This design comes from an exercise in tuning for small area, a short achievable clock period and few clock cycles on the open sky130 flow, not from production work. RTL that was checked went through simulation tests only; none was proved equivalent to the original. The series may have gaps, and a smaller design here may also do less where the tests do not look. For runs 1 to 5 and 12, only the layout was checked, not whether the RTL still works.

## flow/design.v in outline (module list and top-level ports)
// module geofence: 1450 lines
// module geofence_fa: 6 lines
module geofence (clk, reset, X, Y, valid, is_inside);
  // ...
==> flow/run.sh <==
#!/bin/bash
# synth_recipe.tcl (not shown) runs the flow's synth.tcl, then flattens the netlist and writes it again
# the make line also repeats each setting of config.mk as NAME=value (left out here)
make -C /OpenROAD-flow-scripts/flow DESIGN_CONFIG=/design/flow/config.mk WORK_HOME=/design/flow/orfs CLKGATE_MAP_FILE= SYNTH_SCRIPT=/design/flow/synth_recipe.tcl finish
==> flow/config.mk <==
export PLATFORM = sky130hd
export DESIGN_NAME = geofence
export DESIGN_NICKNAME = geofence
export VERILOG_FILES = /design/flow/design.v
export SDC_FILE = /design/flow/constraint.sdc
export NUM_CORES = 4
export LEC_CHECK = 0
export CAP_MARGIN = 20
export CORE_MARGIN = 2
export CORE_UTILIZATION = 60
export SETUP_SLACK_MARGIN = 5
export SLEW_MARGIN = 20
export SYNTH_HIERARCHICAL = 1
export SYNTH_MINIMUM_KEEP_SIZE = 0
export TNS_END_PERCENT = 0
==> flow/constraint.sdc <==
create_clock -name core_clock -period 10.0 [get_ports {clk}]
set_input_delay 2.0000 -clock core_clock [delete_from_list [all_inputs] [get_ports {clk}]]
set_output_delay 2.0000 -clock core_clock [all_outputs]
set_load 0.01 [all_outputs]
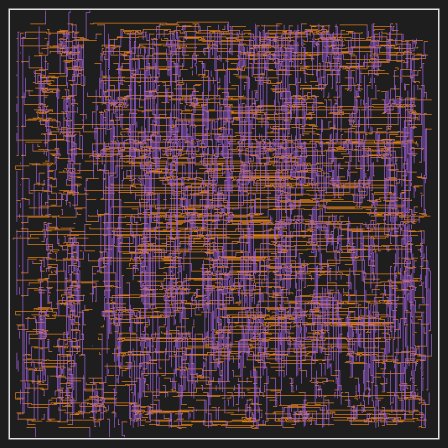
Figure 1: run 1, routed metal, one colour a layer.
Only two layers are drawn.
layer	colour	wire length
metal 1	orange	13,800 um
metal 2	purple	17,900 um
routed len/inst: 19.4 um
via count: 10.6k

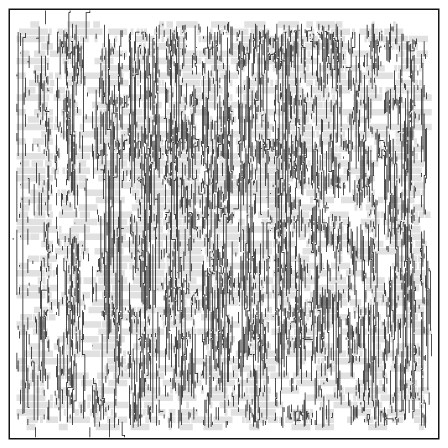
Figure 2: run 1, met2 routing.
Cells faint in the background.
share of all routed wire	50%
longest straight run	140 um
met2 track demand over resource: 50.2%
final routed wirelength across all metal layers: 35,500 um

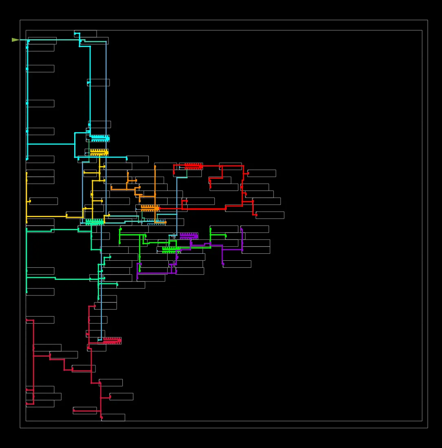
Figure 3: run 1, clock tree after CTS.
clock sink count: 93
number of H-tree levels: 3

==> qor_table.md, run 1 <==
| Step | Item | Value |
| --- | --- | --- |
| status | Outcome | timing/DRC/antenna clean |
| cts | Cts bufs inserted | 9 |
| floorplan | Num ports | 24 |
| timing | Final hold violation count | 0 |
| finish | N_diodes | 0 |
| floorplan | Full die area | 25,300 um^2 |
| flow run | Number of max-cap violations | 0 |
| synthesis | Library cells used by synthesis | 66 |
| drt | Residual antenna-violating net count after detailed routing | 0 |
| setup path | Worst setup path category | flip-flop to flip-flop |
| timing | Count of final max-slew check failures | 0 |
| timing | FMAX | 0.167 GHz |
| synthesis | Average size of a mapped cell | 9.97 um^2 |
| global route | Number of antenna violations at the first check in global routing | 0 |
| synthesis | Synth area leader | fa_1 |
| timing | Post-layout worst setup margin | 4.02 ns |
| global route | Maximum number of pins on one net before global-route repair | 24 |
| timing | Final critical-path share of the clock period | 59.8% |
| synthesis | Synthesis Warnings | 7 |
| synthesis | Yosys reg bits | 93 |
| timing | Final setup violation count | 0 |
| global route | First-pass GRT wire length | 58,200 um |
| cts | Cells resized by post-CTS repair | 54 |
| timing | Transition time at the pin with the least slew margin | 1.15 ns |
| synthesis | Fraction of the mapped netlist area in compound gates | 6.61% |
| synthesis | Post-Syn Instances | 1,446 |
| cts | Clk Latency, worst-skew pair | 0.34 ns |
| setup path | CP Capture Type | flip-flop |
| setup path | Register-to-register setup slack | 4.02 ns |
| synthesis | Mux share of post-synthesis cell area | 0.278% |
| floorplan | Initial core utilization | 61.3% |
| worst hold path | Cell depth of the worst hold path | 1 |
| synthesis | Top cell types by occurrence after synthesis | 397 x nand2_1, 324 x fa_1, 159 x inv_1 |
| placement | HPWL Detailed | 25,100 um |
| cts | Largest buffer count on any clock path | 2 |
| cts | Setup fix buffers added after clock tree synthesis | 88 |
| synthesis | Cell with the most instances after synthesis | nand2_1 |
| global route | Aggregate global-route resource usage | 29.6% |
| synthesis | Number of enable-type register cells in the synthesized netlist | 64 |
| timing | Final-layout setup total negative slack | 0 ns |
| placement | Pre-CTS setup slack | 3.46 ns |
| synthesis | Adder-cell share of the synthesized area | 51.2% |
| floorplan | Height of the chip | 159 um |
| timing | RSZ-0062 raised after global routing | true |
| setup path | Library cell appearing most often on the critical path | fa_1 |
| cts | CTS root buf | clkbuf_16 |
| timing | Clock Skew | 0.0106 ns |
| setup path | Largest fanout on the critical path | 23 |
| worst hold path | Kind of path behind the tightest hold check | flip-flop to flip-flop |
| global route | Number of global-route vias before repair | 11.4k |
| setup path | Crit-path slowest cell | dfxtp_4 |
| floorplan | Core Region | 23,500 um^2 |
| setup path | Levels on crit path | 16 |
| synthesis | Ys async rst share | 5.38% |
| timing | Clock period minus worst slack | 5.98 ns |
| synthesis | Netlist area before placement | 14,400 um^2 |
| timing | Max-slew headroom at the worst pin | 23.1% |
| finish | Post-layout nets | 1,922 |
| placement | Number of placed instances, taps included | 1,716 |
| floorplan | Total number of placement rows | 56 |
| finish | Synth-to-layout area growth | 12.0% |
| setup path | Sum of buffers and inverters on the critical path | 1 |
-- run 1: through the flow --
stage	cell area [um^2]
after floorplan	14600
after global placement	14900
after detailed placement	14900
after CTS	16100
after global routing	16200
final	16200
-- run 1: placed cells by master, fill, tap and decap left out, types with 8 or more instances in the layout --
master and instances:
dfxtp_4 10, buf_6 8, clkbuf_16 9, o21ai_1 9, buf_4 87, fa_1 310
edfxtp_1 64, dfxtp_1 13, fa_2 14, nor4_1 10, and2_1 25, nor2_1 47
o21ai_0 16, xor2_1 13, nor2b_1 9, o31ai_1 9, clkdlybuf4s50_1 23, a21oi_1 24
o22ai_1 9, inv_1 158, nand2b_1 8, a31oi_1 11, ha_1 69, nand2_1 394
xnor2_1 22
-- run 1: final cells by class --
type                    instances  area (um^2)
clock buffers                  11          253
clock inverters                 5         32.5
fillers                      1853         7390
inverters                     160          601
multi-input cells            1117        11200
flip-flops and latches         93         2570
well taps                     319          399
repair buffers                126         1110
-- run 1: per-layer routing --
layer	vias up	share of wire [%]	track usage, %
met5	-	0	0
met4	0	3.3	10.6
met3	76	7.4	4.71
met2	448	50	50.2
met1	5347	39	39.0
li1	4686	-	-
==> run 2: changes to the inputs <==
--- a/flow/design.v
+++ b/flow/design.v
@@ -6,3 +6,3 @@
 output reg valid;
-output is_inside;
+output reg is_inside;
 reg [3:0] ph;
@@ -11,7 +11,12 @@
 reg [9:0] vxm, vym;                
-reg axs, ays, bxs, bys;            
-reg [9:0] axm, aym, bxm, bym;
+reg [21:0] ao, bo, vp;
+reg sa, sb;
+wire [21:0] ae = sa ? vp : ao;
+wire [21:0] be = sb ? vp : bo;
+wire axs = ae[21], ays = ae[20];
+wire [9:0] axm = ae[19:10], aym = ae[9:0];
+wire bxs = be[21], bys = be[20];
+wire [9:0] bxm = be[19:10], bym = be[9:0];
 reg deg;                           
 reg ins;                           
-assign is_inside = ins;            
 wire [10:0] dx = {1'b0, X} - {1'b0, rx};
@@ -1440,10 +1445,11 @@
     vym <= dym;
-    if (first | new_a) begin
-        axs <= vxs; ays <= vys; axm <= vxm; aym <= vym;
-    end
-    if (first | new_b) begin
-        bxs <= vxs; bys <= vys; bxm <= vxm; bym <= vym;
-    end
+    ao <= ae;
+    bo <= be;
+    vp <= {vxs, vys, vxm, vym};
+    sa <= first | new_a;
+    sb <= first | new_b;
     deg <= first | (deg & ~new_a & ~new_b);
     ins <= ins_nx;
+    if (ph == 4'd7)
+        is_inside <= ins_nx;
 end
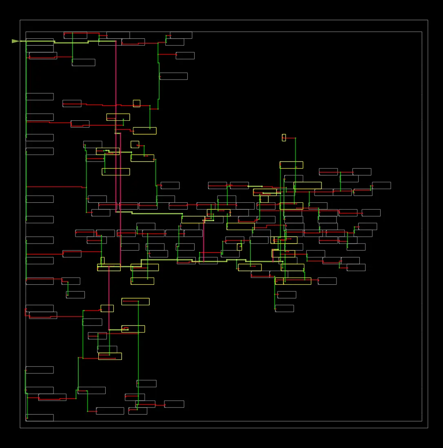
Figure 4: run 2, the clock network.
Clk Latency, worst-skew pair: 0.42 ns
cts bufs inserted: 17
Clock Skew: 0.0115 ns

==> run 2 against run 1 <==
  * Still clean on timing, DRC and antenna
  * Utilization fell by 1.2 points
  * Sequential share of layout area barely moved
  * Area after synthesis rose by 4.4%
  * Worst hold slack worse by 0.042 ns
  * Cell count about the same
  * Count of clock-buffer cells in the layout grew 8
  * Fmax increased by 3.3%
==> qor_table.md, run 2 <==
| Step | Item | Value | Change |
| --- | --- | --- | --- |
| timing | Clock period minus worst slack | 5.79 ns | -0.190 ns |
| flow run | Number of max-cap violations | 0 | unchanged |
| setup path | Largest incremental delay on the critical path | 0.54 ns |  |
| finish | Area of all placed cells without fillers | 16,500 um^2 | +2.1% |
| global route | Maximum number of pins on one net before global-route repair | 23 | -4.2% |
| synthesis | Synth top area cells | fa_1 43%, dfxtp_1 12%, nand2_1 9.9% |  |
| finish | Number of sequential storage elements | 118 | +27% |
| setup path | Largest fanout on the critical path | 13 | -43% |
| global route | Number of antenna violations at the first check in global routing | 0 | unchanged |
| timing | Transition time at the pin with the least slew margin | 1.00 ns | -0.150 ns |
| placement | Pre-CTS setup slack | 3.84 ns | +0.379 ns |
| finish | Synth-to-layout area growth | 9.54% |  |
| synthesis | Post-Syn Instances | 1,511 | +4.5% |
| timing | Final hold violation count | 0 | unchanged |
| synthesis | Ys async rst share | 4.24% | -1.1 points |
| finish | Footprint of the multi-input gates | 11,700 um^2 | +4.3% |
| finish | Multi-input logic cell count | 1,140 | +2.1% |
| setup path | Crit-path slowest cell | fa_1 |  |
| setup path | Worst setup path category | flip-flop to flip-flop |  |
| floorplan | Total number of placement rows | 57 | +1.8% |
| drt | Highest routing layer actually used | met4 |  |
| drt | Final routed wirelength across all metal layers | 37,000 um | +4.5% |
| timing | Max-slew headroom at the worst pin | 33.3% | +10 points |
| synthesis | Average size of a mapped cell | 9.97 um^2 | about the same |
| worst hold path | Kind of path behind the tightest hold check | flip-flop to flip-flop |  |
| finish | Clock tree buffer count of the final layout | 19 | +8 |
| setup path | Sum of buffers and inverters on the critical path | 4 | +3 |
| finish | Portion of the layout cell area used by non-clock buffers | 3.09% | -3.8 points |
| drt | Length of routed wiring on met1 | 14,800 um | +7.4% |
| timing | Post-layout worst setup margin | 4.21 ns | +0.190 ns |
| worst hold path | Cell depth of the worst hold path | 0 | -1 |
| global route | Met3 usage in global routing | 6.47% | +1.8 points |
| floorplan | Full die area | 26,400 um^2 | +4.3% |
| cts | Number of H-tree levels | 4 | +1 |
| finish | Post-layout nets | 1,910 | -0.62% |
| drt | Residual antenna-violating net count after detailed routing | 0 | unchanged |
| setup path | Library cell appearing most often on the critical path | fa_1 |  |
| status | Outcome | timing/DRC/antenna clean |  |
| floorplan | Num ports | 24 | unchanged |
| floorplan | Core Region | 24,500 um^2 | +3.9% |
| global route | First-pass GRT wire length | 62,200 um | +7.0% |
| finish | Top library cells by usage in the layout, fill and taps aside | 393 x nand2_1, 303 x fa_1, 162 x inv_1 |  |
| drt | Via count | 10.6k | +0.77% |
| finish | Number of ordinary inverters in the final layout | 165 | +3.1% |
| timing | Final critical-path share of the clock period | 57.9% | -1.9 points |
| floorplan | Tapcell count | 324 | +1.6% |
| drt | Detailed route wirelength on metal3 | 3230 um | +24% |
| finish | Core Util, Final | 67.4% |  |
| setup path | CP Capture Type | flip-flop |  |
| drt | Metal2 WL | 18,200 um | +1.8% |
| setup path | Levels on crit path | 20 | +4 |
| cts | Largest buffer count on any clock path | 2 | unchanged |
| cts | CTS root buf | clkbuf_16 |  |
| finish | N_diodes | 0 | unchanged |
| floorplan | Height of the chip | 162 um | +2.1% |
| global route | Aggregate global-route resource usage | 31.0% | +1.5 points |
| synthesis | Synthesis Warnings | 7 | unchanged |
| cts | Clock sink count | 118 | +27% |
| synthesis | Synth area leader | fa_1 |  |
| floorplan | Width of the chip | 162 um |  |
| finish | Layout buffer count excluding clock buffers | 53 | -58% |
| global route | Number of global-route vias before repair | 11.8k | +3.5% |
| finish | Number of inserted filler cells in the final layout | 1,971 | +6.4% |
| synthesis | Cell with the most instances after synthesis | nand2_1 |  |
| finish | Final clock-cell share | 4.06% | +2.3 points |
| floorplan | Initial core utilization | 61.6% | +0.32 points |
| global route | GR Util met1 | 42.0% | +3.1 points |
| timing | RSZ-0062 raised after global routing | true |  |
| synthesis | Netlist area before placement | 15,100 um^2 | +4.4% |
| timing | Count of final max-slew check failures | 0 | unchanged |
| placement | Placed instance area | 15,500 um^2 | +4.5% |
| synthesis | Number of enable-type register cells in the synthesized netlist | 21 | -67% |
| timing | Final setup violation count | 0 | unchanged |
| finish | Biggest Area Class | multi-input combinational cells |  |
| global route | Busiest layer in global routing | met2 |  |
| setup path | Register-to-register setup slack | 4.21 ns | +0.19 ns |
| placement | HPWL Detailed | 27,900 um | +11% |
| synthesis | Library cells used by synthesis | 76 | +15% |
| finish | Sequential share of cell area | 15.8% | -0.043 points |
| timing | FMAX | 0.173 GHz | +3.3% |
| synthesis | Sequential-to-total area share from yosys stat | 17.2% |  |
| synthesis | Top cell types by occurrence after synthesis | 396 x nand2_1, 324 x fa_1, 165 x inv_1 |  |
| timing | Final-layout setup total negative slack | 0 ns | unchanged |
| drt | Routed len/inst | 20.2 um | +4.4% |
| placement | Number of placed instances, taps included | 1,785 | +4.0% |
| finish | Register cell area after layout | 2610 um^2 | +1.9% |
| synthesis | Yosys reg bits | 118 | +27% |
| global route | Met2 track demand over resource | 51.7% | +1.5 points |
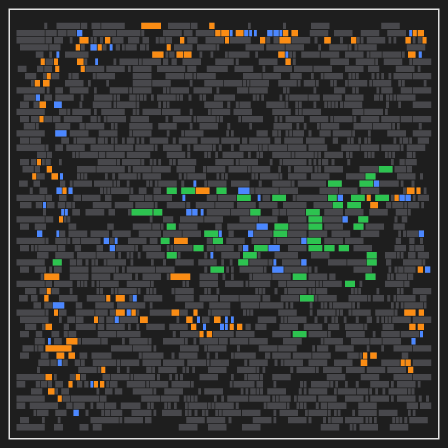
Figure 5: run 2, gate-type map.
family	colour	cells	most used
inverting AOI/OAI gates	orange	95	a21oi_1
NOR gates	blue	69	nor2_1
multiplexers	green	46	mux2_4
Finished Layout Cells: 1,832
most common library cell in the layout ignoring fill and taps: nand2_1
share of cell area taken by multi-input logic gates: 70.8%

## run 2: cell count changes after synthesis, moves of 5 or more
cell      change
or4_1         -7
xnor2_1       +5
edfxtp_1     -43
nand2b_1      -6
nand3_1       +9
o211ai_1      +6
inv_1         +6
a211o_1       +6
dfxtp_1      +68
mux2_2       +37
nor2_1       -16
o21ai_1       -7
## run 2: what timing repair did
item	4_1_cts	5_1_grt
setup endpoints to repair	9	10
buffers inserted	7	7
gates resized for setup	32	5
pin swaps	3	2
cloned	1	0
## run 2: worst register-to-register path: cells and delay by family (launching register included)
| family | cells | cell delay [ns] |
|---|---|---|
| muxes | 1 | 0.48 |
| and+or+nand+nor | 2 | 0.23 |
| DFF | 1 | 0.39 |
| AOI/OAI and AO/OA | 6 | 1.10 |
| buffers and inverters | 4 | 0.36 |
| adders and majority gates | 7 | 3.05 |
## run 2: cell families after synthesis
kind of cell	after synthesis	synth area share, %
flip-flops	118	17.2
buffers and inverters	253	6.56
AO/OA/AOI/OAI	122	5.91
multiplexers	46	3.52
AND/OR/NAND/NOR	535	15.3
XOR/XNOR	42	2.54
adder cells (fa/ha/maj)	395	48.9
==> run 3: changes to the inputs <==
--- a/flow/design.v
+++ b/flow/design.v
@@ -11,10 +11,4 @@
 reg [9:0] vxm, vym;                
-reg [21:0] ao, bo, vp;
-reg sa, sb;
-wire [21:0] ae = sa ? vp : ao;
-wire [21:0] be = sb ? vp : bo;
-wire axs = ae[21], ays = ae[20];
-wire [9:0] axm = ae[19:10], aym = ae[9:0];
-wire bxs = be[21], bys = be[20];
-wire [9:0] bxm = be[19:10], bym = be[9:0];
+reg axs, ays, bxs, bys;            
+reg [9:0] axm, aym, bxm, bym;
 reg deg;                           
@@ -646,81 +640,98 @@
 geofence_fa fua_611 (.a(ua_613), .b(ua_557), .c(ua_559), .s(ua_611), .co(ua_612));
-wire ua_614 = ~ua_201 & ua_562;
-wire ua_615 = ~ua_201 | ua_562;
-wire ua_616 = ua_563 & ua_564;
-wire ua_617 = ua_563 | ua_564;
-wire ua_618 = ua_565 & ua_566;
-wire ua_619 = ua_565 | ua_566;
-wire ua_620 = ua_567 & ua_568;
-wire ua_621 = ua_567 | ua_568;
-wire ua_622 = ua_569 & ua_570;
-wire ua_623 = ua_569 | ua_570;
-wire ua_624 = ua_571 & ua_572;
-wire ua_625 = ua_571 | ua_572;
-wire ua_626 = ua_573 & ua_575;
-wire ua_627 = ua_573 | ua_575;
-wire ua_628 = ua_576 & ua_578;
-wire ua_629 = ua_576 | ua_578;
-wire ua_630 = ua_579 & ua_581;
-wire ua_631 = ua_579 | ua_581;
-wire ua_632 = ua_582 & ua_584;
-wire ua_633 = ua_582 | ua_584;
-wire ua_634 = ua_585 & ua_587;
-wire ua_635 = ua_585 | ua_587;
-wire ua_636 = ua_588 & ua_590;
-wire ua_637 = ua_588 | ua_590;
-wire ua_638 = ua_591 & ua_593;
-wire ua_639 = ua_591 | ua_593;
-wire ua_640 = ua_594 & ua_596;
-wire ua_641 = ua_594 | ua_596;
-wire ua_642 = ua_597 & ua_599;
-wire ua_643 = ua_597 | ua_599;
-wire ua_644 = ua_600 & ua_602;
-wire ua_645 = ua_600 | ua_602;
-wire ua_646 = ua_603 & ua_605;
-wire ua_647 = ua_603 | ua_605;
-wire ua_648 = ua_606 & ~ua_608;
-wire ua_649 = ua_606 | ~ua_608;
-wire ua_650 = ~ua_609 & ~ua_611;
-wire ua_651 = ~ua_609 | ~ua_611;
-wire ua_652 = ~ua_560 & ~ua_612;
-wire ua_653 = ~ua_560 | ~ua_612;
-wire ua_654 = ua_616 | (ua_617 & ua_614);
-wire ua_655 = ua_617 & ua_615;
-wire ua_656 = ua_620 | (ua_621 & ua_618);
-wire ua_657 = ua_621 & ua_619;
-wire ua_658 = ua_624 | (ua_625 & ua_622);
-wire ua_659 = ua_625 & ua_623;
-wire ua_660 = ua_628 | (ua_629 & ua_626);
-wire ua_661 = ua_629 & ua_627;
-wire ua_662 = ua_632 | (ua_633 & ua_630);
-wire ua_663 = ua_633 & ua_631;
-wire ua_664 = ua_636 | (ua_637 & ua_634);
-wire ua_665 = ua_637 & ua_635;
-wire ua_666 = ua_640 | (ua_641 & ua_638);
-wire ua_667 = ua_641 & ua_639;
-wire ua_668 = ua_644 | (ua_645 & ua_642);
-wire ua_669 = ua_645 & ua_643;
-wire ua_670 = ua_648 | (ua_649 & ua_646);
-wire ua_671 = ua_649 & ua_647;
-wire ua_672 = ua_652 | (ua_653 & ua_650);
-wire ua_673 = ua_653 & ua_651;
-wire ua_674 = ua_656 | (ua_657 & ua_654);
-wire ua_675 = ua_657 & ua_655;
-wire ua_676 = ua_660 | (ua_661 & ua_658);
-wire ua_677 = ua_661 & ua_659;
-wire ua_678 = ua_664 | (ua_665 & ua_662);
-wire ua_679 = ua_665 & ua_663;
-wire ua_680 = ua_668 | (ua_669 & ua_666);
-wire ua_681 = ua_669 & ua_667;
-wire ua_682 = ua_672 | (ua_673 & ua_670);
-wire ua_683 = ua_673 & ua_671;
-wire ua_684 = ua_676 | (ua_677 & ua_674);
-wire ua_685 = ua_677 & ua_675;
-wire ua_686 = ua_680 | (ua_681 & ua_678);
-wire ua_687 = ua_681 & ua_679;
-wire ua_688 = ua_686 | (ua_687 & ua_684);
-wire ua_689 = ua_687 & ua_685;
-wire ua_690 = ua_682 | (ua_683 & ua_688);
-wire ua_691 = ua_683 & ua_689;
-wire ua_neg = 1'b1 ^ 1'b0 ^ ua_690;
+wire ua_614 = ~(~ua_201 & ua_562);
+wire ua_615 = ~(~ua_201 | ua_562);
+wire ua_616 = ~(ua_563 & ua_564);
+wire ua_617 = ~(ua_563 | ua_564);
+wire ua_618 = ~(ua_565 & ua_566);
+wire ua_619 = ~(ua_565 | ua_566);
+wire ua_620 = ~(ua_567 & ua_568);
+wire ua_621 = ~(ua_567 | ua_568);
+wire ua_622 = ~(ua_569 & ua_570);
+wire ua_623 = ~(ua_569 | ua_570);
+wire ua_624 = ~(ua_571 & ua_572);
+wire ua_625 = ~(ua_571 | ua_572);
+wire ua_626 = ~(ua_573 & ua_575);
+wire ua_627 = ~(ua_573 | ua_575);
+wire ua_628 = ~(ua_576 & ua_578);
+wire ua_629 = ~(ua_576 | ua_578);
+wire ua_630 = ~(ua_579 & ua_581);
+wire ua_631 = ~(ua_579 | ua_581);
+wire ua_632 = ~(ua_582 & ua_584);
+wire ua_633 = ~(ua_582 | ua_584);
+wire ua_634 = ~(ua_585 & ua_587);
+wire ua_635 = ~(ua_585 | ua_587);
+wire ua_636 = ~(ua_588 & ua_590);
+wire ua_637 = ~(ua_588 | ua_590);
+wire ua_638 = ~(ua_591 & ua_593);
+wire ua_639 = ~(ua_591 | ua_593);
+wire ua_640 = ~(ua_594 & ua_596);
+wire ua_641 = ~(ua_594 | ua_596);
+wire ua_642 = ~(ua_597 & ua_599);
+wire ua_643 = ~(ua_597 | ua_599);
+wire ua_644 = ~(ua_600 & ua_602);
+wire ua_645 = ~(ua_600 | ua_602);
+wire ua_646 = ~(ua_603 & ua_605);
+wire ua_647 = ~(ua_603 | ua_605);
+wire ua_648 = ~(ua_606 & ~ua_608);
+wire ua_649 = ~(ua_606 | ~ua_608);
+wire ua_650 = ~(~ua_609 & ~ua_611);
+wire ua_651 = ~(~ua_609 | ~ua_611);
+wire ua_652 = ~(~ua_560 & ~ua_612);
+wire ua_653 = ~(~ua_560 | ~ua_612);
+wire ua_654;
+geofence_oai mua_654 (.gh(ua_616), .ph(ua_617), .gl(ua_614), .y(ua_654));
+wire ua_655;
+geofence_oai mua_655 (.gh(ua_620), .ph(ua_621), .gl(ua_618), .y(ua_655));
+wire ua_656 = ~(ua_621 | ua_619);
+wire ua_657;
+geofence_aoi mua_657 (.gh(ua_655), .ph(ua_656), .gl(ua_654), .y(ua_657));
+wire ua_658;
+geofence_oai mua_658 (.gh(ua_624), .ph(ua_625), .gl(ua_622), .y(ua_658));
+wire ua_659 = ~(ua_625 | ua_623);
+wire ua_660;
+geofence_oai mua_660 (.gh(ua_628), .ph(ua_629), .gl(ua_626), .y(ua_660));
+wire ua_661 = ~(ua_629 | ua_627);
+wire ua_662;
+geofence_aoi mua_662 (.gh(ua_660), .ph(ua_661), .gl(ua_658), .y(ua_662));
+wire ua_663 = ~(ua_661 & ua_659);
+wire ua_664;
+geofence_oai mua_664 (.gh(ua_632), .ph(ua_633), .gl(ua_630), .y(ua_664));
+wire ua_665 = ~(ua_633 | ua_631);
+wire ua_666;
+geofence_oai mua_666 (.gh(ua_636), .ph(ua_637), .gl(ua_634), .y(ua_666));
+wire ua_667 = ~(ua_637 | ua_635);
+wire ua_668;
+geofence_aoi mua_668 (.gh(ua_666), .ph(ua_667), .gl(ua_664), .y(ua_668));
+wire ua_669 = ~(ua_667 & ua_665);
+wire ua_670;
+geofence_oai mua_670 (.gh(ua_668), .ph(ua_669), .gl(ua_662), .y(ua_670));
+wire ua_671 = ~(ua_669 | ua_663);
+wire ua_672;
+geofence_oai mua_672 (.gh(ua_640), .ph(ua_641), .gl(ua_638), .y(ua_672));
+wire ua_673 = ~(ua_641 | ua_639);
+wire ua_674;
+geofence_oai mua_674 (.gh(ua_644), .ph(ua_645), .gl(ua_642), .y(ua_674));
+wire ua_675 = ~(ua_645 | ua_643);
+wire ua_676;
+geofence_aoi mua_676 (.gh(ua_674), .ph(ua_675), .gl(ua_672), .y(ua_676));
+wire ua_677 = ~(ua_675 & ua_673);
+wire ua_678;
+geofence_oai mua_678 (.gh(ua_648), .ph(ua_649), .gl(ua_646), .y(ua_678));
+wire ua_679 = ~(ua_649 | ua_647);
+wire ua_680;
+geofence_oai mua_680 (.gh(ua_652), .ph(ua_653), .gl(ua_650), .y(ua_680));
+wire ua_681 = ~(ua_653 | ua_651);
+wire ua_682;
+geofence_aoi mua_682 (.gh(ua_680), .ph(ua_681), .gl(ua_678), .y(ua_682));
+wire ua_683 = ~(ua_681 & ua_679);
+wire ua_684;
+geofence_oai mua_684 (.gh(ua_682), .ph(ua_683), .gl(ua_676), .y(ua_684));
+wire ua_685 = ~(ua_683 | ua_677);
+wire ua_686;
+geofence_aoi mua_686 (.gh(ua_684), .ph(ua_685), .gl(ua_670), .y(ua_686));
+wire ua_687 = ~(ua_685 & ua_671);
+wire ua_688;
+geofence_oai mua_688 (.gh(ua_686), .ph(ua_687), .gl(ua_657), .y(ua_688));
+wire ua_g = ua_688;
+wire ua_x = 1'b1 ^ 1'b0;
 wire ub_1 = ~(bxm[0] & vym[0]);
@@ -1338,85 +1349,105 @@
 geofence_fa fub_611 (.a(ub_613), .b(ub_557), .c(ub_559), .s(ub_611), .co(ub_612));
-wire ub_614 = ~ub_201 & ub_562;
-wire ub_615 = ~ub_201 | ub_562;
-wire ub_616 = ub_563 & ub_564;
-wire ub_617 = ub_563 | ub_564;
-wire ub_618 = ub_565 & ub_566;
-wire ub_619 = ub_565 | ub_566;
-wire ub_620 = ub_567 & ub_568;
-wire ub_621 = ub_567 | ub_568;
-wire ub_622 = ub_569 & ub_570;
-wire ub_623 = ub_569 | ub_570;
-wire ub_624 = ub_571 & ub_572;
-wire ub_625 = ub_571 | ub_572;
-wire ub_626 = ub_573 & ub_575;
-wire ub_627 = ub_573 | ub_575;
-wire ub_628 = ub_576 & ub_578;
-wire ub_629 = ub_576 | ub_578;
-wire ub_630 = ub_579 & ub_581;
-wire ub_631 = ub_579 | ub_581;
-wire ub_632 = ub_582 & ub_584;
-wire ub_633 = ub_582 | ub_584;
-wire ub_634 = ub_585 & ub_587;
-wire ub_635 = ub_585 | ub_587;
-wire ub_636 = ub_588 & ub_590;
-wire ub_637 = ub_588 | ub_590;
-wire ub_638 = ub_591 & ub_593;
-wire ub_639 = ub_591 | ub_593;
-wire ub_640 = ub_594 & ub_596;
-wire ub_641 = ub_594 | ub_596;
-wire ub_642 = ub_597 & ub_599;
-wire ub_643 = ub_597 | ub_599;
-wire ub_644 = ub_600 & ub_602;
-wire ub_645 = ub_600 | ub_602;
-wire ub_646 = ub_603 & ub_605;
-wire ub_647 = ub_603 | ub_605;
-wire ub_648 = ub_606 & ~ub_608;
-wire ub_649 = ub_606 | ~ub_608;
-wire ub_650 = ~ub_609 & ~ub_611;
-wire ub_651 = ~ub_609 | ~ub_611;
-wire ub_652 = ~ub_560 & ~ub_612;
-wire ub_653 = ~ub_560 | ~ub_612;
-wire ub_654 = ub_616 | (ub_617 & ub_614);
-wire ub_655 = ub_617 & ub_615;
-wire ub_656 = ub_620 | (ub_621 & ub_618);
-wire ub_657 = ub_621 & ub_619;
-wire ub_658 = ub_624 | (ub_625 & ub_622);
-wire ub_659 = ub_625 & ub_623;
-wire ub_660 = ub_628 | (ub_629 & ub_626);
-wire ub_661 = ub_629 & ub_627;
-wire ub_662 = ub_632 | (ub_633 & ub_630);
-wire ub_663 = ub_633 & ub_631;
-wire ub_664 = ub_636 | (ub_637 & ub_634);
-wire ub_665 = ub_637 & ub_635;
-wire ub_666 = ub_640 | (ub_641 & ub_638);
-wire ub_667 = ub_641 & ub_639;
-wire ub_668 = ub_644 | (ub_645 & ub_642);
-wire ub_669 = ub_645 & ub_643;
-wire ub_670 = ub_648 | (ub_649 & ub_646);
-wire ub_671 = ub_649 & ub_647;
-wire ub_672 = ub_652 | (ub_653 & ub_650);
-wire ub_673 = ub_653 & ub_651;
-wire ub_674 = ub_656 | (ub_657 & ub_654);
-wire ub_675 = ub_657 & ub_655;
-wire ub_676 = ub_660 | (ub_661 & ub_658);
-wire ub_677 = ub_661 & ub_659;
-wire ub_678 = ub_664 | (ub_665 & ub_662);
-wire ub_679 = ub_665 & ub_663;
-wire ub_680 = ub_668 | (ub_669 & ub_666);
-wire ub_681 = ub_669 & ub_667;
-wire ub_682 = ub_672 | (ub_673 & ub_670);
-wire ub_683 = ub_673 & ub_671;
-wire ub_684 = ub_676 | (ub_677 & ub_674);
-wire ub_685 = ub_677 & ub_675;
-wire ub_686 = ub_680 | (ub_681 & ub_678);
-wire ub_687 = ub_681 & ub_679;
-wire ub_688 = ub_686 | (ub_687 & ub_684);
-wire ub_689 = ub_687 & ub_685;
-wire ub_690 = ub_682 | (ub_683 & ub_688);
-wire ub_691 = ub_683 & ub_689;
-wire ub_neg = 1'b1 ^ 1'b0 ^ ub_690;
-wire ta = ua_neg;
-wire tb = ub_neg;
-wire a_le = (a1 == a2) ? ta ^ a1 : a1 | az;     
-wire b_ge = (b1 == b2) ? ~(tb ^ b1) : ~b1 | bz;  
+wire ub_614 = ~(~ub_201 & ub_562);
+wire ub_615 = ~(~ub_201 | ub_562);
+wire ub_616 = ~(ub_563 & ub_564);
+wire ub_617 = ~(ub_563 | ub_564);
+wire ub_618 = ~(ub_565 & ub_566);
+wire ub_619 = ~(ub_565 | ub_566);
+wire ub_620 = ~(ub_567 & ub_568);
+wire ub_621 = ~(ub_567 | ub_568);
+wire ub_622 = ~(ub_569 & ub_570);
+wire ub_623 = ~(ub_569 | ub_570);
+wire ub_624 = ~(ub_571 & ub_572);
+wire ub_625 = ~(ub_571 | ub_572);
+wire ub_626 = ~(ub_573 & ub_575);
+wire ub_627 = ~(ub_573 | ub_575);
+wire ub_628 = ~(ub_576 & ub_578);
+wire ub_629 = ~(ub_576 | ub_578);
+wire ub_630 = ~(ub_579 & ub_581);
+wire ub_631 = ~(ub_579 | ub_581);
+wire ub_632 = ~(ub_582 & ub_584);
+wire ub_633 = ~(ub_582 | ub_584);
+wire ub_634 = ~(ub_585 & ub_587);
+wire ub_635 = ~(ub_585 | ub_587);
+wire ub_636 = ~(ub_588 & ub_590);
+wire ub_637 = ~(ub_588 | ub_590);
+wire ub_638 = ~(ub_591 & ub_593);
+wire ub_639 = ~(ub_591 | ub_593);
+wire ub_640 = ~(ub_594 & ub_596);
+wire ub_641 = ~(ub_594 | ub_596);
+wire ub_642 = ~(ub_597 & ub_599);
+wire ub_643 = ~(ub_597 | ub_599);
+wire ub_644 = ~(ub_600 & ub_602);
+wire ub_645 = ~(ub_600 | ub_602);
+wire ub_646 = ~(ub_603 & ub_605);
+wire ub_647 = ~(ub_603 | ub_605);
+wire ub_648 = ~(ub_606 & ~ub_608);
+wire ub_649 = ~(ub_606 | ~ub_608);
+wire ub_650 = ~(~ub_609 & ~ub_611);
+wire ub_651 = ~(~ub_609 | ~ub_611);
+wire ub_652 = ~(~ub_560 & ~ub_612);
+wire ub_653 = ~(~ub_560 | ~ub_612);
+wire ub_654;
+geofence_oai mub_654 (.gh(ub_616), .ph(ub_617), .gl(ub_614), .y(ub_654));
+wire ub_655;
+geofence_oai mub_655 (.gh(ub_620), .ph(ub_621), .gl(ub_618), .y(ub_655));
+wire ub_656 = ~(ub_621 | ub_619);
+wire ub_657;
+geofence_aoi mub_657 (.gh(ub_655), .ph(ub_656), .gl(ub_654), .y(ub_657));
+wire ub_658;
+geofence_oai mub_658 (.gh(ub_624), .ph(ub_625), .gl(ub_622), .y(ub_658));
+wire ub_659 = ~(ub_625 | ub_623);
+wire ub_660;
+geofence_oai mub_660 (.gh(ub_628), .ph(ub_629), .gl(ub_626), .y(ub_660));
+wire ub_661 = ~(ub_629 | ub_627);
+wire ub_662;
+geofence_aoi mub_662 (.gh(ub_660), .ph(ub_661), .gl(ub_658), .y(ub_662));
+wire ub_663 = ~(ub_661 & ub_659);
+wire ub_664;
+geofence_oai mub_664 (.gh(ub_632), .ph(ub_633), .gl(ub_630), .y(ub_664));
+wire ub_665 = ~(ub_633 | ub_631);
+wire ub_666;
+geofence_oai mub_666 (.gh(ub_636), .ph(ub_637), .gl(ub_634), .y(ub_666));
+wire ub_667 = ~(ub_637 | ub_635);
+wire ub_668;
+geofence_aoi mub_668 (.gh(ub_666), .ph(ub_667), .gl(ub_664), .y(ub_668));
+wire ub_669 = ~(ub_667 & ub_665);
+wire ub_670;
+geofence_oai mub_670 (.gh(ub_668), .ph(ub_669), .gl(ub_662), .y(ub_670));
+wire ub_671 = ~(ub_669 | ub_663);
+wire ub_672;
+geofence_oai mub_672 (.gh(ub_640), .ph(ub_641), .gl(ub_638), .y(ub_672));
+wire ub_673 = ~(ub_641 | ub_639);
+wire ub_674;
+geofence_oai mub_674 (.gh(ub_644), .ph(ub_645), .gl(ub_642), .y(ub_674));
+wire ub_675 = ~(ub_645 | ub_643);
+wire ub_676;
+geofence_aoi mub_676 (.gh(ub_674), .ph(ub_675), .gl(ub_672), .y(ub_676));
+wire ub_677 = ~(ub_675 & ub_673);
+wire ub_678;
+geofence_oai mub_678 (.gh(ub_648), .ph(ub_649), .gl(ub_646), .y(ub_678));
+wire ub_679 = ~(ub_649 | ub_647);
+wire ub_680;
+geofence_oai mub_680 (.gh(ub_652), .ph(ub_653), .gl(ub_650), .y(ub_680));
+wire ub_681 = ~(ub_653 | ub_651);
+wire ub_682;
+geofence_aoi mub_682 (.gh(ub_680), .ph(ub_681), .gl(ub_678), .y(ub_682));
+wire ub_683 = ~(ub_681 & ub_679);
+wire ub_684;
+geofence_oai mub_684 (.gh(ub_682), .ph(ub_683), .gl(ub_676), .y(ub_684));
+wire ub_685 = ~(ub_683 | ub_677);
+wire ub_686;
+geofence_aoi mub_686 (.gh(ub_684), .ph(ub_685), .gl(ub_670), .y(ub_686));
+wire ub_687 = ~(ub_685 & ub_671);
+wire ub_688;
+geofence_oai mub_688 (.gh(ub_686), .ph(ub_687), .gl(ub_657), .y(ub_688));
+wire ub_g = ub_688;
+wire ub_x = 1'b1 ^ 1'b0;
+wire a_le0 = (a1 == a2) ? ua_x ^ a1 : a1 | az;
+wire a_le1 = (a1 == a2) ? ~(ua_x ^ a1) : a1 | az;
+wire b_ge0 = (b1 == b2) ? ~(ub_x ^ b1) : ~b1 | bz;
+wire b_ge1 = (b1 == b2) ? ub_x ^ b1 : ~b1 | bz;
+wire a_le, b_ge;
+geofence_mux ma (.s(ua_g), .a(a_le0), .b(a_le1), .y(a_le));  
+geofence_mux mb (.s(ub_g), .a(b_ge0), .b(b_ge1), .y(b_ge));  
 wire opp = (axs ^ vxs) | (ays ^ vys);
@@ -1445,7 +1476,8 @@
     vym <= dym;
-    ao <= ae;
-    bo <= be;
-    vp <= {vxs, vys, vxm, vym};
-    sa <= first | new_a;
-    sb <= first | new_b;
+    if (first | new_a) begin
+        axs <= vxs; ays <= vys; axm <= vxm; aym <= vym;
+    end
+    if (first | new_b) begin
+        bxs <= vxs; bys <= vys; bxm <= vxm; bym <= vym;
+    end
     deg <= first | (deg & ~new_a & ~new_b);
@@ -1456,2 +1488,17 @@
 endmodule
+module geofence_aoi (gh, ph, gl, y);
+input gh, ph, gl;
+output y;
+assign y = ~(gh | (ph & gl));
+endmodule
+module geofence_oai (gh, ph, gl, y);
+input gh, ph, gl;
+output y;
+assign y = ~(gh & (ph | gl));
+endmodule
+module geofence_mux (s, a, b, y);
+input s, a, b;
+output y;
+assign y = s ? b : a;
+endmodule
 module geofence_fa (a, b, c, s, co);
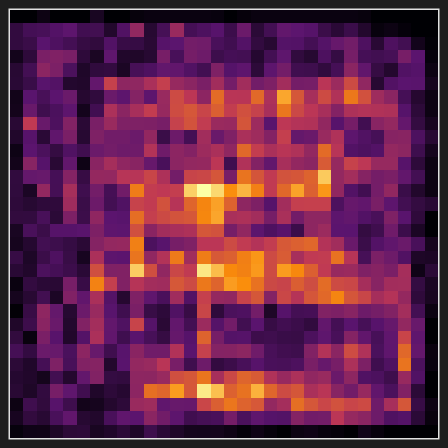
Figure 6: run 3, wiring heat map.
The die is cut into 32 by 32 equal tiles; black is low, pale yellow is high, scaled to the fullest tile. Values are wire area over tile area, all layers added.
tiles over half the peak	17%
nearly empty tiles	3.5%
densest ninth of the die	centre
mean over tiles	0.24
fullest tile	0.78
final routed wirelength across all metal layers: 36,600 um
aggregate global-route resource usage: 30.4%

==> run 3 against run 2 <==
  * Utilization is 1.9 points higher
  * Critical path depth is 2 lower
  * Die area is 3.6% lower
  * Still clean on timing, DRC and antenna
  * Global-route usage is 0.60 points lower
  * Highest routed layer unchanged
  * Area after synthesis is 3.7% lower
==> qor_table.md, run 3 <==
| Step | Item | Value | Change |
| --- | --- | --- | --- |
| status | Outcome | timing/DRC/antenna clean |  |
| global route | Maximum number of pins on one net before global-route repair | 24 | +4.3% |
| setup path | Largest incremental delay on the critical path | 0.64 ns | +0.10 ns |
| cts | Cts bufs inserted | 9 | -8 |
| cts | CTS root buf | clkbuf_16 |  |
| synthesis | Cell with the most instances after synthesis | nand2_1 |  |
| placement | HPWL Detailed | 24,900 um | -11% |
| floorplan | Full die area | 25,400 um^2 | -3.6% |
| floorplan | Height of the chip | 159 um | -1.8% |
| cts | Largest buffer count on any clock path | 2 | unchanged |
| timing | RSZ-0062 raised after global routing | true |  |
| synthesis | Synthesis Warnings | 7 | unchanged |
| floorplan | Initial core utilization | 61.4% | -0.15 points |
| setup path | Worst setup path category | flip-flop to flip-flop |  |
| placement | Number of placed instances, taps included | 1,746 | -2.2% |
| setup path | Largest fanout on the critical path | 11 | -2 |
| cts | Clock sink count | 94 | -20% |
| synthesis | Post-synthesis xor/xnor area fraction | 2.23% | -0.31 points |
| timing | Final critical-path share of the clock period | 56.3% | -1.6 points |
| global route | Busiest layer in global routing | met2 |  |
| drt | Metal2 WL | 18,200 um | -0.11% |
| flow run | Number of max-cap violations | 0 | unchanged |
| synthesis | Ys async rst share | 5.32% | +1.1 points |
| timing | Transition time at the pin with the least slew margin | 1.26 ns | +0.260 ns |
| synthesis | Mux share of post-synthesis cell area | 0.354% | -3.2 points |
| setup path | CP Capture Type | flip-flop |  |
| placement | Pre-CTS setup slack | 3.82 ns | -0.0142 ns |
| setup path | Levels on crit path | 18 | -10% |
| worst hold path | Cell depth of the worst hold path | 2 | +2 |
| setup path | Crit-path slowest cell | edfxtp_1 |  |
| finish | Area of all placed cells without fillers | 16,400 um^2 | -0.82% |
| cts | Number of H-tree levels | 3 | -1 |
| finish | Finished Layout Cells | 1,876 | +2.4% |
| finish | Post-layout nets | 1,967 | +3.0% |
| setup path | Library cell appearing most often on the critical path | fa_1 |  |
| setup path | Worst endpoint required time | 10.04 ns |  |
| timing | Final hold violation count | 0 | unchanged |
| drt | Highest routing layer actually used | met4 |  |
| placement | Placed instance area | 15,000 um^2 | -3.7% |
| synthesis | Library cells used by synthesis | 55 | -28% |
| synthesis | Synth area leader | fa_1 |  |
| global route | First-pass GRT wire length | 59,800 um | -3.8% |
| finish | Register cell area after layout | 2600 um^2 | -0.67% |
| synthesis | Top cell types by occurrence after synthesis | 435 x nand2_1, 324 x fa_1, 159 x inv_1 |  |
| setup path | Register-to-register setup slack | 4.37 ns | +0.16 ns |
| synthesis | Synth top area cells | fa_1 45%, edfxtp_1 13%, nand2_1 11% |  |
| floorplan | Total number of placement rows | 56 | -1.8% |
| finish | N_diodes | 0 | unchanged |
| cts | Clk Latency, worst-skew pair | 0.36 ns | -0.06 ns |
| timing | Post-layout worst setup margin | 4.37 ns | +0.157 ns |
| synthesis | Sequential-to-total area share from yosys stat | 17.6% | +0.39 points |
| synthesis | Fraction of the mapped netlist area in compound gates | 5.74% | -0.18 points |
| timing | Clock Skew | 0.0121 ns | +0.000655 ns |
| finish | Synth-to-layout area growth | 12.8% |  |
| timing | Final setup violation count | 0 | unchanged |
| floorplan | Num ports | 24 | unchanged |
| synthesis | Dominant combinational cell family by area after synthesis | adder cells |  |
| drt | Detailed route wirelength on metal3 | 3190 um | -1.2% |
| finish | Number of inserted filler cells in the final layout | 1,842 | -6.5% |
| timing | Clock period minus worst slack | 5.63 ns | -0.157 ns |
| global route | Met3 usage in global routing | 5.63% | -0.84 points |
| floorplan | Width of the chip | 159 um | -1.8% |
| synthesis | Yosys reg bits | 94 | -20% |
| global route | Number of antenna violations at the first check in global routing | 0 | unchanged |
| drt | Residual antenna-violating net count after detailed routing | 0 | unchanged |
| finish | Top library cells by usage in the layout, fill and taps aside | 428 x nand2_1, 312 x fa_1, 159 x inv_1 |  |
| timing | Max-slew headroom at the worst pin | 15.8% | -17 points |
| synthesis | Post-Syn Instances | 1,479 | -2.1% |
| worst hold path | Kind of path behind the tightest hold check | flip-flop to flip-flop |  |
| timing | Count of final max-slew check failures | 0 | unchanged |
| finish | Footprint of the multi-input gates | 11,300 um^2 | -3.4% |
| synthesis | Number of enable-type register cells in the synthesized netlist | 65 | +210% |
| floorplan | Core Region | 23,600 um^2 | -3.5% |
| global route | GR Util met1 | 40.8% | -1.2 points |
| synthesis | Average size of a mapped cell | 9.81 um^2 | -1.6% |
| timing | Final-layout setup total negative slack | 0 ns | unchanged |
| global route | Number of global-route vias before repair | 11.6k | -2.0% |
| drt | Length of routed wiring on met1 | 14,200 um | -4.5% |
| synthesis | Adder-cell share of the synthesized area | 50.7% | +1.7 points |
| finish | Core Util, Final | 69.3% | +1.9 points |
| finish | Most common library cell in the layout ignoring fill and taps | nand2_1 |  |
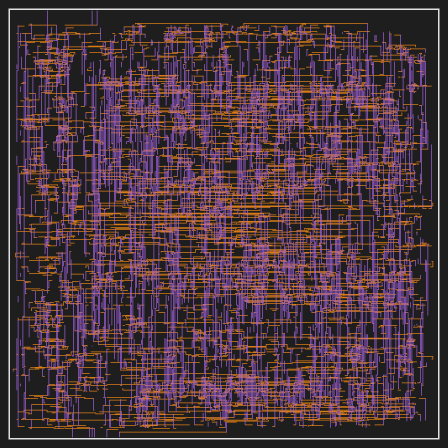
Figure 7: run 3, routed metal, one colour a layer.
Only two layers are drawn.
layer	colour	wire length
metal 2	purple	18,200 um
metal 1	orange	14,200 um
routed len/inst: 19.5 um
via count: 10.8k

-- run 3: cell count changes in the layout (fill, tap and decap cells not counted), moves of 9 or more --
cell / previous run / this run
a21oi_2: 0 / 15
fa_2: 21 / 12
buf_4: 26 / 106
o21ai_1: 2 / 27
nor2_1: 31 / 43
mux2_2: 17 / 1
nand2_1: 393 / 428
dfxtp_1: 83 / 13
edfxtp_1: 21 / 65
fa_1: 303 / 312
mux2_4: 23 / 2
buf_6: 1 / 11
-- run 3: repair_timing --
| action | CTS | global route |
|---|---|---|
| pin swaps | 5 | 13 |
| hold endpoints to repair | 0 | 0 |
| endpoints found under the setup margin | 51 | 55 |
| gates resized for setup | 30 | 25 |
| setup buffers | 86 | 24 |
| cloned | 2 | 2 |
-- run 3: area by class of cell --
class | instances | area share [%]
multi-input combinational | 1146 | 69.0
sequential | 94 | 15.9
timing repair buffer | 142 | 7.15
inverter | 159 | 3.65
tap | 319 | 2.44
clock buffer | 10 | 1.46
clock inverter | 6 | 0.466
==> run 4: changes to the inputs <==
--- a/flow/design.v
+++ b/flow/design.v
@@ -1452,2 +1452,5 @@
 geofence_mux mb (.s(ub_g), .a(b_ge0), .b(b_ge1), .y(b_ge));  
+wire [21:0] v_q = {vxs, vys, vxm, vym};
+wire [21:0] a_q = {axs, ays, axm, aym};
+wire [21:0] b_q = {bxs, bys, bxm, bym};
 wire opp = (axs ^ vxs) | (ays ^ vys);
@@ -1457,2 +1460,12 @@
 wire first = (ph == 4'd2);
+wire ld_a = first | new_a;
+wire ld_b = first | new_b;
+wire [21:0] a_nx, b_nx;
+genvar gi;
+generate
+    for (gi = 0; gi < 22; gi = gi + 1) begin : ldm
+        geofence_mux mxa (.s(ld_a), .a(a_q[gi]), .b(v_q[gi]), .y(a_nx[gi]));
+        geofence_mux mxb (.s(ld_b), .a(b_q[gi]), .b(v_q[gi]), .y(b_nx[gi]));
+    end
+endgenerate
 wire ins_nx = first ? vz : (ins | hit);
@@ -1476,8 +1489,4 @@
     vym <= dym;
-    if (first | new_a) begin
-        axs <= vxs; ays <= vys; axm <= vxm; aym <= vym;
-    end
-    if (first | new_b) begin
-        bxs <= vxs; bys <= vys; bxm <= vxm; bym <= vym;
-    end
+    {axs, ays, axm, aym} <= a_nx;
+    {bxs, bys, bxm, bym} <= b_nx;
     deg <= first | (deg & ~new_a & ~new_b);
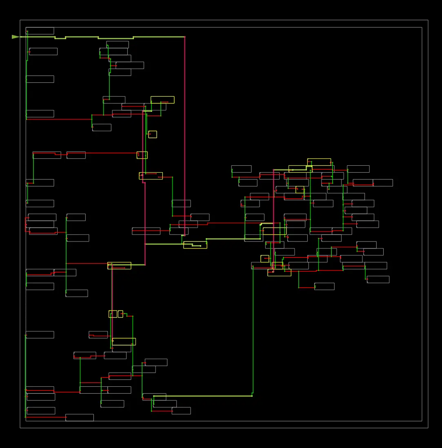
Figure 8: run 4, the clock network.
clock tree buffer count of the final layout: 9
clock sink count: 94
Clock Skew: 0.0147 ns
cts bufs inserted: 9

==> run 4 against run 3 <==
  * Highest routed layer unchanged
  * Utilization shrank 1.1 points
  * Sequential cell count is the same
  * Clock skew grew 0.0026 ns
  * Sequential share of layout area shrank 2.2 points
  * Critical path depth grew 1
  * Area after synthesis grew 1.5%
  * Via count grew 1.6%
==> qor_table.md, run 4 <==
| Step | Item | Value | Change |
| --- | --- | --- | --- |
| setup path | Largest incremental delay on the critical path | 0.55 ns | -0.09 ns |
| synthesis | Yosys reg bits | 94 | unchanged |
| drt | Detailed Routing Iterations Pass 1 | 5 |  |
| timing | Final setup violation count | 0 | unchanged |
| finish | Portion of the layout cell area used by non-clock buffers | 5.68% | -1.5 points |
| setup path | Crit-path leading delay family | adder cells |  |
| synthesis | Synthesis Warnings | 7 | unchanged |
| setup path | Largest fanout on the critical path | 6 | -5 |
| finish | Sequential share of cell area | 13.7% | -2.2 points |
| synthesis | Post-synthesis xor/xnor area fraction | 2.20% | -0.033 points |
| synthesis | Top cell types by occurrence after synthesis | 435 x nand2_1, 324 x fa_1, 159 x inv_1 |  |
| placement | Number of placed instances, taps included | 1,800 | +3.1% |
| floorplan | Width of the chip | 161 um | +0.74% |
| worst hold path | Cell depth of the worst hold path | 2 | unchanged |
| cts | Clk Latency, worst-skew pair | 0.37 ns | about the same |
| timing | Transition time at the pin with the least slew margin | 0.895 ns | -0.364 ns |
| setup path | Worst endpoint required time | 10.25 ns | +0.21 ns |
| finish | Top library cells by usage in the layout, fill and taps aside | 430 x nand2_1, 313 x fa_1, 153 x inv_1 |  |
| synthesis | Post-Syn Instances | 1,523 | +3.0% |
| finish | Finished Layout Cells | 1,860 | -0.85% |
| finish | Number of ordinary inverters in the final layout | 159 | unchanged |
| timing | Post-layout worst setup margin | 4.30 ns | -0.0671 ns |
| placement | Final estimated routing congestion in global placement | 0.866 |  |
| synthesis | Adder-cell share of the synthesized area | 49.9% | -0.76 points |
| global route | GR Util met1 | 42.0% | +1.2 points |
| global route | Number of global-route vias before repair | 11.5k | -0.74% |
| synthesis | Synth area leader | fa_1 |  |
| synthesis | Area fraction in and, or, nand and nor cells after synthesis | 16.8% |  |
| synthesis | Cell with the most instances after synthesis | nand2_1 |  |
| timing | Clock period minus worst slack | 5.70 ns | +0.0671 ns |
| setup path | CP Capture Type | flip-flop |  |
| worst hold path | Kind of path behind the tightest hold check | flip-flop to flip-flop |  |
| timing | Final hold violation count | 0 | unchanged |
| drt | Detailed route wirelength on metal3 | 3230 um | +1.2% |
| drt | Iteration-0 DRC Markers | 902 |  |
| timing | RSZ-0062 raised after global routing | true |  |
| finish | Biggest Area Class | multi-input combinational cells |  |
| synthesis | Number of enable-type register cells in the synthesized netlist | 21 | -68% |
| synthesis | Synth top area cells | fa_1 44%, nand2_1 11%, dfxtp_1 9.2% |  |
| setup path | Sum of buffers and inverters on the critical path | 2 |  |
| cts | Number of H-tree levels | 3 | unchanged |
| finish | Footprint of the multi-input gates | 12,000 um^2 | +6.4% |
| global route | Number of antenna violations at the first check in global routing | 1 | +1 |
| global route | Aggregate global-route resource usage | 31.0% | +0.53 points |
| timing | FMAX | 0.175 GHz |  |
| global route | Busiest layer in global routing | met2 |  |
| finish | Share of cell area taken by multi-input logic gates | 72.8% | +3.8 points |
| synthesis | Ys async rst share | 5.32% | unchanged |
| status | Outcome | timing/DRC/antenna clean |  |
| cts | Largest buffer count on any clock path | 2 | unchanged |
| synthesis | Commonest register cell after synthesis | dfxtp_1 |  |
| global route | GRT overflow | 0 |  |
| timing | Max-slew headroom at the worst pin | 40.1% | +24 points |
| synthesis | Library cells used by synthesis | 55 | unchanged |
| floorplan | Total number of placement rows | 57 | +1.8% |
| setup path | Levels on crit path | 19 | +1 |
| drt | Final routed DRC violation total | 0 |  |
| synthesis | Sequential-to-total area share from yosys stat | 14.4% | -3.3 points |
| finish | Register cell area after layout | 2250 um^2 | -13% |
| finish | Layout buffer count excluding clock buffers | 74 | -48% |
| floorplan | Initial core utilization | 60.9% | -0.52 points |
| timing | Final critical-path share of the clock period | 57.0% | +0.67 points |
| timing | Count of final max-slew check failures | 0 | unchanged |
| drt | Final routed wirelength across all metal layers | 38,500 um | +5.0% |
| floorplan | Num ports | 24 | unchanged |
| timing | Hold slack | 0.464 ns |  |
| drt | Via count | 10.9k | +1.6% |
| setup path | Register-to-register setup slack | 4.30 ns | -0.07 ns |
| drt | Highest routing layer actually used | met4 |  |
| drt | Residual antenna-violating net count after detailed routing | 0 | unchanged |
| drt | Length of routed wiring on met1 | 15,400 um | +8.5% |
| drt | Routed len/inst | 20.7 um | +5.9% |
| synthesis | Net count of the mapped netlist | 1,938 |  |
| finish | Most common library cell in the layout ignoring fill and taps | nand2_1 |  |
| floorplan | Height of the chip | 161 um | +0.74% |
| global route | Maximum number of pins on one net before global-route repair | 24 | unchanged |
| timing | Final-layout setup total negative slack | 0 ns | unchanged |
| finish | N_diodes | 1 | +1 |
| setup path | Worst setup path category | flip-flop to flip-flop |  |
| floorplan | Full die area | 25,800 um^2 | +1.5% |
| synthesis | Netlist area before placement | 14,700 um^2 |  |
| setup path | Library cell appearing most often on the critical path | fa_1 |  |
| global route | Met3 usage in global routing | 6.38% | +0.75 points |
| finish | Final clock-cell share | 1.75% | -0.18 points |
| setup path | Crit-path slowest cell | fa_1 |  |
| drt | Metal2 WL | 18,700 um | +3.0% |
| global route | Met2 track demand over resource | 50.3% |  |
| synthesis | Dominant combinational cell family by area after synthesis | adder cells |  |
| global route | First-pass GRT wire length | 61,400 um | +2.6% |
| placement | Pre-CTS setup slack | 3.53 ns | -0.288 ns |
| setup path | Ordered list of cells on the worst path | buf_12, and2_1, ha_1, fa_1, fa_1, fa_1, fa_1, fa_1, fa_1, o22ai_2, inv_1, a21oi_2, o21ai_1, a21oi_2, o21ai_2, mux2_4, nand2b_4, nand2_8, mux2_4 |  |
| floorplan | Core Region | 24,200 um^2 | +2.4% |
| flow run | Number of max-cap violations | 0 | unchanged |
| floorplan | Tapcell count | 324 | +1.6% |
| synthesis | Mux share of post-synthesis cell area | 4.84% | +4.5 points |
| synthesis | Fraction of the mapped netlist area in compound gates | 5.65% | -0.086 points |
| finish | Number of inserted filler cells in the final layout | 1,873 | +1.7% |
| synthesis | Average size of a mapped cell | 9.67 um^2 | -1.4% |
| finish | Post-layout nets | 1,945 | -1.1% |
| finish | Multi-input logic cell count | 1,192 | +4.0% |
| finish | Synth-to-layout area growth | 12.0% |  |
| placement | HPWL Detailed | 25,600 um | +2.5% |
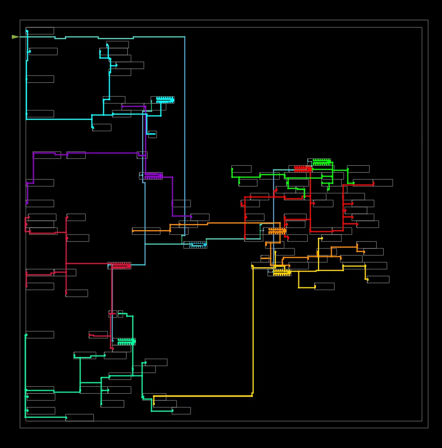
Figure 9: run 4, clock tree after CTS.
number of sequential storage elements: 94
CTS root buf: clkbuf_16

run 4: cell count changes after synthesis, sizes merged:
| cell | change |
|---|---|
| dfxtp | +44 |
| mux2 | +44 |
| edfxtp | -44 |
run 4: kinds of logic (layout without fill, tap and decap cells):
group / count (synthesis) / in the layout
simple gates: 586 / 592
other cells: 0 / 1
buf+inv: 243 / 249
mux: 48 / 48
fa+ha+maj: 393 / 393
compound gates: 122 / 122
flops: 94 / 94
xor+xnor: 37 / 37
run 4: per-stage QoR:
| stage | area, um^2 | util [%] |
|---|---|---|
| 5_1_grt | 16500 | 68.2 |
| 3_3_place_gp | 15200 | 63.1 |
| 3_5_place_dp | 15200 | 63.1 |
| 6_report | 16500 | 68.2 |
| 2_1_floorplan | 14900 | - |
| 4_1_cts | 16000 | 66.3 |
run 4: repair_timing:
item                       in CTS  in global routing
cloned                          7                  4
pin swaps                       6                 11
setup endpoints to repair      51                 55
gates resized for setup        95                 45
setup buffers                  17                 15
==> run 5: too many edits to list; what changed since run 4 <==
flow/design.v: 1518 -> 1228 lines; modules unchanged: 4
  geofence: edited, 1497 -> 1195 lines
  geofence_dec: new, 7 lines
  geofence_sel3: new, 5 lines
==> module geofence_dec as of run 5 <==
module geofence_dec (a0, a1, s1, s2, s3);
input a0, a1;
output s1, s2, s3;
assign s1 = a0 & ~a1;
assign s2 = ~a0 & a1;
assign s3 = a0 & a1;
endmodule
==> module geofence_sel3 as of run 5 <==
module geofence_sel3 (s1, a, s2, b, s3, c, y);
input s1, a, s2, b, s3, c;
output y;
assign y = ~((s1 & a) | (s2 & b) | (s3 & c));
endmodule
--- a/flow/config.mk
+++ b/flow/config.mk
@@ -8,5 +8,5 @@
 export CAP_MARGIN = 20
 export CORE_MARGIN = 2
-export CORE_UTILIZATION = 60
+export CORE_UTILIZATION = 40
 export SETUP_SLACK_MARGIN = 5
 export SLEW_MARGIN = 20
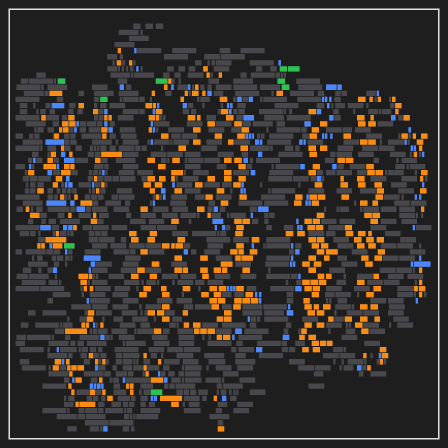
Figure 10: run 5, gate-type map.
family	colour	cells	most used
inverting AOI/OAI gates	orange	355	a222oi_1
NOR gates	blue	150	nor2_1
multiplexers	green	9	mux2i_1
Finished Layout Cells: 1,858
share of cell area taken by multi-input logic gates: 67.9%

==> run 5 against run 4 <==
  * Non-clock buffer count up 1
  * Die area up 41%
  * Area after synthesis down 5.2%
  * Largest cell class unchanged
==> qor_table.md, run 5 <==
| Step | Item | Value | Change |
| --- | --- | --- | --- |
| status | Outcome | timing/DRC/antenna clean |  |
| synthesis | Cell with the most instances after synthesis | fa_1 |  |
| cts | Number of H-tree levels | 4 | +1 |
| timing | Final critical-path share of the clock period | 55.9% | -1.1 points |
| synthesis | Sequential-to-total area share from yosys stat | 21.5% | +7.1 points |
| drt | Average via count per standard cell | 6.55 |  |
| drt | Residual antenna-violating net count after detailed routing | 0 | unchanged |
| synthesis | Top cell types by occurrence after synthesis | 182 x fa_1, 180 x a222oi_1, 113 x inv_1 |  |
| timing | Clock period minus worst slack | 5.59 ns | -0.112 ns |
| synthesis | Number of enable-type register cells in the synthesized netlist | 65 | +210% |
| placement | HPWL Detailed | 31,500 um | +23% |
| timing | Final-layout setup total negative slack | 0 ns | unchanged |
| timing | Post-layout worst setup margin | 4.41 ns | +0.112 ns |
| cts | Largest buffer count on any clock path | 2 | unchanged |
| cts | Clock tree from TritonCTS | built |  |
| setup path | Crit-path slowest cell | fa_2 |  |
| synthesis | Average size of a mapped cell | 10.7 um^2 | +11% |
| global route | Aggregate global-route resource usage | 25.3% | -5.6 points |
| finish | Synth-to-layout area growth | 17.8% |  |
| finish | Core Util, Final | 47.7% | -20 points |
| finish | Top library cells by usage in the layout, fill and taps aside | 180 x fa_1, 180 x a222oi_1, 108 x inv_1 |  |
| setup path | Levels on crit path | 22 | +3 |
| cts | Setup fix buffers added after clock tree synthesis | 32 | +15 |
| cts | Clk Latency, worst-skew pair | 0.43 ns | +0.06 ns |
| cts | Cts bufs inserted | 17 | +8 |
| floorplan | Full die area | 36,400 um^2 | +41% |
| cts | CTS root buf | clkbuf_16 |  |
| floorplan | Core Region | 34,500 um^2 | +43% |
| cts | Clock sink count | 116 | +23% |
| placement | Final estimated routing congestion in global placement | 0.888 | +2.5% |
| synthesis | Commonest register cell after synthesis | edfxtp_1 |  |
| setup path | Register-to-register setup slack | 4.48 ns | +0.18 ns |
| placement | Number of placed instances, taps included | 1,783 | -0.94% |
| finish | Post-layout nets | 1,680 | -14% |
| synthesis | Library cells used by synthesis | 81 | +47% |
| timing | RSZ-0062 raised after global routing | true |  |
| floorplan | Num ports | 24 | unchanged |
| finish | N_diodes | 0 | -1 |
| synthesis | Synth area leader | fa_1 |  |
| worst hold path | Kind of path behind the tightest hold check | flip-flop to flip-flop |  |
| timing | FMAX | 0.179 GHz | +2.0% |
| setup path | CP Capture Type | flip-flop |  |
| setup path | Crit-path leading delay family | compound AO/OA/AOI/OAI gates |  |
| timing | Count of final max-slew check failures | 0 | unchanged |
| worst hold path | Cell depth of the worst hold path | 2 | unchanged |
| timing | Clock Skew | 0.0103 ns | -0.00449 ns |
| global route | GRT overflow | 0 | unchanged |
| floorplan | Total number of placement rows | 68 | +19% |
| setup path | Library cell appearing most often on the critical path | ha_4 |  |
| setup path | Largest incremental delay on the critical path | 0.38 ns | -0.17 ns |
| global route | Number of antenna violations at the first check in global routing | 0 | -1 |
| setup path | Worst endpoint required time | 10.31 ns | +0.06 ns |
| drt | Iteration-0 DRC Markers | 2,273 | +150% |
| drt | Final routed DRC violation total | 0 | unchanged |
| synthesis | Yosys reg bits | 116 | +23% |
| global route | Maximum number of pins on one net before global-route repair | 24 | unchanged |
| setup path | Worst setup path category | primary input to flip-flop |  |
| timing | Final setup violation count | 0 | unchanged |
| synthesis | Synth top area cells | fa_1 26%, edfxtp_1 14%, a222oi_1 13% |  |
| timing | Max-slew headroom at the worst pin | 31.3% | -8.9 points |
| floorplan | Height of the chip | 191 um | +19% |
| floorplan | Initial core utilization | 40.5% | -20 points |
| setup path | Ordered list of cells on the worst path | buf_8, inv_8, ha_4, fa_2, nor2b_4, o211ai_2, a311o_1, a21oi_4, inv_6, xnor2_4, ha_4, and2_4, nor2_4, xnor2_2, ha_1, a21o_1, a21oi_2, a311oi_2, o311a_1, a221oi_4, mux2i_1, nor3_1 |  |
| timing | Transition time at the pin with the least slew margin | 1.03 ns | +0.134 ns |
| synthesis | Netlist area before placement | 14,000 um^2 | -5.2% |
| timing | Hold slack | 0.460 ns | -0.00434 ns |
| synthesis | Net count of the mapped netlist | 1,597 | -18% |
| placement | Placed instance area | 14,900 um^2 | -2.5% |
| timing | Final hold violation count | 0 | unchanged |
| floorplan | Width of the chip | 191 um | +19% |
| synthesis | Post-Syn Instances | 1,307 | -14% |
| flow run | Number of max-cap violations | 0 | unchanged |
| global route | Number of global-route vias before repair | 12.7k | +11% |
| synthesis | Synthesis Warnings | 7 | unchanged |
| setup path | Sum of buffers and inverters on the critical path | 3 | +1 |
| synthesis | Ys async rst share | 4.31% | -1.0 points |
| global route | First-pass GRT wire length | 71,200 um | +16% |
| setup path | Largest fanout on the critical path | 8 | +2 |
| finish | Area of all placed cells without fillers | 16,500 um^2 | -0.22% |
| drt | Detailed Routing Iterations Pass 1 | 12 | +7 |
| drt | Routed len/inst | 24.4 um | +18% |
| cts | Cells resized by post-CTS repair | 95 | unchanged |
| placement | Pre-CTS setup slack | 2.76 ns | -0.771 ns |
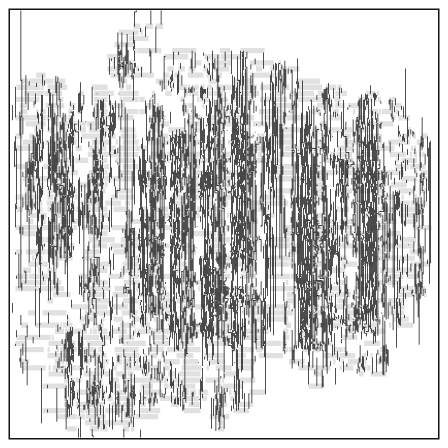
Figure 11: run 5, met2 routing.
Cells faint in the background.
main direction	vertical
share of all routed wire	45%
wire length on this layer	20.6 mm
nets with wire on the layer	1,456
final routed wirelength across all metal layers: 45,400 um
via count: 12.2k

## run 5: changes by cell type in the layout (fill, tap and decap cells not counted), moves of 43 or more
cell | previous run | this run
fa_1 | 313 | 180
nand2_1 | 430 | 68
a222oi_1 | 0 | 180
inv_1 | 153 | 108
mux2_4 | 46 | 3
edfxtp_1 | 21 | 65
nor2_1 | 39 | 89
## run 5: logic make-up after synthesis
group	after synthesis	share of synthesized area [%]
compound gates	383	23.3
xor+xnor	71	4.61
fa+ha+maj	268	33.8
buf+inv	131	3.70
flops	116	21.5
mux	9	0.753
simple gates	329	12.4
## run 5: cell type report
class                      count  area (um^2)
clock inverter                 7         63.8
clock buffer                  25          551
tap                          455          569
inverter                     116          453
timing repair buffer          75          633
fill                        3183        18000
sequential                   116         3010
multi-input combinational   1064        11200
## run 5: per-layer routing
layer  GRT usage (%)  part of all wire (%)
met1            32.1                    38
met2            39.8                    45
met3            6.37                    11
met4            13.5                   5.3
met5               0                     0
==> run 6: changes to the inputs <==
--- a/flow/design.v
+++ b/flow/design.v
@@ -18,6 +18,8 @@
 wire [10:0] dy = {1'b0, Y} - {1'b0, ry};
-wire [9:0] dxm = (dx[9:0] ^ {10{dx[10]}}) + {9'd0, dx[10]};
-wire [9:0] dym = (dy[9:0] ^ {10{dy[10]}}) + {9'd0, dy[10]};
-wire [11:0] d3xm = {2'b00, dxm} + {1'b0, dxm, 1'b0};
-wire [11:0] d3ym = {2'b00, dym} + {1'b0, dym, 1'b0};
+wire [9:0] tx = dx[9:0] ^ {10{dx[10]}};
+wire [9:0] ty = dy[9:0] ^ {10{dy[10]}};
+wire [9:0] dxm = tx + {9'd0, dx[10]};
+wire [9:0] dym = ty + {9'd0, dy[10]};
+wire [11:0] d3xm = {2'b00, tx} + {1'b0, tx, 1'b0} + {10'd0, dx[10], dx[10]};
+wire [11:0] d3ym = {2'b00, ty} + {1'b0, ty, 1'b0} + {10'd0, dy[10], dy[10]};
 wire vxz = ~|vxm;
--- a/flow/config.mk
+++ b/flow/config.mk
@@ -8,2 +8,3 @@
 export CAP_MARGIN = 20
+export CELL_PAD_IN_SITES_DETAIL_PLACEMENT = 1
 export CORE_MARGIN = 2
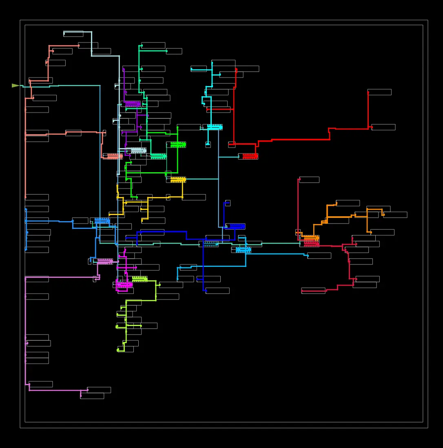
Figure 12: run 6, clock tree after CTS.
number of sequential storage elements: 116
clock sink count: 116
number of H-tree levels: 4
cts bufs inserted: 17

==> run 6 against run 5 <==
  * Cell count down 0.16%
  * Design area fell by 1.2%
  * Largest cell class unchanged
  * Worst setup slack worse by 0.012 ns
  * Sequential cell count stayed put
  * Critical endpoint is now bym[1]
  * Via count increased by 4.1%
  * Clock skew rose by 0.0084 ns
  * Count of clock-buffer cells in the layout down 3
==> qor_table.md, run 6 <==
| Step | Item | Value | Change |
| --- | --- | --- | --- |
| floorplan | Width of the chip | 190 um | -0.45% |
| finish | Core Util, Final | 47.4% | -0.36 points |
| finish | N_diodes | 0 | unchanged |
| synthesis | Top cell types by occurrence after synthesis | 182 x fa_1, 180 x a222oi_1, 108 x inv_1 |  |
| synthesis | Synth top area cells | fa_1 26%, edfxtp_1 14%, a222oi_1 13% |  |
| setup path | Levels on crit path | 19 | -14% |
| synthesis | Sequential-to-total area share from yosys stat | 21.7% | +0.20 points |
| timing | Clock period minus worst slack | 5.60 ns | +0.0121 ns |
| floorplan | Full die area | 36,100 um^2 | -0.89% |
| setup path | Ordered list of cells on the worst path | nor2b_4, buf_4, a222oi_1, fa_2, inv_1, ha_1, inv_1, fa_2, fa_1, fa_1, nor2_1, o21ai_1, a21oi_4, o21ai_2, a21oi_2, o21ai_4, mux2_4, nand2b_4, nand2_8 |  |
| synthesis | Cell with the most instances after synthesis | fa_1 |  |
| drt | Detailed Routing Iterations Pass 1 | 23 | +11 |
| placement | Placed instance area | 14,900 um^2 | +0.19% |
| global route | First-pass GRT wire length | 76,500 um | +7.4% |
| timing | Clock Skew | 0.0186 ns | +0.00840 ns |
| worst hold path | Cell depth of the worst hold path | 2 | unchanged |
| setup path | Worst endpoint required time | 10.11 ns | -0.20 ns |
| setup path | CP Capture Type | flip-flop |  |
| status | Outcome | timing/DRC/antenna clean |  |
| finish | Finished Layout Cells | 1,855 | -0.16% |
| cts | Clk Latency, worst-skew pair | 0.43 ns | about the same |
| cts | Clock tree from TritonCTS | built |  |
| finish | Synth-to-layout area growth | 17.4% |  |
| setup path | Register-to-register setup slack | 4.40 ns | -0.08 ns |
| synthesis | Adder-cell share of the synthesized area | 35.0% | +1.2 points |
| timing | FMAX | 0.179 GHz | -0.22% |
| global route | Maximum number of pins on one net before global-route repair | 24 | unchanged |
| global route | Number of global-route vias before repair | 13.4k | +5.1% |
| finish | Number of inserted filler cells in the final layout | 3,642 | +14% |
| global route | Aggregate global-route resource usage | 27.8% | +2.5 points |
| timing | Transition time at the pin with the least slew margin | 1.14 ns | +0.109 ns |
| finish | Top library cells by usage in the layout, fill and taps aside | 180 x a222oi_1, 170 x fa_1, 105 x inv_1 |  |
| timing | Final setup violation count | 0 | unchanged |
| timing | Count of final max-slew check failures | 0 | unchanged |
| floorplan | Total number of placement rows | 68 | unchanged |
| global route | Number of antenna violations at the first check in global routing | 3 | +3 |
| timing | Final-layout setup total negative slack | 0 ns | unchanged |
| cts | Largest buffer count on any clock path | 2 | unchanged |
| global route | GRT overflow | 0 | unchanged |
| timing | Final hold violation count | 0 | unchanged |
| synthesis | Commonest register cell after synthesis | edfxtp_1 |  |
| setup path | Worst setup path category | flip-flop to flip-flop |  |
| drt | Routed len/inst | 27.1 um | +11% |
| synthesis | Area fraction in and, or, nand and nor cells after synthesis | 11.5% | -0.90 points |
| floorplan | Num ports | 24 | unchanged |
| placement | Number of placed instances, taps included | 1,768 | -0.84% |
| floorplan | Height of the chip | 190 um | -0.45% |
| drt | Average via count per standard cell | 6.83 | +4.3% |
| setup path | Sum of buffers and inverters on the critical path | 3 | unchanged |
| drt | Iteration-0 DRC Markers | 2,840 | +25% |
| drt | Residual antenna-violating net count after detailed routing | 0 | unchanged |
| floorplan | Initial core utilization | 40.4% | -0.17 points |
| cts | CTS root buf | clkbuf_16 |  |
| worst hold path | Kind of path behind the tightest hold check | flip-flop to flip-flop |  |
| finish | Area of all placed cells without fillers | 16,200 um^2 | -1.2% |
| synthesis | Synthesis Warnings | 7 | unchanged |
| finish | Post-layout nets | 1,687 | +0.42% |
| placement | Final estimated routing congestion in global placement | 0.936 | +5.4% |
| timing | Post-layout worst setup margin | 4.40 ns | -0.0121 ns |
| synthesis | Post-synthesis xor/xnor area fraction | 5.34% | +0.73 points |
| flow run | Number of max-cap violations | 0 | unchanged |
| synthesis | Ys async rst share | 4.31% | unchanged |
| timing | Max-slew headroom at the worst pin | 24.0% | -7.2 points |
| floorplan | Core Region | 34,300 um^2 | -0.49% |
| timing | Final critical-path share of the clock period | 56.0% | +0.12 points |
Testbench counts for the RTL of run 6, summed over its fixed seeds: cycles 21,600.
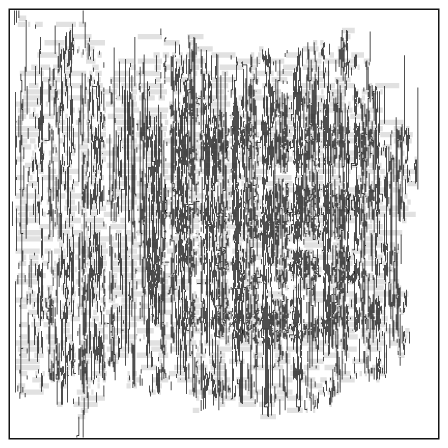
Figure 13: run 6, met2 routing.
Cells faint in the background.
nets with wire on the layer	1,555
longest straight run	136 um
main direction	vertical
final routed wirelength across all metal layers: 50,200 um
met2 track demand over resource: 44.1%
via count: 12.7k

## run 6: cell types whose count changed after synthesis, sizes merged, moves of 5 or more
| cell | before | now |
|---|---|---|
| ha | 86 | 96 |
| or3 | 8 | 2 |
| o21ai | 57 | 52 |
| a21o | 11 | 18 |
| nor3 | 11 | 6 |
| xnor2 | 48 | 57 |
| or2 | 8 | 3 |
| inv | 116 | 110 |
| o211ai | 6 | 0 |
| nand2 | 70 | 77 |
## run 6: layout make-up
type,count,area (um^2),area share (%)
tap,455,569,3.50
sequential,116,3010,18.5
clock inverter,10,93.8,0.578
inverter,110,437,2.69
multi-input combinational,1059,11000,67.6
timing repair buffer,83,678,4.17
clock buffer,22,475,2.93
## run 6: repair_timing
item	CTS	global route
buffers inserted	29	20
gates resized for setup	82	17
cloned	6	0
endpoints found under the setup margin	65	62
pin swaps	39	24
## run 6: layer usage
metal / wire length, um / global-route usage (%)
met4: 2980 / 14.9
met2: 23000 / 44.1
met1: 18200 / 34.4
met3: 5980 / 7.80
met5: 26 / 0
## run 6: worst min-delay path: stages, from the launching register on
cell and delay, ns:
dfxtp_1 0.31, nand3_1 0.07, nand2_1 0.05
==> run 7: changes to the inputs <==
--- a/flow/config.mk
+++ b/flow/config.mk
@@ -8,5 +8,4 @@
 export CAP_MARGIN = 20
-export CELL_PAD_IN_SITES_DETAIL_PLACEMENT = 1
 export CORE_MARGIN = 2
-export CORE_UTILIZATION = 40
+export CORE_UTILIZATION = 62
 export SETUP_SLACK_MARGIN = 5
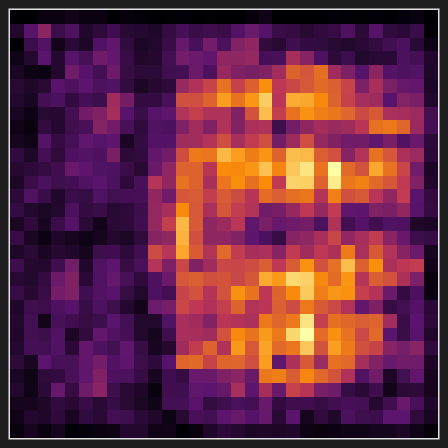
Figure 14: run 7, wiring heat map.
The die is cut into 31 by 31 equal tiles; black is low, pale yellow is high, scaled to the fullest tile. Values are wire area over tile area, all layers added.
aggregate global-route resource usage: 37.0%
final routed wirelength across all metal layers: 43,200 um
routed len/inst: 25.7 um

==> run 7 against run 6 <==
  * Still clean
  * Sequential cell count did not move
  * Critical path depth down 2
  * Count of clock-buffer cells in the layout shrank 3
  * Cell count is 9.5% lower
  * Worst setup slack improved by 0.18 ns
  * Fmax increased by 3.3%
  * Die area down 35%
==> qor_table.md, run 7 <==
| Step | Item | Value | Change |
| --- | --- | --- | --- |
| synthesis | Cell with the most instances after synthesis | fa_1 |  |
| flow run | Number of max-cap violations | 0 | unchanged |
| synthesis | Top cell types by occurrence after synthesis | 182 x fa_1, 180 x a222oi_1, 108 x inv_1 |  |
| global route | Number of global-route vias before repair | 12.9k | -3.9% |
| floorplan | Total number of placement rows | 54 | -21% |
| setup path | Largest fanout on the critical path | 6 |  |
| finish | Share of cell area taken by multi-input logic gates | 68.5% | +0.88 points |
| floorplan | Width of the chip | 153 um | -19% |
| timing | Final hold violation count | 0 | unchanged |
| cts | Clock sink count | 116 | unchanged |
| placement | Number of placed instances, taps included | 1,591 | -10% |
| drt | Metal2 WL | 18,800 um | -18% |
| floorplan | Full die area | 23,500 um^2 | -35% |
| cts | Setup fix buffers added after clock tree synthesis | 28 | -3.4% |
| finish | Synth-to-layout area growth | 15.4% |  |
| global route | First-pass GRT wire length | 68,300 um | -11% |
| timing | Final-layout setup total negative slack | 0 ns | unchanged |
| setup path | Setup crit start kind | flip-flop |  |
| finish | Multi-input logic cell count | 1,060 | +0.094% |
| synthesis | Ys async rst share | 4.31% | unchanged |
| floorplan | Num ports | 24 | unchanged |
| cts | Hold buffer count at CTS | 0 |  |
| floorplan | Core Region | 21,900 um^2 | -36% |
| finish | Register cell area after layout | 3010 um^2 | unchanged |
| cts | Number of H-tree levels | 4 | unchanged |
| timing | Max-slew headroom at the worst pin | 24.4% | +0.31 points |
| finish | Final clock-cell share | 3.54% | +0.037 points |
| synthesis | Library cells used by synthesis | 67 |  |
| finish | Footprint of the multi-input gates | 10,900 um^2 | -0.41% |
| status | Outcome | timing/DRC/antenna clean |  |
| cts | Clock tree from TritonCTS | built |  |
| cts | Cts bufs inserted | 17 | unchanged |
| timing | Clock Skew | 0.0119 ns | -0.00670 ns |
| setup path | CP Capture Type | flip-flop |  |
| drt | Residual antenna-violating net count after detailed routing | 0 | unchanged |
| global route | Met3 usage in global routing | 9.47% | +1.7 points |
| floorplan | Tapcell count | 280 | -38% |
| global route | GRT overflow | 0 | unchanged |
| drt | Via count | 12.3k | -2.8% |
| finish | Number of sequential storage elements | 116 | unchanged |
| setup path | Number of cells on the worst reg-to-reg path | 17 |  |
| setup path | Levels on crit path | 17 | -2 |
| floorplan | Initial core utilization | 63.2% | +23 points |
| finish | Layout buffer count excluding clock buffers | 81 | -2.4% |
| finish | Post-layout nets | 1,686 | -0.059% |
| global route | Number of antenna violations at the first check in global routing | 1 | -2 |
| synthesis | Netlist area before placement | 13,800 um^2 |  |
| synthesis | Synth area leader | fa_1 |  |
| finish | Number of ordinary inverters in the final layout | 110 | unchanged |
| cts | Register clock-pin slew on the reported worst setup and hold paths | 0.06 ns |  |
| worst hold path | Kind of path behind the tightest hold check | flip-flop to flip-flop |  |
| timing | Count of final max-slew check failures | 0 | unchanged |
| drt | Highest routing layer actually used | met4 |  |
| finish | Biggest Area Class | multi-input combinational cells |  |
| timing | Transition time at the pin with the least slew margin | 1.13 ns | -0.00460 ns |
| finish | Top library cells by usage in the layout, fill and taps aside | 180 x a222oi_1, 173 x fa_1, 106 x inv_1 |  |
| finish | Sequential share of cell area | 18.8% | +0.32 points |
| synthesis | Synthesis Warnings | 7 | unchanged |
| cts | Largest buffer count on any clock path | 2 | unchanged |
| drt | Iteration-0 DRC Markers | 2,969 | +4.5% |
| finish | Number of inserted filler cells in the final layout | 1,651 | -55% |
| timing | Final critical-path share of the clock period | 54.2% | -1.8 points |
| drt | Average via count per standard cell | 7.33 | +7.4% |
| finish | Most common library cell in the layout ignoring fill and taps | a222oi_1 |  |
| global route | Maximum number of pins on one net before global-route repair | 24 | unchanged |
| synthesis | Commonest register cell after synthesis | edfxtp_1 |  |
| setup path | Crit-path slowest cell | fa_1 |  |
| cts | CTS root buf | clkbuf_16 |  |
| setup path | Ordered list of cells on the worst path | and2b_4, buf_4, a221oi_2, fa_1, fa_1, fa_1, fa_1, fa_1, nor2_1, nor2_2, o221ai_2, nor2_2, nand2_1, o21ai_4, mux2_4, nand2b_4, nand2_4 |  |
| finish | Finished Layout Cells | 1,679 | -9.5% |
| finish | Clock tree buffer count of the final layout | 19 | -14% |
| drt | Detailed Routing Iterations Pass 1 | 19 | -17% |
| cts | Clk Latency, worst-skew pair | 0.42 ns | about the same |
| timing | FMAX | 0.184 GHz | +3.3% |
| setup path | Worst endpoint required time | 10.11 ns | about the same |
| synthesis | Sequential-to-total area share from yosys stat | 21.7% | unchanged |
| setup path | Register-to-register setup slack | 4.58 ns | +0.18 ns |
| finish | N_diodes | 1 | +1 |
| drt | Detailed route wirelength on metal3 | 6110 um | +2.2% |
| timing | Final setup violation count | 0 | unchanged |
| drt | Length of routed wiring on met1 | 15,200 um | -16% |
| synthesis | Synth top area cells | fa_1 26%, edfxtp_1 14%, a222oi_1 13% |  |
| finish | Portion of the layout cell area used by non-clock buffers | 4.21% | +0.033 points |
| timing | Clock period minus worst slack | 5.42 ns | -0.177 ns |
| setup path | Largest incremental delay on the critical path | 0.51 ns |  |
| worst hold path | Cell depth of the worst hold path | 1 | -1 |
| cts | Cells resized by post-CTS repair | 77 | -6.1% |
| floorplan | Height of the chip | 153 um | -19% |
| global route | Met2 track demand over resource | 58.4% | +14 points |
| placement | Final estimated routing congestion in global placement | 0.920 | -1.7% |
| global route | Busiest layer in global routing | met2 |  |
| global route | GR Util met1 | 47.8% | +13 points |
| setup path | Worst setup path category | flip-flop to flip-flop |  |
| synthesis | Yosys reg bits | 116 |  |
| setup path | Sum of buffers and inverters on the critical path | 1 | -2 |
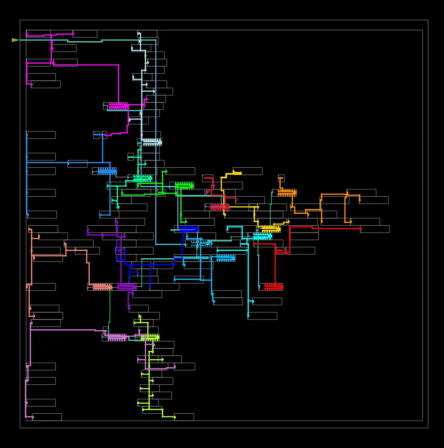
Figure 15: run 7, clock tree after CTS.

==> run 7: cell count changes in the layout (fill, tap and decap cells not counted), moves of 2 or more <==
cell	before	now
clkinv_4	0	3
fa_1	170	173
clkbuf_1	3	0
buf_2	2	0
nor2b_1	10	15
a221oi_1	7	9
nand2_4	2	4
a221oi_2	5	3
nor2b_2	10	5
a21oi_2	15	17
nand2_8	6	4
fa_2	12	9
clkinvlp_4	4	0
==> run 7: logic make-up (layout without fill, tap and decap cells) <==
logic type	Yosys count	in the layout	share of synthesized area [%]
AOI/OAI and AO/OA	372	372	22.3
xor gates and xnor gates	82	82	5.34
adders and majority gates	278	278	35.0
buffers and inverters	124	222	3.44
DFF	116	116	21.7
muxes	9	9	0.760
other	0	1	0
and+or+nand+nor	312	319	11.5
==> run 7: metrics by stage <==
step | setup slack, ns | util (%) | instance area [um^2]
final | 4.58 | 73.0 | 16000
after CTS | 4.66 | 71.9 | 15700
after floorplan | 4.87 | - | 14100
after global placement | 3.86 | 67.0 | 14700
after detailed placement | 3.84 | 67.0 | 14700
after global routing | 4.39 | 73.0 | 16000
==> run 8: changes to the inputs <==
--- a/flow/config.mk
+++ b/flow/config.mk
@@ -9,3 +9,3 @@
 export CORE_MARGIN = 2
-export CORE_UTILIZATION = 62
+export CORE_UTILIZATION = 50
 export SETUP_SLACK_MARGIN = 5
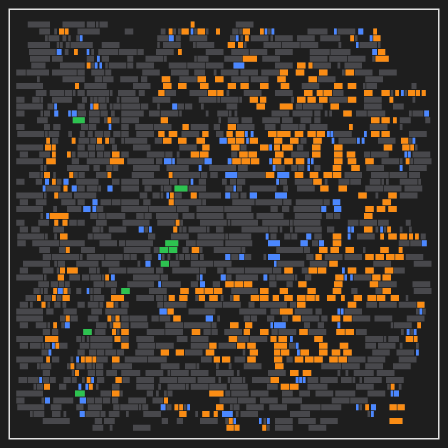
Figure 16: run 8, gate-type map.
family	colour	cells	most used
NOR gates	blue	140	nor2_1
multiplexers	green	9	mux2i_1
inverting AOI/OAI gates	orange	339	a222oi_1
share of cell area taken by multi-input logic gates: 68.4%
Finished Layout Cells: 1,731
most common library cell in the layout ignoring fill and taps: a222oi_1

==> run 8 against run 7 <==
  * Non-clock buffer count is 8 lower
  * Utilization is 14 points lower
  * Worst setup slack better by 0.0042 ns
  * Clock skew is 0.0047 ns higher
  * Routed wire length is 2.0% higher
  * Critical path type unchanged
  * Highest routed layer unchanged
==> qor_table.md, run 8 <==
| Step | Item | Value | Change |
| --- | --- | --- | --- |
| setup path | Ordered list of cells on the worst path | a222oi_1, fa_1, fa_2, fa_2, fa_1, fa_1, nor2_1, nor2_2, o221ai_2, nor2_2, nand2_2, o21ai_4, mux2_4, nand2b_4, nand2_4 |  |
| floorplan | Tapcell count | 341 | +22% |
| finish | Number of ordinary inverters in the final layout | 110 | unchanged |
| synthesis | Commonest register cell after synthesis | edfxtp_1 |  |
| cts | Clock sink count | 116 | unchanged |
| worst hold path | Cell depth of the worst hold path | 2 | +1 |
| drt | Detailed route wirelength on metal3 | 5520 um | -9.6% |
| global route | Aggregate global-route resource usage | 31.2% | -5.8 points |
| global route | Number of global-route vias before repair | 12.3k | -4.3% |
| setup path | CP Capture Type | flip-flop |  |
| timing | Final critical-path share of the clock period | 54.2% | about the same |
| placement | Placed instance area | 14,800 um^2 | +0.73% |
| synthesis | Synthesis Warnings | 7 | unchanged |
| finish | Layout buffer count excluding clock buffers | 73 | -9.9% |
| timing | Clock Skew | 0.0166 ns | +0.00469 ns |
| drt | Iteration-0 DRC Markers | 2,640 | -11% |
| finish | Clock tree buffer count of the final layout | 21 | +2 |
| finish | Area of all placed cells without fillers | 16,000 um^2 | +0.39% |
| synthesis | Ys async rst share | 4.31% | unchanged |
| floorplan | Width of the chip | 170 um | +11% |
| synthesis | Yosys reg bits | 116 | unchanged |
| finish | Synth-to-layout area growth | 15.9% |  |
| finish | Register cell area after layout | 3010 um^2 | about the same |
| timing | Final-layout setup total negative slack | 0 ns | unchanged |
| worst hold path | Kind of path behind the tightest hold check | flip-flop to flip-flop |  |
| cts | Register clock-pin slew on the reported worst setup and hold paths | 0.06 ns | about the same |
| floorplan | Height of the chip | 170 um | +11% |
| timing | Count of final max-slew check failures | 0 | unchanged |
| finish | Final clock-cell share | 3.60% | +0.064 points |
| finish | Number of sequential storage elements | 116 | unchanged |
| drt | Detailed Routing Iterations Pass 1 | 14 | -5 |
| drt | Average via count per standard cell | 6.95 | -5.2% |
| cts | Number of H-tree levels | 4 | unchanged |
| status | Outcome | timing/DRC/antenna clean |  |
| synthesis | Sequential-to-total area share from yosys stat | 21.7% | unchanged |
| finish | Number of inserted filler cells in the final layout | 2,304 | +40% |
| setup path | Sum of buffers and inverters on the critical path | 0 | -1 |
| global route | Number of antenna violations at the first check in global routing | 0 | -1 |
| drt | Final routed wirelength across all metal layers | 44,100 um | +2.0% |
| floorplan | Initial core utilization | 51.2% | -12 points |
| synthesis | Cell with the most instances after synthesis | fa_1 |  |
| placement | Final estimated routing congestion in global placement | 0.902 | -1.9% |
| setup path | Crit-path slowest cell | dfxtp_1 |  |
| cts | Clk Latency, worst-skew pair | 0.42 ns | about the same |
| setup path | Worst setup path category | flip-flop to flip-flop |  |
| drt | Residual antenna-violating net count after detailed routing | 0 | unchanged |
| global route | First-pass GRT wire length | 68,800 um | +0.67% |
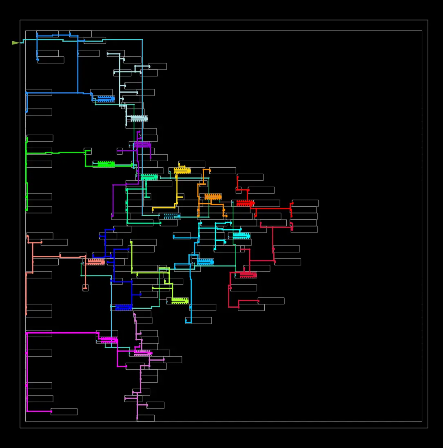
Figure 17: run 8, clock tree after CTS.

-- run 8: cell count changes in the layout (fill, tap and decap cells not counted), sizes merged --
| cell | change |
|---|---|
| buf | -8 |
| clkbuf | +2 |
| and2 | -1 |
| clkdlybuf4s15 | +1 |
| clkinv | -1 |
| diode | -1 |
| dlygate4sd2 | -1 |
-- run 8: cell families (layout without fill, tap and decap cells) --
| family | Yosys count | in the layout | synth area share, % |
|---|---|---|---|
| compound gates | 372 | 372 | 22.3 |
| xor+xnor | 82 | 82 | 5.34 |
| fa+ha+maj | 278 | 278 | 35.0 |
| buf+inv | 124 | 215 | 3.44 |
| flops | 116 | 116 | 21.7 |
| mux | 9 | 9 | 0.760 |
| simple gates | 312 | 318 | 11.5 |
-- run 8: per-layer routing --
layer | global-route usage (%) | vias up
met4 | 15.5 | 0
met2 | 48.5 | 895
met5 | 0 | -
li1 | - | 5254
met3 | 8.95 | 179
met1 | 40.0 | 5708
-- run 8: what timing repair did --
item / CTS / global route
cloned: 6 / 0
resized for setup: 93 / 10
hold buffers: 0 / 0
endpoints found under the setup margin: 65 / 60
pin swaps: 39 / 11
setup buffers: 32 / 5
==> run 9: changes to the inputs <==
--- a/flow/config.mk
+++ b/flow/config.mk
@@ -9,3 +9,3 @@
 export CORE_MARGIN = 2
-export CORE_UTILIZATION = 50
+export CORE_UTILIZATION = 58
 export SETUP_SLACK_MARGIN = 5
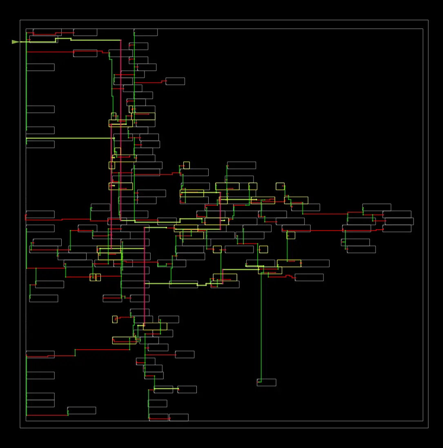
Figure 18: run 9, the clock network.
clock tree buffer count of the final layout: 19
Clock Skew: 0.0145 ns

==> run 9 against run 8 <==
  * Still clean on timing, DRC and antenna
  * Global-route usage rose by 3.6 points
  * Sequential cell count is the same
  * Fmax is 0.66% lower
  * Synthesized cell count is the same
  * Non-clock buffer count fell by 4
  * Count of clock-buffer cells in the layout shrank 2
  * Worst setup slack worse by 0.036 ns
  * First-iteration DRC count grew 1.6%
  * Critical endpoint is now bxm[9]
  * Highest routed layer is now met5
==> qor_table.md, run 9 <==
| Step | Item | Value | Change |
| --- | --- | --- | --- |
| setup path | Setup crit start kind | flip-flop |  |
| drt | Iteration-0 DRC Markers | 2,683 | +1.6% |
| cts | Clock sink count | 116 | unchanged |
| timing | Final-layout setup total negative slack | 0 ns | unchanged |
| synthesis | Dominant combinational cell family by area after synthesis | adder cells |  |
| synthesis | Commonest register cell after synthesis | edfxtp_1 |  |
| cts | Clk Latency, worst-skew pair | 0.42 ns | about the same |
| finish | Top library cells by usage in the layout, fill and taps aside | 180 x a222oi_1, 166 x fa_1, 106 x inv_1 |  |
| synthesis | Mux share of post-synthesis cell area | 0.760% | unchanged |
| timing | Post-layout worst setup margin | 4.55 ns |  |
| placement | Final estimated routing congestion in global placement | 0.965 | +6.9% |
| synthesis | Area fraction in and, or, nand and nor cells after synthesis | 11.5% | unchanged |
| setup path | CP Capture Type | flip-flop |  |
| cts | Hold buffer count at CTS | 0 | unchanged |
| synthesis | Ys async rst share | 4.31% | unchanged |
| synthesis | Sequential-to-total area share from yosys stat | 21.7% | unchanged |
| setup path | Crit-path slowest cell | dfxtp_1 |  |
| drt | Final routed wirelength across all metal layers | 43,400 um | -1.5% |
| cts | Register clock-pin slew on the reported worst setup and hold paths | 0.06 ns | about the same |
| drt | Detailed Routing Iterations Pass 1 | 22 | +8 |
| finish | Most common library cell in the layout ignoring fill and taps | a222oi_1 |  |
| synthesis | Cell with the most instances after synthesis | fa_1 |  |
| floorplan | Height of the chip | 158 um | -7.0% |
| synthesis | Fraction of the mapped netlist area in compound gates | 22.3% | unchanged |
| status | Outcome | timing/DRC/antenna clean |  |
| global route | Aggregate global-route resource usage | 34.8% | +3.6 points |
| synthesis | Post-synthesis xor/xnor area fraction | 5.34% | unchanged |
| global route | First-pass GRT wire length | 65,300 um | -5.0% |
| timing | Final critical-path share of the clock period | 54.5% | +0.36 points |
| setup path | Ordered list of cells on the worst path | a222oi_1, fa_1, fa_1, fa_1, fa_1, nor2_1, nor2_1, o221ai_1, nor2_2, nand2_2, o21ai_4, mux2_4, buf_4, nand2b_4, nand2_4 |  |
| drt | Residual antenna-violating net count after detailed routing | 0 | unchanged |
| global route | Number of antenna violations at the first check in global routing | 1 | +1 |
| finish | Finished Layout Cells | 1,704 | -1.6% |
| synthesis | Yosys reg bits | 116 | unchanged |
| floorplan | Initial core utilization | 58.9% | +7.8 points |
| drt | Average via count per standard cell | 7.19 | +3.4% |
| worst hold path | Kind of path behind the tightest hold check | flip-flop to flip-flop |  |
| finish | Synth-to-layout area growth | 14.7% |  |
| floorplan | Width of the chip | 158 um | -7.0% |
| synthesis | Synthesis Warnings | 7 | unchanged |
| floorplan | Num ports | 24 |  |
| finish | Area of all placed cells without fillers | 15,900 um^2 | -1.0% |
| worst hold path | Cell depth of the worst hold path | 2 | unchanged |
| synthesis | Adder-cell share of the synthesized area | 35.0% | unchanged |
| placement | Placed instance area | 14,700 um^2 | -0.14% |
| cts | Number of H-tree levels | 4 | unchanged |
| global route | Number of global-route vias before repair | 11.9k | -3.4% |
| synthesis | Library cells used by synthesis | 67 |  |
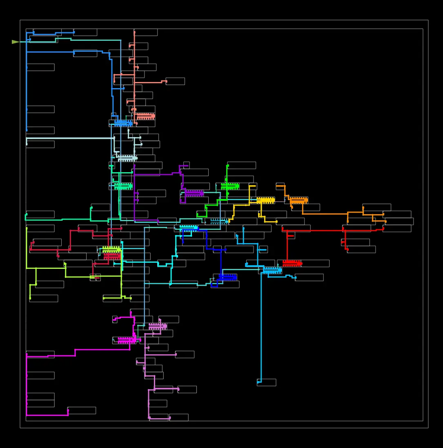
Figure 19: run 9, clock tree after CTS.

-- run 9: timing repair --
action | CTS | global route
setup buffers | 14 | 18
gates cloned | 5 | 0
endpoints found under the setup margin | 64 | 61
pin swaps | 27 | 31
resized for setup | 58 | 28
-- run 9: layout make-up --
type                    instances  area [um^2]
fillers                      1854         7600
repair buffers                 69          576
flip-flops and latches        116         3000
inverters                     110          430
well taps                     319          399
multi-input cells            1058        10900
clock inverters                13         92.6
clock buffers                  19          454
-- run 9: logic make-up after synthesis --
kind of cell / Yosys count
AND/OR/NAND/NOR: 312
XOR/XNOR: 82
adder cells (fa/ha/maj): 278
flip-flops: 116
AO/OA/AOI/OAI: 372
buffers and inverters: 124
multiplexers: 9
-- run 9: metal layers --
layer | wire length [um] | GRT usage (%)
met1 | 15900 | 43.7
met2 | 19200 | 53.9
met3 | 5790 | 11.2
met4 | 2570 | 18.6
met5 | 9 | 0
-- run 9: critical path, delay by kind of cell, from the launching register on --
family                     cells  cell delay, ns
adders and majority gates      4            2.01
buffers and inverters          1            0.15
DFF                            1            1.10
AOI/OAI and AO/OA              3            0.72
muxes                          1            0.34
and+or+nand+nor                6            0.82
==> run 10: changes to the inputs <==
--- a/flow/config.mk
+++ b/flow/config.mk
@@ -9,3 +9,3 @@
 export CORE_MARGIN = 2
-export CORE_UTILIZATION = 58
+export CORE_UTILIZATION = 40
 export SETUP_SLACK_MARGIN = 5
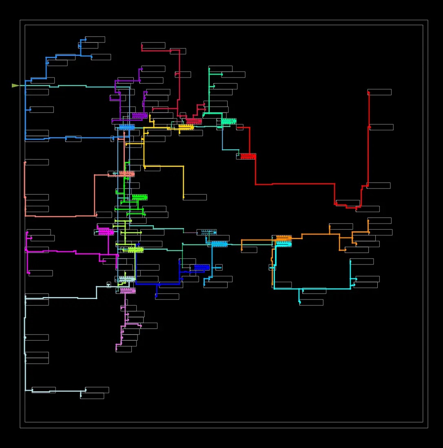
Figure 20: run 10, clock tree after CTS.

==> run 10 against run 9 <==
  * Still clean on timing, DRC and antenna
  * Critical path depth increased by 2
  * Design area grew 0.55%
  * Die area is 44% higher
  * Register-to-register slack got worse by 0.06 ns
  * Clock skew increased by 0.011 ns
  * Global-route usage down 10 points
  * First-iteration DRC count is 1.0% higher
==> qor_table.md, run 10 <==
| Step | Item | Value | Change |
| --- | --- | --- | --- |
| synthesis | Cell with the most instances after synthesis | fa_1 |  |
| cts | Hold buffer count at CTS | 0 | unchanged |
| drt | Highest routing layer actually used | met4 |  |
| setup path | Crit-path slowest cell | dfxtp_1 |  |
| floorplan | Height of the chip | 190 um | +20% |
| global route | Aggregate global-route resource usage | 24.7% | -10 points |
| global route | Number of global-route vias before repair | 12.2k | +2.2% |
| synthesis | Number of enable-type register cells in the synthesized netlist | 65 |  |
| drt | Detailed Routing Iterations Pass 1 | 14 | -36% |
| global route | Met2 track demand over resource | 37.3% | -17 points |
| worst hold path | Cell depth of the worst hold path | 2 | unchanged |
| drt | Final routed wirelength across all metal layers | 44,500 um | +2.6% |
| drt | Length of routed wiring on met1 | 17,000 um | +7.2% |
| synthesis | Commonest register cell after synthesis | edfxtp_1 |  |
| status | Outcome | timing/DRC/antenna clean |  |
| drt | Metal2 WL | 19,400 um | +1.1% |
| global route | First-pass GRT wire length | 68,400 um | +4.7% |
| setup path | Levels on crit path | 17 | +2 |
| finish | Top library cells by usage in the layout, fill and taps aside | 180 x a222oi_1, 171 x fa_1, 106 x inv_1 |  |
| setup path | CP Capture Type | flip-flop |  |
| cts | Clock sink count | 116 | unchanged |
| timing | Final-layout setup total negative slack | 0 ns | unchanged |
| setup path | Crit-path leading delay family | adder cells |  |
| timing | Post-layout worst setup margin | 4.49 ns | -0.0596 ns |
| worst hold path | Kind of path behind the tightest hold check | flip-flop to flip-flop |  |
| cts | Clk Latency, worst-skew pair | 0.43 ns | about the same |
| drt | Final routed DRC violation total | 0 |  |
| setup path | Ordered list of cells on the worst path | inv_1, nor2_1, nor2_1, ha_1, fa_1, fa_2, fa_1, fa_1, nor2_1, nor2_2, o221ai_2, nor2_2, nand2_2, o21ai_4, mux2_4, nand2b_4, nand2_4 |  |
| setup path | Setup crit start kind | flip-flop |  |
| synthesis | Yosys reg bits | 116 | unchanged |
| finish | Register cell area after layout | 3010 um^2 | +0.17% |
| floorplan | Width of the chip | 190 um | +20% |
| synthesis | Library cells used by synthesis | 67 | unchanged |
| placement | Placed instance area | 14,900 um^2 | +1.0% |
| synthesis | Post-Syn Instances | 1,293 |  |
| timing | Final setup violation count | 0 |  |
| cts | Setup fix buffers added after clock tree synthesis | 19 | +5 |
| synthesis | Ys async rst share | 4.31% | unchanged |
| finish | Number of inserted filler cells in the final layout | 3,171 | +71% |
| finish | Area of all placed cells without fillers | 16,000 um^2 | +0.55% |
| placement | Pre-CTS setup slack | 3.80 ns |  |
| finish | Footprint of the multi-input gates | 10,900 um^2 | about the same |
| timing | Clock Skew | 0.0254 ns | +0.0109 ns |
| cts | Number of H-tree levels | 4 | unchanged |
| placement | Final estimated routing congestion in global placement | 0.936 | -3.0% |
| finish | Synth-to-layout area growth | 15.4% |  |
| drt | Detailed route wirelength on metal3 | 5720 um | -1.1% |
| cts | Cells resized by post-CTS repair | 80 | +38% |
| global route | Number of antenna violations at the first check in global routing | 2 | +1 |
| setup path | Sum of buffers and inverters on the critical path | 1 | unchanged |
| synthesis | Synthesis Warnings | 7 | unchanged |
| finish | Most common library cell in the layout ignoring fill and taps | a222oi_1 |  |
| floorplan | Num ports | 24 | unchanged |
| cts | Register clock-pin slew on the reported worst setup and hold paths | 0.07 ns | about the same |
| drt | Average via count per standard cell | 6.62 | -8.0% |
| drt | Iteration-0 DRC Markers | 2,710 | +1.0% |
| global route | Met3 usage in global routing | 7.40% | -3.8 points |
| global route | Busiest layer in global routing | met2 |  |
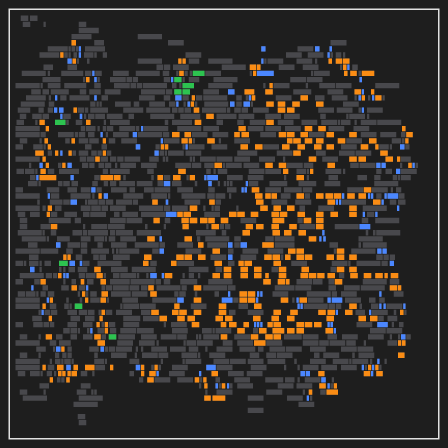
Figure 21: run 10, gate-type map.
share of cell area taken by multi-input logic gates: 68.4%
Finished Layout Cells: 1,827

run 10: cell types whose count changed in the layout (fill, tap and decap cells not counted), sizes merged:
| cell | before | now |
|---|---|---|
| clkinv | 4 | 7 |
| clkinvlp | 0 | 3 |
| inv | 119 | 111 |
| nand2 | 82 | 83 |
| buf | 45 | 31 |
| diode | 0 | 1 |
| bufinv | 0 | 1 |
run 10: final cells by class:
class	instances	share of cell area, %
flip-flops and latches	116	18.9
clock buffers	20	2.87
repair buffers	54	2.92
inverters	110	2.71
clock inverters	12	0.658
diodes	1	0.0157
well taps	455	3.57
multi-input cells	1059	68.4
run 10: kinds of logic (layout without fill, tap and decap cells):
logic type                 Yosys count  in the layout  share of synthesized area (%)
buffers and inverters              124            196                           3.44
adders and majority gates          278            278                           35.0
AOI/OAI and AO/OA                  372            372                           22.3
and+or+nand+nor                    312            318                           11.5
muxes                                9              9                          0.760
DFF                                116            116                           21.7
other                                0              1                              0
xor gates and xnor gates            82             82                           5.34
==> run 11: changes to the inputs <==
--- a/flow/config.mk
+++ b/flow/config.mk
@@ -9,3 +9,3 @@
 export CORE_MARGIN = 2
-export CORE_UTILIZATION = 40
+export CORE_UTILIZATION = 55
 export SETUP_SLACK_MARGIN = 5
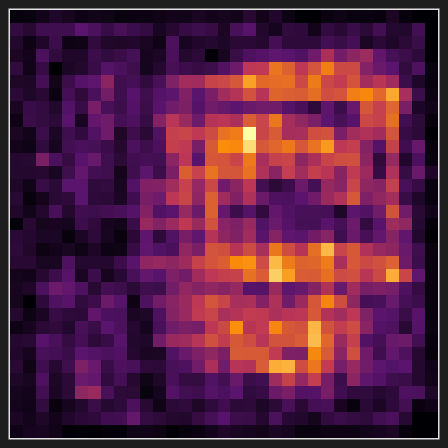
Figure 22: run 11, wiring heat map.
The die is cut into 33 by 33 equal tiles; black is low, pale yellow is high, scaled to the fullest tile. Values are wire area over tile area, all layers added.
final routed wirelength across all metal layers: 42,700 um
routed len/inst: 25.0 um

==> run 11 against run 10 <==
  * Worst hold slack better by 0.030 ns
  * Synthesized cell count unchanged
  * Design area decreased by 0.36%
  * Global-route usage increased by 8.7 points
  * Sequential share of layout area increased by 0.052 points
  * Routed wire length fell by 4.0%
==> qor_table.md, run 11 <==
| Step | Item | Value | Change |
| --- | --- | --- | --- |
| finish | Top library cells by usage in the layout, fill and taps aside | 180 x a222oi_1, 169 x fa_1, 106 x inv_1 |  |
| finish | Biggest Area Class | multi-input combinational cells |  |
| drt | Final routed DRC violation total | 0 | unchanged |
| finish | Portion of the layout cell area used by non-clock buffers | 3.30% | +0.39 points |
| drt | Highest routing layer actually used | met4 |  |
| setup path | Ordered list of cells on the worst path | nor2b_1, a222oi_1, fa_1, fa_1, fa_1, fa_1, nor2_1, nor2_2, o221ai_2, nor2_2, nand2_1, o21ai_2, mux2_4, nand2b_4, nand2_4 |  |
| drt | Detailed Routing Iterations Pass 1 | 15 | +1 |
| finish | Number of sequential storage elements | 116 | unchanged |
| timing | Post-layout worst setup margin | 4.66 ns | +0.174 ns |
| drt | Average via count per standard cell | 6.98 | +5.6% |
| global route | Number of antenna violations at the first check in global routing | 0 | -2 |
| cts | Hold buffer count at CTS | 0 | unchanged |
| finish | Final clock-cell share | 3.71% | +0.18 points |
| worst hold path | Cell depth of the worst hold path | 2 | unchanged |
| timing | Final-layout setup total negative slack | 0 ns | unchanged |
| global route | Busiest layer in global routing | met2 |  |
| synthesis | Yosys reg bits | 116 | unchanged |
| finish | Number of ordinary inverters in the final layout | 110 | unchanged |
| setup path | Levels on crit path | 15 | -2 |
| setup path | Setup crit start kind | flip-flop |  |
| setup path | Worst endpoint required time | 10.10 ns |  |
| placement | Final estimated routing congestion in global placement | 0.904 | -3.4% |
| cts | Clock sink count | 116 | unchanged |
| synthesis | Post-Syn Instances | 1,293 | unchanged |
| global route | Aggregate global-route resource usage | 33.4% | +8.7 points |
| timing | Final critical-path share of the clock period | 53.4% |  |
| floorplan | Num ports | 24 | unchanged |
| drt | Length of routed wiring on met1 | 15,800 um | -6.9% |
| floorplan | Total number of placement rows | 58 |  |
| setup path | Crit-path leading delay family | adder cells |  |
| synthesis | Commonest register cell after synthesis | edfxtp_1 |  |
| global route | First-pass GRT wire length | 67,200 um | -1.8% |
| finish | Sequential share of cell area | 18.9% | +0.052 points |
| drt | Detailed route wirelength on metal3 | 5470 um | -4.5% |
| cts | Cts bufs inserted | 17 |  |
| global route | Met3 usage in global routing | 7.54% | +0.14 points |
| placement | Pre-CTS setup slack | 3.85 ns | +0.0525 ns |
| setup path | Crit-path slowest cell | nor2b_1 |  |
| floorplan | Initial core utilization | 55.4% |  |
| setup path | Number of cells on the worst reg-to-reg path | 15 |  |
| setup path | Library cell appearing most often on the critical path | fa_1 |  |
| finish | Number of inserted filler cells in the final layout | 2,103 | -34% |
| setup path | Sum of buffers and inverters on the critical path | 0 | -1 |
| synthesis | Library cells used by synthesis | 67 | unchanged |
| setup path | CP Capture Type | flip-flop |  |
| synthesis | Cell with the most instances after synthesis | fa_1 |  |
| finish | N_diodes | 0 | -1 |
| drt | Residual antenna-violating net count after detailed routing | 0 |  |
| global route | Number of global-route vias before repair | 12.0k | -1.3% |
| finish | Most common library cell in the layout ignoring fill and taps | a222oi_1 |  |
| drt | Metal2 WL | 19,100 um | -1.5% |
| finish | Layout buffer count excluding clock buffers | 61 | +13% |
| floorplan | Height of the chip | 163 um | -14% |
| finish | Share of cell area taken by multi-input logic gates | 68.8% | +0.36 points |
| floorplan | Tapcell count | 330 | -27% |
| global route | Met2 track demand over resource | 52.2% | +15 points |
| synthesis | Ys async rst share | 4.31% | unchanged |
| worst hold path | Kind of path behind the tightest hold check | flip-flop to flip-flop |  |
| status | Outcome | timing/DRC/antenna clean |  |
| finish | Register cell area after layout | 3010 um^2 | about the same |
| drt | Iteration-0 DRC Markers | 2,871 | +5.9% |
| finish | Footprint of the multi-input gates | 10,900 um^2 | +0.16% |
| timing | Count of final max-slew check failures | 0 |  |
| floorplan | Width of the chip | 163 um | -14% |
| cts | Register clock-pin slew on the reported worst setup and hold paths | 0.06 ns | about the same |
| timing | Final setup violation count | 0 | unchanged |
| finish | Multi-input logic cell count | 1,059 | unchanged |
| synthesis | Synthesis Warnings | 7 | unchanged |
| synthesis | Number of enable-type register cells in the synthesized netlist | 65 | unchanged |
| finish | Synth-to-layout area growth | 14.9% |  |
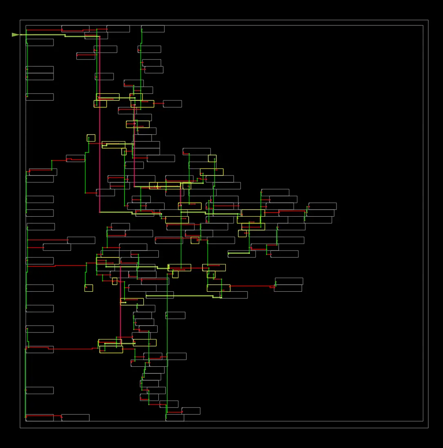
Figure 23: run 11, the clock network.
clock tree buffer count of the final layout: 21
Clock Skew: 0.0105 ns
Clk Latency, worst-skew pair: 0.41 ns

==> run 11: logic make-up (layout without fill, tap and decap cells) <==
logic type / count (synthesis) / count (layout) / synth area share [%]
buf+inv: 124 / 203 / 3.44
compound gates: 372 / 373 / 22.3
fa+ha+maj: 278 / 278 / 35.0
xor+xnor: 82 / 82 / 5.34
simple gates: 312 / 317 / 11.5
mux: 9 / 9 / 0.760
flops: 116 / 116 / 21.7
==> run 11: what timing repair did <==
item / in CTS / in global routing
setup endpoints to repair: 64 / 60
pin swaps: 48 / 5
cloned: 6 / 0
hold endpoints to repair: 0 / 0
buffers inserted: 25 / 0
gates resized for setup: 89 / 4
==> run 11: stage by stage <==
stage / utilization (%) / instances / hold WS, ns / cell area, um^2
detailed placement: 59.1 / 1645 / 0.453 / 14800
finish: 63.7 / 1708 / 0.490 / 15900
floorplan: - / 1293 / 0.434 / 14100
global route: 63.7 / 1708 / 0.505 / 15900
global placement: 59.1 / 1645 / 0.462 / 14800
CTS: 63.6 / 1708 / 0.468 / 15900
==> run 12: changes to the inputs <==
--- a/flow/design.v
+++ b/flow/design.v
@@ -6,3 +6,3 @@
 output reg valid;
-output reg is_inside;
+output is_inside;
 reg [3:0] ph;
@@ -16,2 +16,3 @@
 reg ins;                           
+assign is_inside = ins;            
 wire [10:0] dx = {1'b0, X} - {1'b0, rx};
@@ -1193,4 +1194,2 @@
     ins <= ins_nx;
-    if (ph == 4'd7)
-        is_inside <= ins_nx;
 end
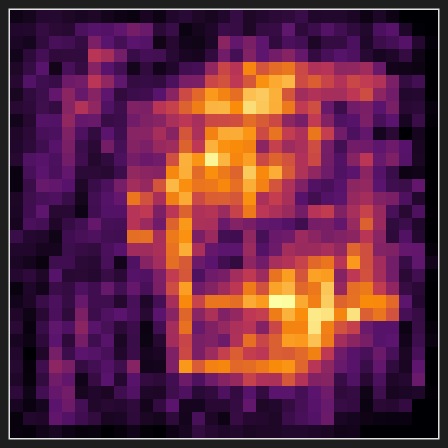
Figure 24: run 12, wiring heat map.
The die is cut into 33 by 33 equal tiles; black is low, pale yellow is high, scaled to the fullest tile. Values are wire area over tile area, all layers added.
nearly empty tiles	4.4%
emptiest ninth of the die	lower left
tiles over half the peak	20%
via count: 12.2k
routed len/inst: 26.5 um
final routed wirelength across all metal layers: 45,800 um
aggregate global-route resource usage: 35.4%

==> run 12 against run 11 <==
  * Still clean
  * Routed wire length rose by 7.0%
  * Count of clock-buffer cells in the layout shrank 2
  * Register-to-register slack worse by 0.08 ns
==> qor_table.md, run 12 <==
| Step | Item | Value | Change |
| --- | --- | --- | --- |
| timing | Clock Skew | 0.0117 ns | +0.00114 ns |
| finish | Portion of the layout cell area used by non-clock buffers | 3.62% | +0.32 points |
| finish | Number of sequential storage elements | 115 | -0.86% |
| timing | Final setup violation count | 0 | unchanged |
| finish | Clock tree buffer count of the final layout | 19 | -9.5% |
| placement | Placed instance area | 14,600 um^2 | -0.86% |
| setup path | Worst endpoint required time | 10.10 ns | about the same |
| placement | Final estimated routing congestion in global placement | 0.920 | +1.8% |
| synthesis | Number of enable-type register cells in the synthesized netlist | 64 | -1.5% |
| floorplan | Width of the chip | 163 um | about the same |
| cts | Cts bufs inserted | 17 | unchanged |
| drt | Final routed DRC violation total | 0 | unchanged |
| synthesis | Synthesis Warnings | 7 | unchanged |
| floorplan | Height of the chip | 163 um | about the same |
| drt | Average via count per standard cell | 7.09 | +1.5% |
| cts | Clock sink count | 115 | -0.86% |
| synthesis | Library cells used by synthesis | 66 | -1.5% |
| finish | Top library cells by usage in the layout, fill and taps aside | 180 x a222oi_1, 178 x fa_1, 110 x inv_1 |  |
| global route | First-pass GRT wire length | 70,500 um | +4.9% |
| synthesis | Yosys reg bits | 115 | -0.86% |
| finish | Register cell area after layout | 2980 um^2 | -0.96% |
| setup path | CP Capture Type | flip-flop |  |
| finish | Sequential share of cell area | 18.8% | -0.11 points |
| drt | Residual antenna-violating net count after detailed routing | 0 | unchanged |
| cts | Clk Latency, worst-skew pair | 0.42 ns | about the same |
| timing | Final critical-path share of the clock period | 54.2% | +0.76 points |
| floorplan | Num ports | 24 | unchanged |
| finish | N_diodes | 0 | unchanged |
| status | Outcome | timing/DRC/antenna clean |  |
| global route | Number of global-route vias before repair | 12.3k | +2.5% |
| cts | Register clock-pin slew on the reported worst setup and hold paths | 0.06 ns | about the same |
| finish | Footprint of the multi-input gates | 10,900 um^2 | -0.54% |
| drt | Detailed Routing Iterations Pass 1 | 17 | +2 |
| timing | Hold slack | 0.465 ns | -0.0248 ns |
| synthesis | Ys async rst share | 4.35% | +0.037 points |
| global route | Number of antenna violations at the first check in global routing | 0 | unchanged |
| finish | Area of all placed cells without fillers | 15,800 um^2 | -0.39% |
| synthesis | Commonest register cell after synthesis | edfxtp_1 |  |
| worst hold path | Cell depth of the worst hold path | 2 | unchanged |
| finish | Core Util, Final | 63.5% | -0.25 points |
| synthesis | Cell with the most instances after synthesis | fa_1 |  |
| setup path | Setup crit start kind | flip-flop |  |
| worst hold path | Kind of path behind the tightest hold check | flip-flop to flip-flop |  |
| finish | Layout buffer count excluding clock buffers | 69 | +13% |
| finish | Biggest Area Class | multi-input combinational cells |  |
| placement | Pre-CTS setup slack | 3.86 ns | +0.00675 ns |
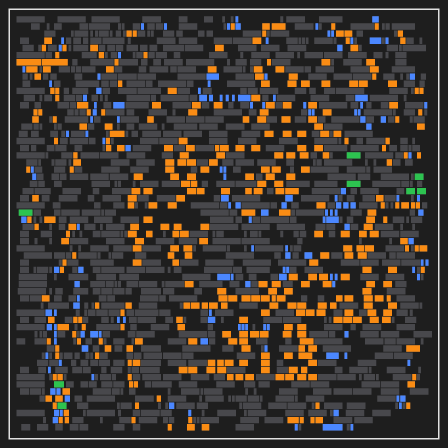
Figure 25: run 12, gate-type map.
family	colour	cells	most used
multiplexers	green	8	mux2i_1
inverting AOI/OAI gates	orange	352	a222oi_1
NOR gates	blue	152	nor2_1
Finished Layout Cells: 1,727
share of cell area taken by multi-input logic gates: 68.7%

-- run 12: cell types whose count changed in the layout (fill, tap and decap cells not counted), sizes merged, moves of 5 or more --
cell | previous run | this run
inv | 114 | 122
nor2b | 27 | 32
o21ai | 52 | 57
nor2 | 92 | 98
o22ai | 3 | 8
a21o | 18 | 5
a21oi | 45 | 52
buf | 38 | 46
-- run 12: critical path, cell delays in order, from the launching register on --
cell and delay [ns]:
edfxtp_1 0.43, nor2b_1 0.71, a222oi_1 0.28, fa_1 0.51
fa_1 0.43, fa_1 0.43, fa_1 0.55, o221ai_1 0.27
nor4_2 0.35, buf_4 0.20, nand2_1 0.06, o21ai_1 0.16
mux2_4 0.35, nand2b_4 0.22, nand2_8 0.15
-- run 12: routing by layer --
layer | track usage [%] | vias to the layer above | routed length, um
met1 | 46.8 | 5859 | 17400
met3 | 11.4 | 217 | 5990
met4 | 17.3 | 0 | 2460
met2 | 52.8 | 914 | 19900
li1 | - | 5248 | -
met5 | 0 | - | 0
-- run 12: kinds of logic after synthesis --
logic type	synth area share [%]
and+or+nand+nor	12.0
xor gates and xnor gates	5.30
adders and majority gates	35.0
buffers and inverters	3.46
muxes	0.669
DFF	21.4
AOI/OAI and AO/OA	22.1

## Gallery

The clock network.
panel A
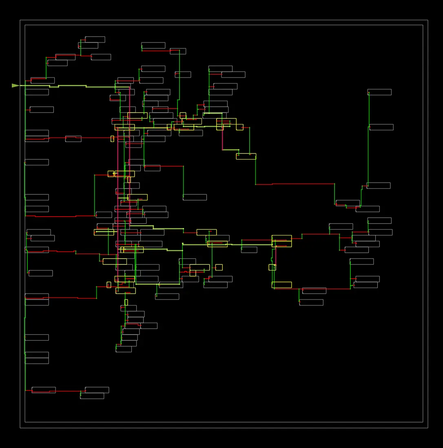
panel B
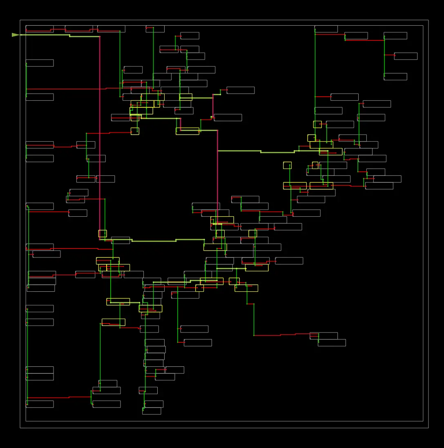
panel C
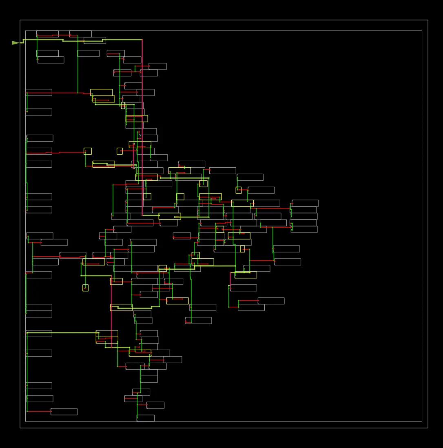
panel D
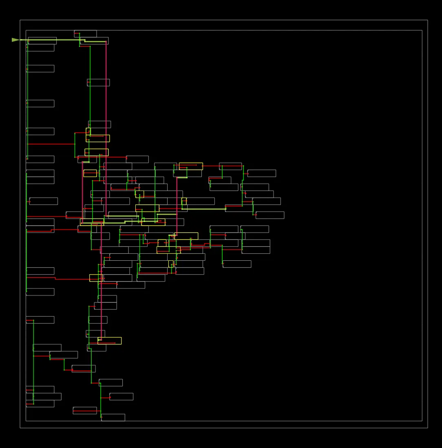
panel E
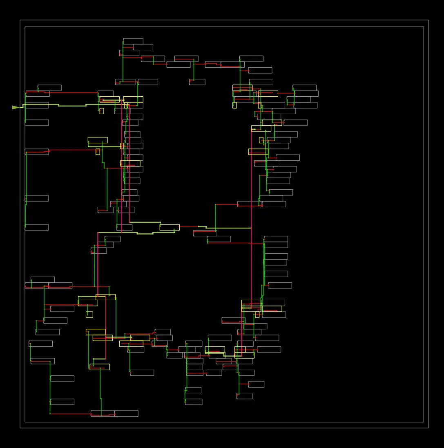
panel F
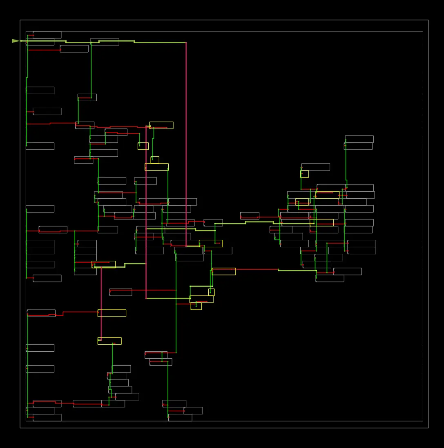
- run 8 = panel C
- run 3 = panel F
- run 5 = panel E
- run 12 = panel B
- run 1 = panel D
- run 10 = panel A


==> gallery <==
Met2 routing.
Cells faint in the background.
shot_01.png
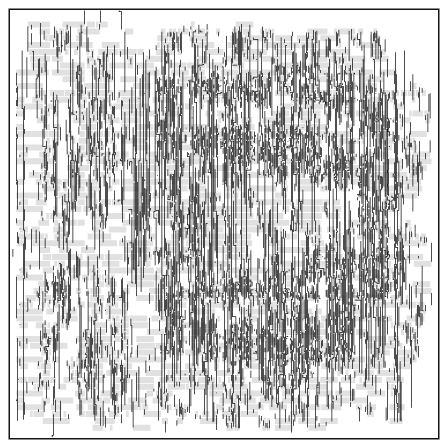
shot_02.png
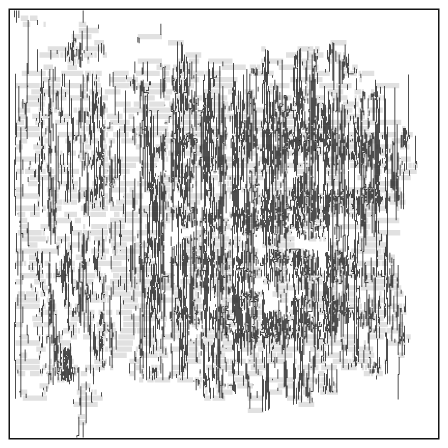
shot_03.png
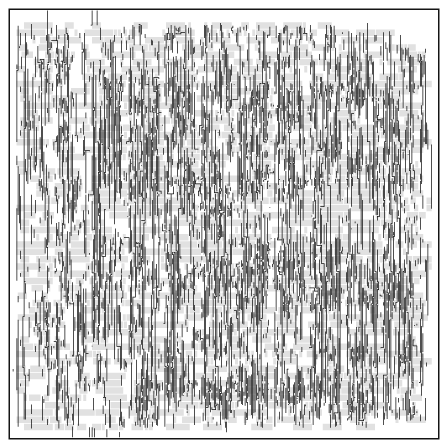
- shot_02.png = run 10
- shot_01.png = run 8
- shot_03.png = run 3

==> re-timing with driven ports <==
In the flow no input, the clock included, has a driving cell. The finished layouts below were timed again as built, in two steps. Step 1 assumes that a clkbuf_16 drives the clock port and a buf_2 every other input. Step 2 adds t to the input delays and takes it off the output delays; t is the mean of the earliest and latest rising clock arrival at the registers after step 1. Input paths then give back, and output paths get back, about the clock's delay inside the block. Slacks: ideal ports / drivers / drivers and shift; pairs: ideal ports / drivers.
run | t, ns | setup slack, ns | worst setup path at the end | worst slew at a driven data input, ns | pins driven straight from the clock port
run 1 | 0.381 | 4.022 / 4.022 / 4.022 | register to register | 0.04 | 1
run 2 | 0.461 | 4.211 / 4.211 / 4.018 | input to register | 0.04 | 1
run 3 | 0.405 | 4.369 / 4.369 / 4.315 | input to register | 0.04 | 1
run 4 | 0.411 | 4.301 / 4.301 / 4.224 | input to register | 0.04 | 1
run 5 | 0.472 | 4.413 / 4.407 / 3.935 | input to register | 0.05 | 1
run 6 | 0.472 | 4.401 / 4.401 / 4.123 | input to register | 0.03 | 1
run 7 | 0.459 | 4.578 / 4.578 / 4.245 | input to register | 0.03 | 1
run 8 | 0.458 | 4.582 / 4.582 / 4.270 | input to register | 0.03 | 1
run 9 | 0.461 | 4.546 / 4.546 / 4.225 | input to register | 0.03 | 1
run 10 | 0.460 | 4.487 / 4.487 / 4.161 | input to register | 0.03 | 1
run 11 | 0.453 | 4.661 / 4.661 / 4.288 | input to register | 0.03 | 1
run 12 | 0.466 | 4.585 / 4.585 / 4.254 | input to register | 0.03 | 1
After both steps setup and hold are still met in every run listed. For run 5, which loses most, drivers alone change the setup slack by -0.006 ns; drivers and shift together by -0.478 ns.
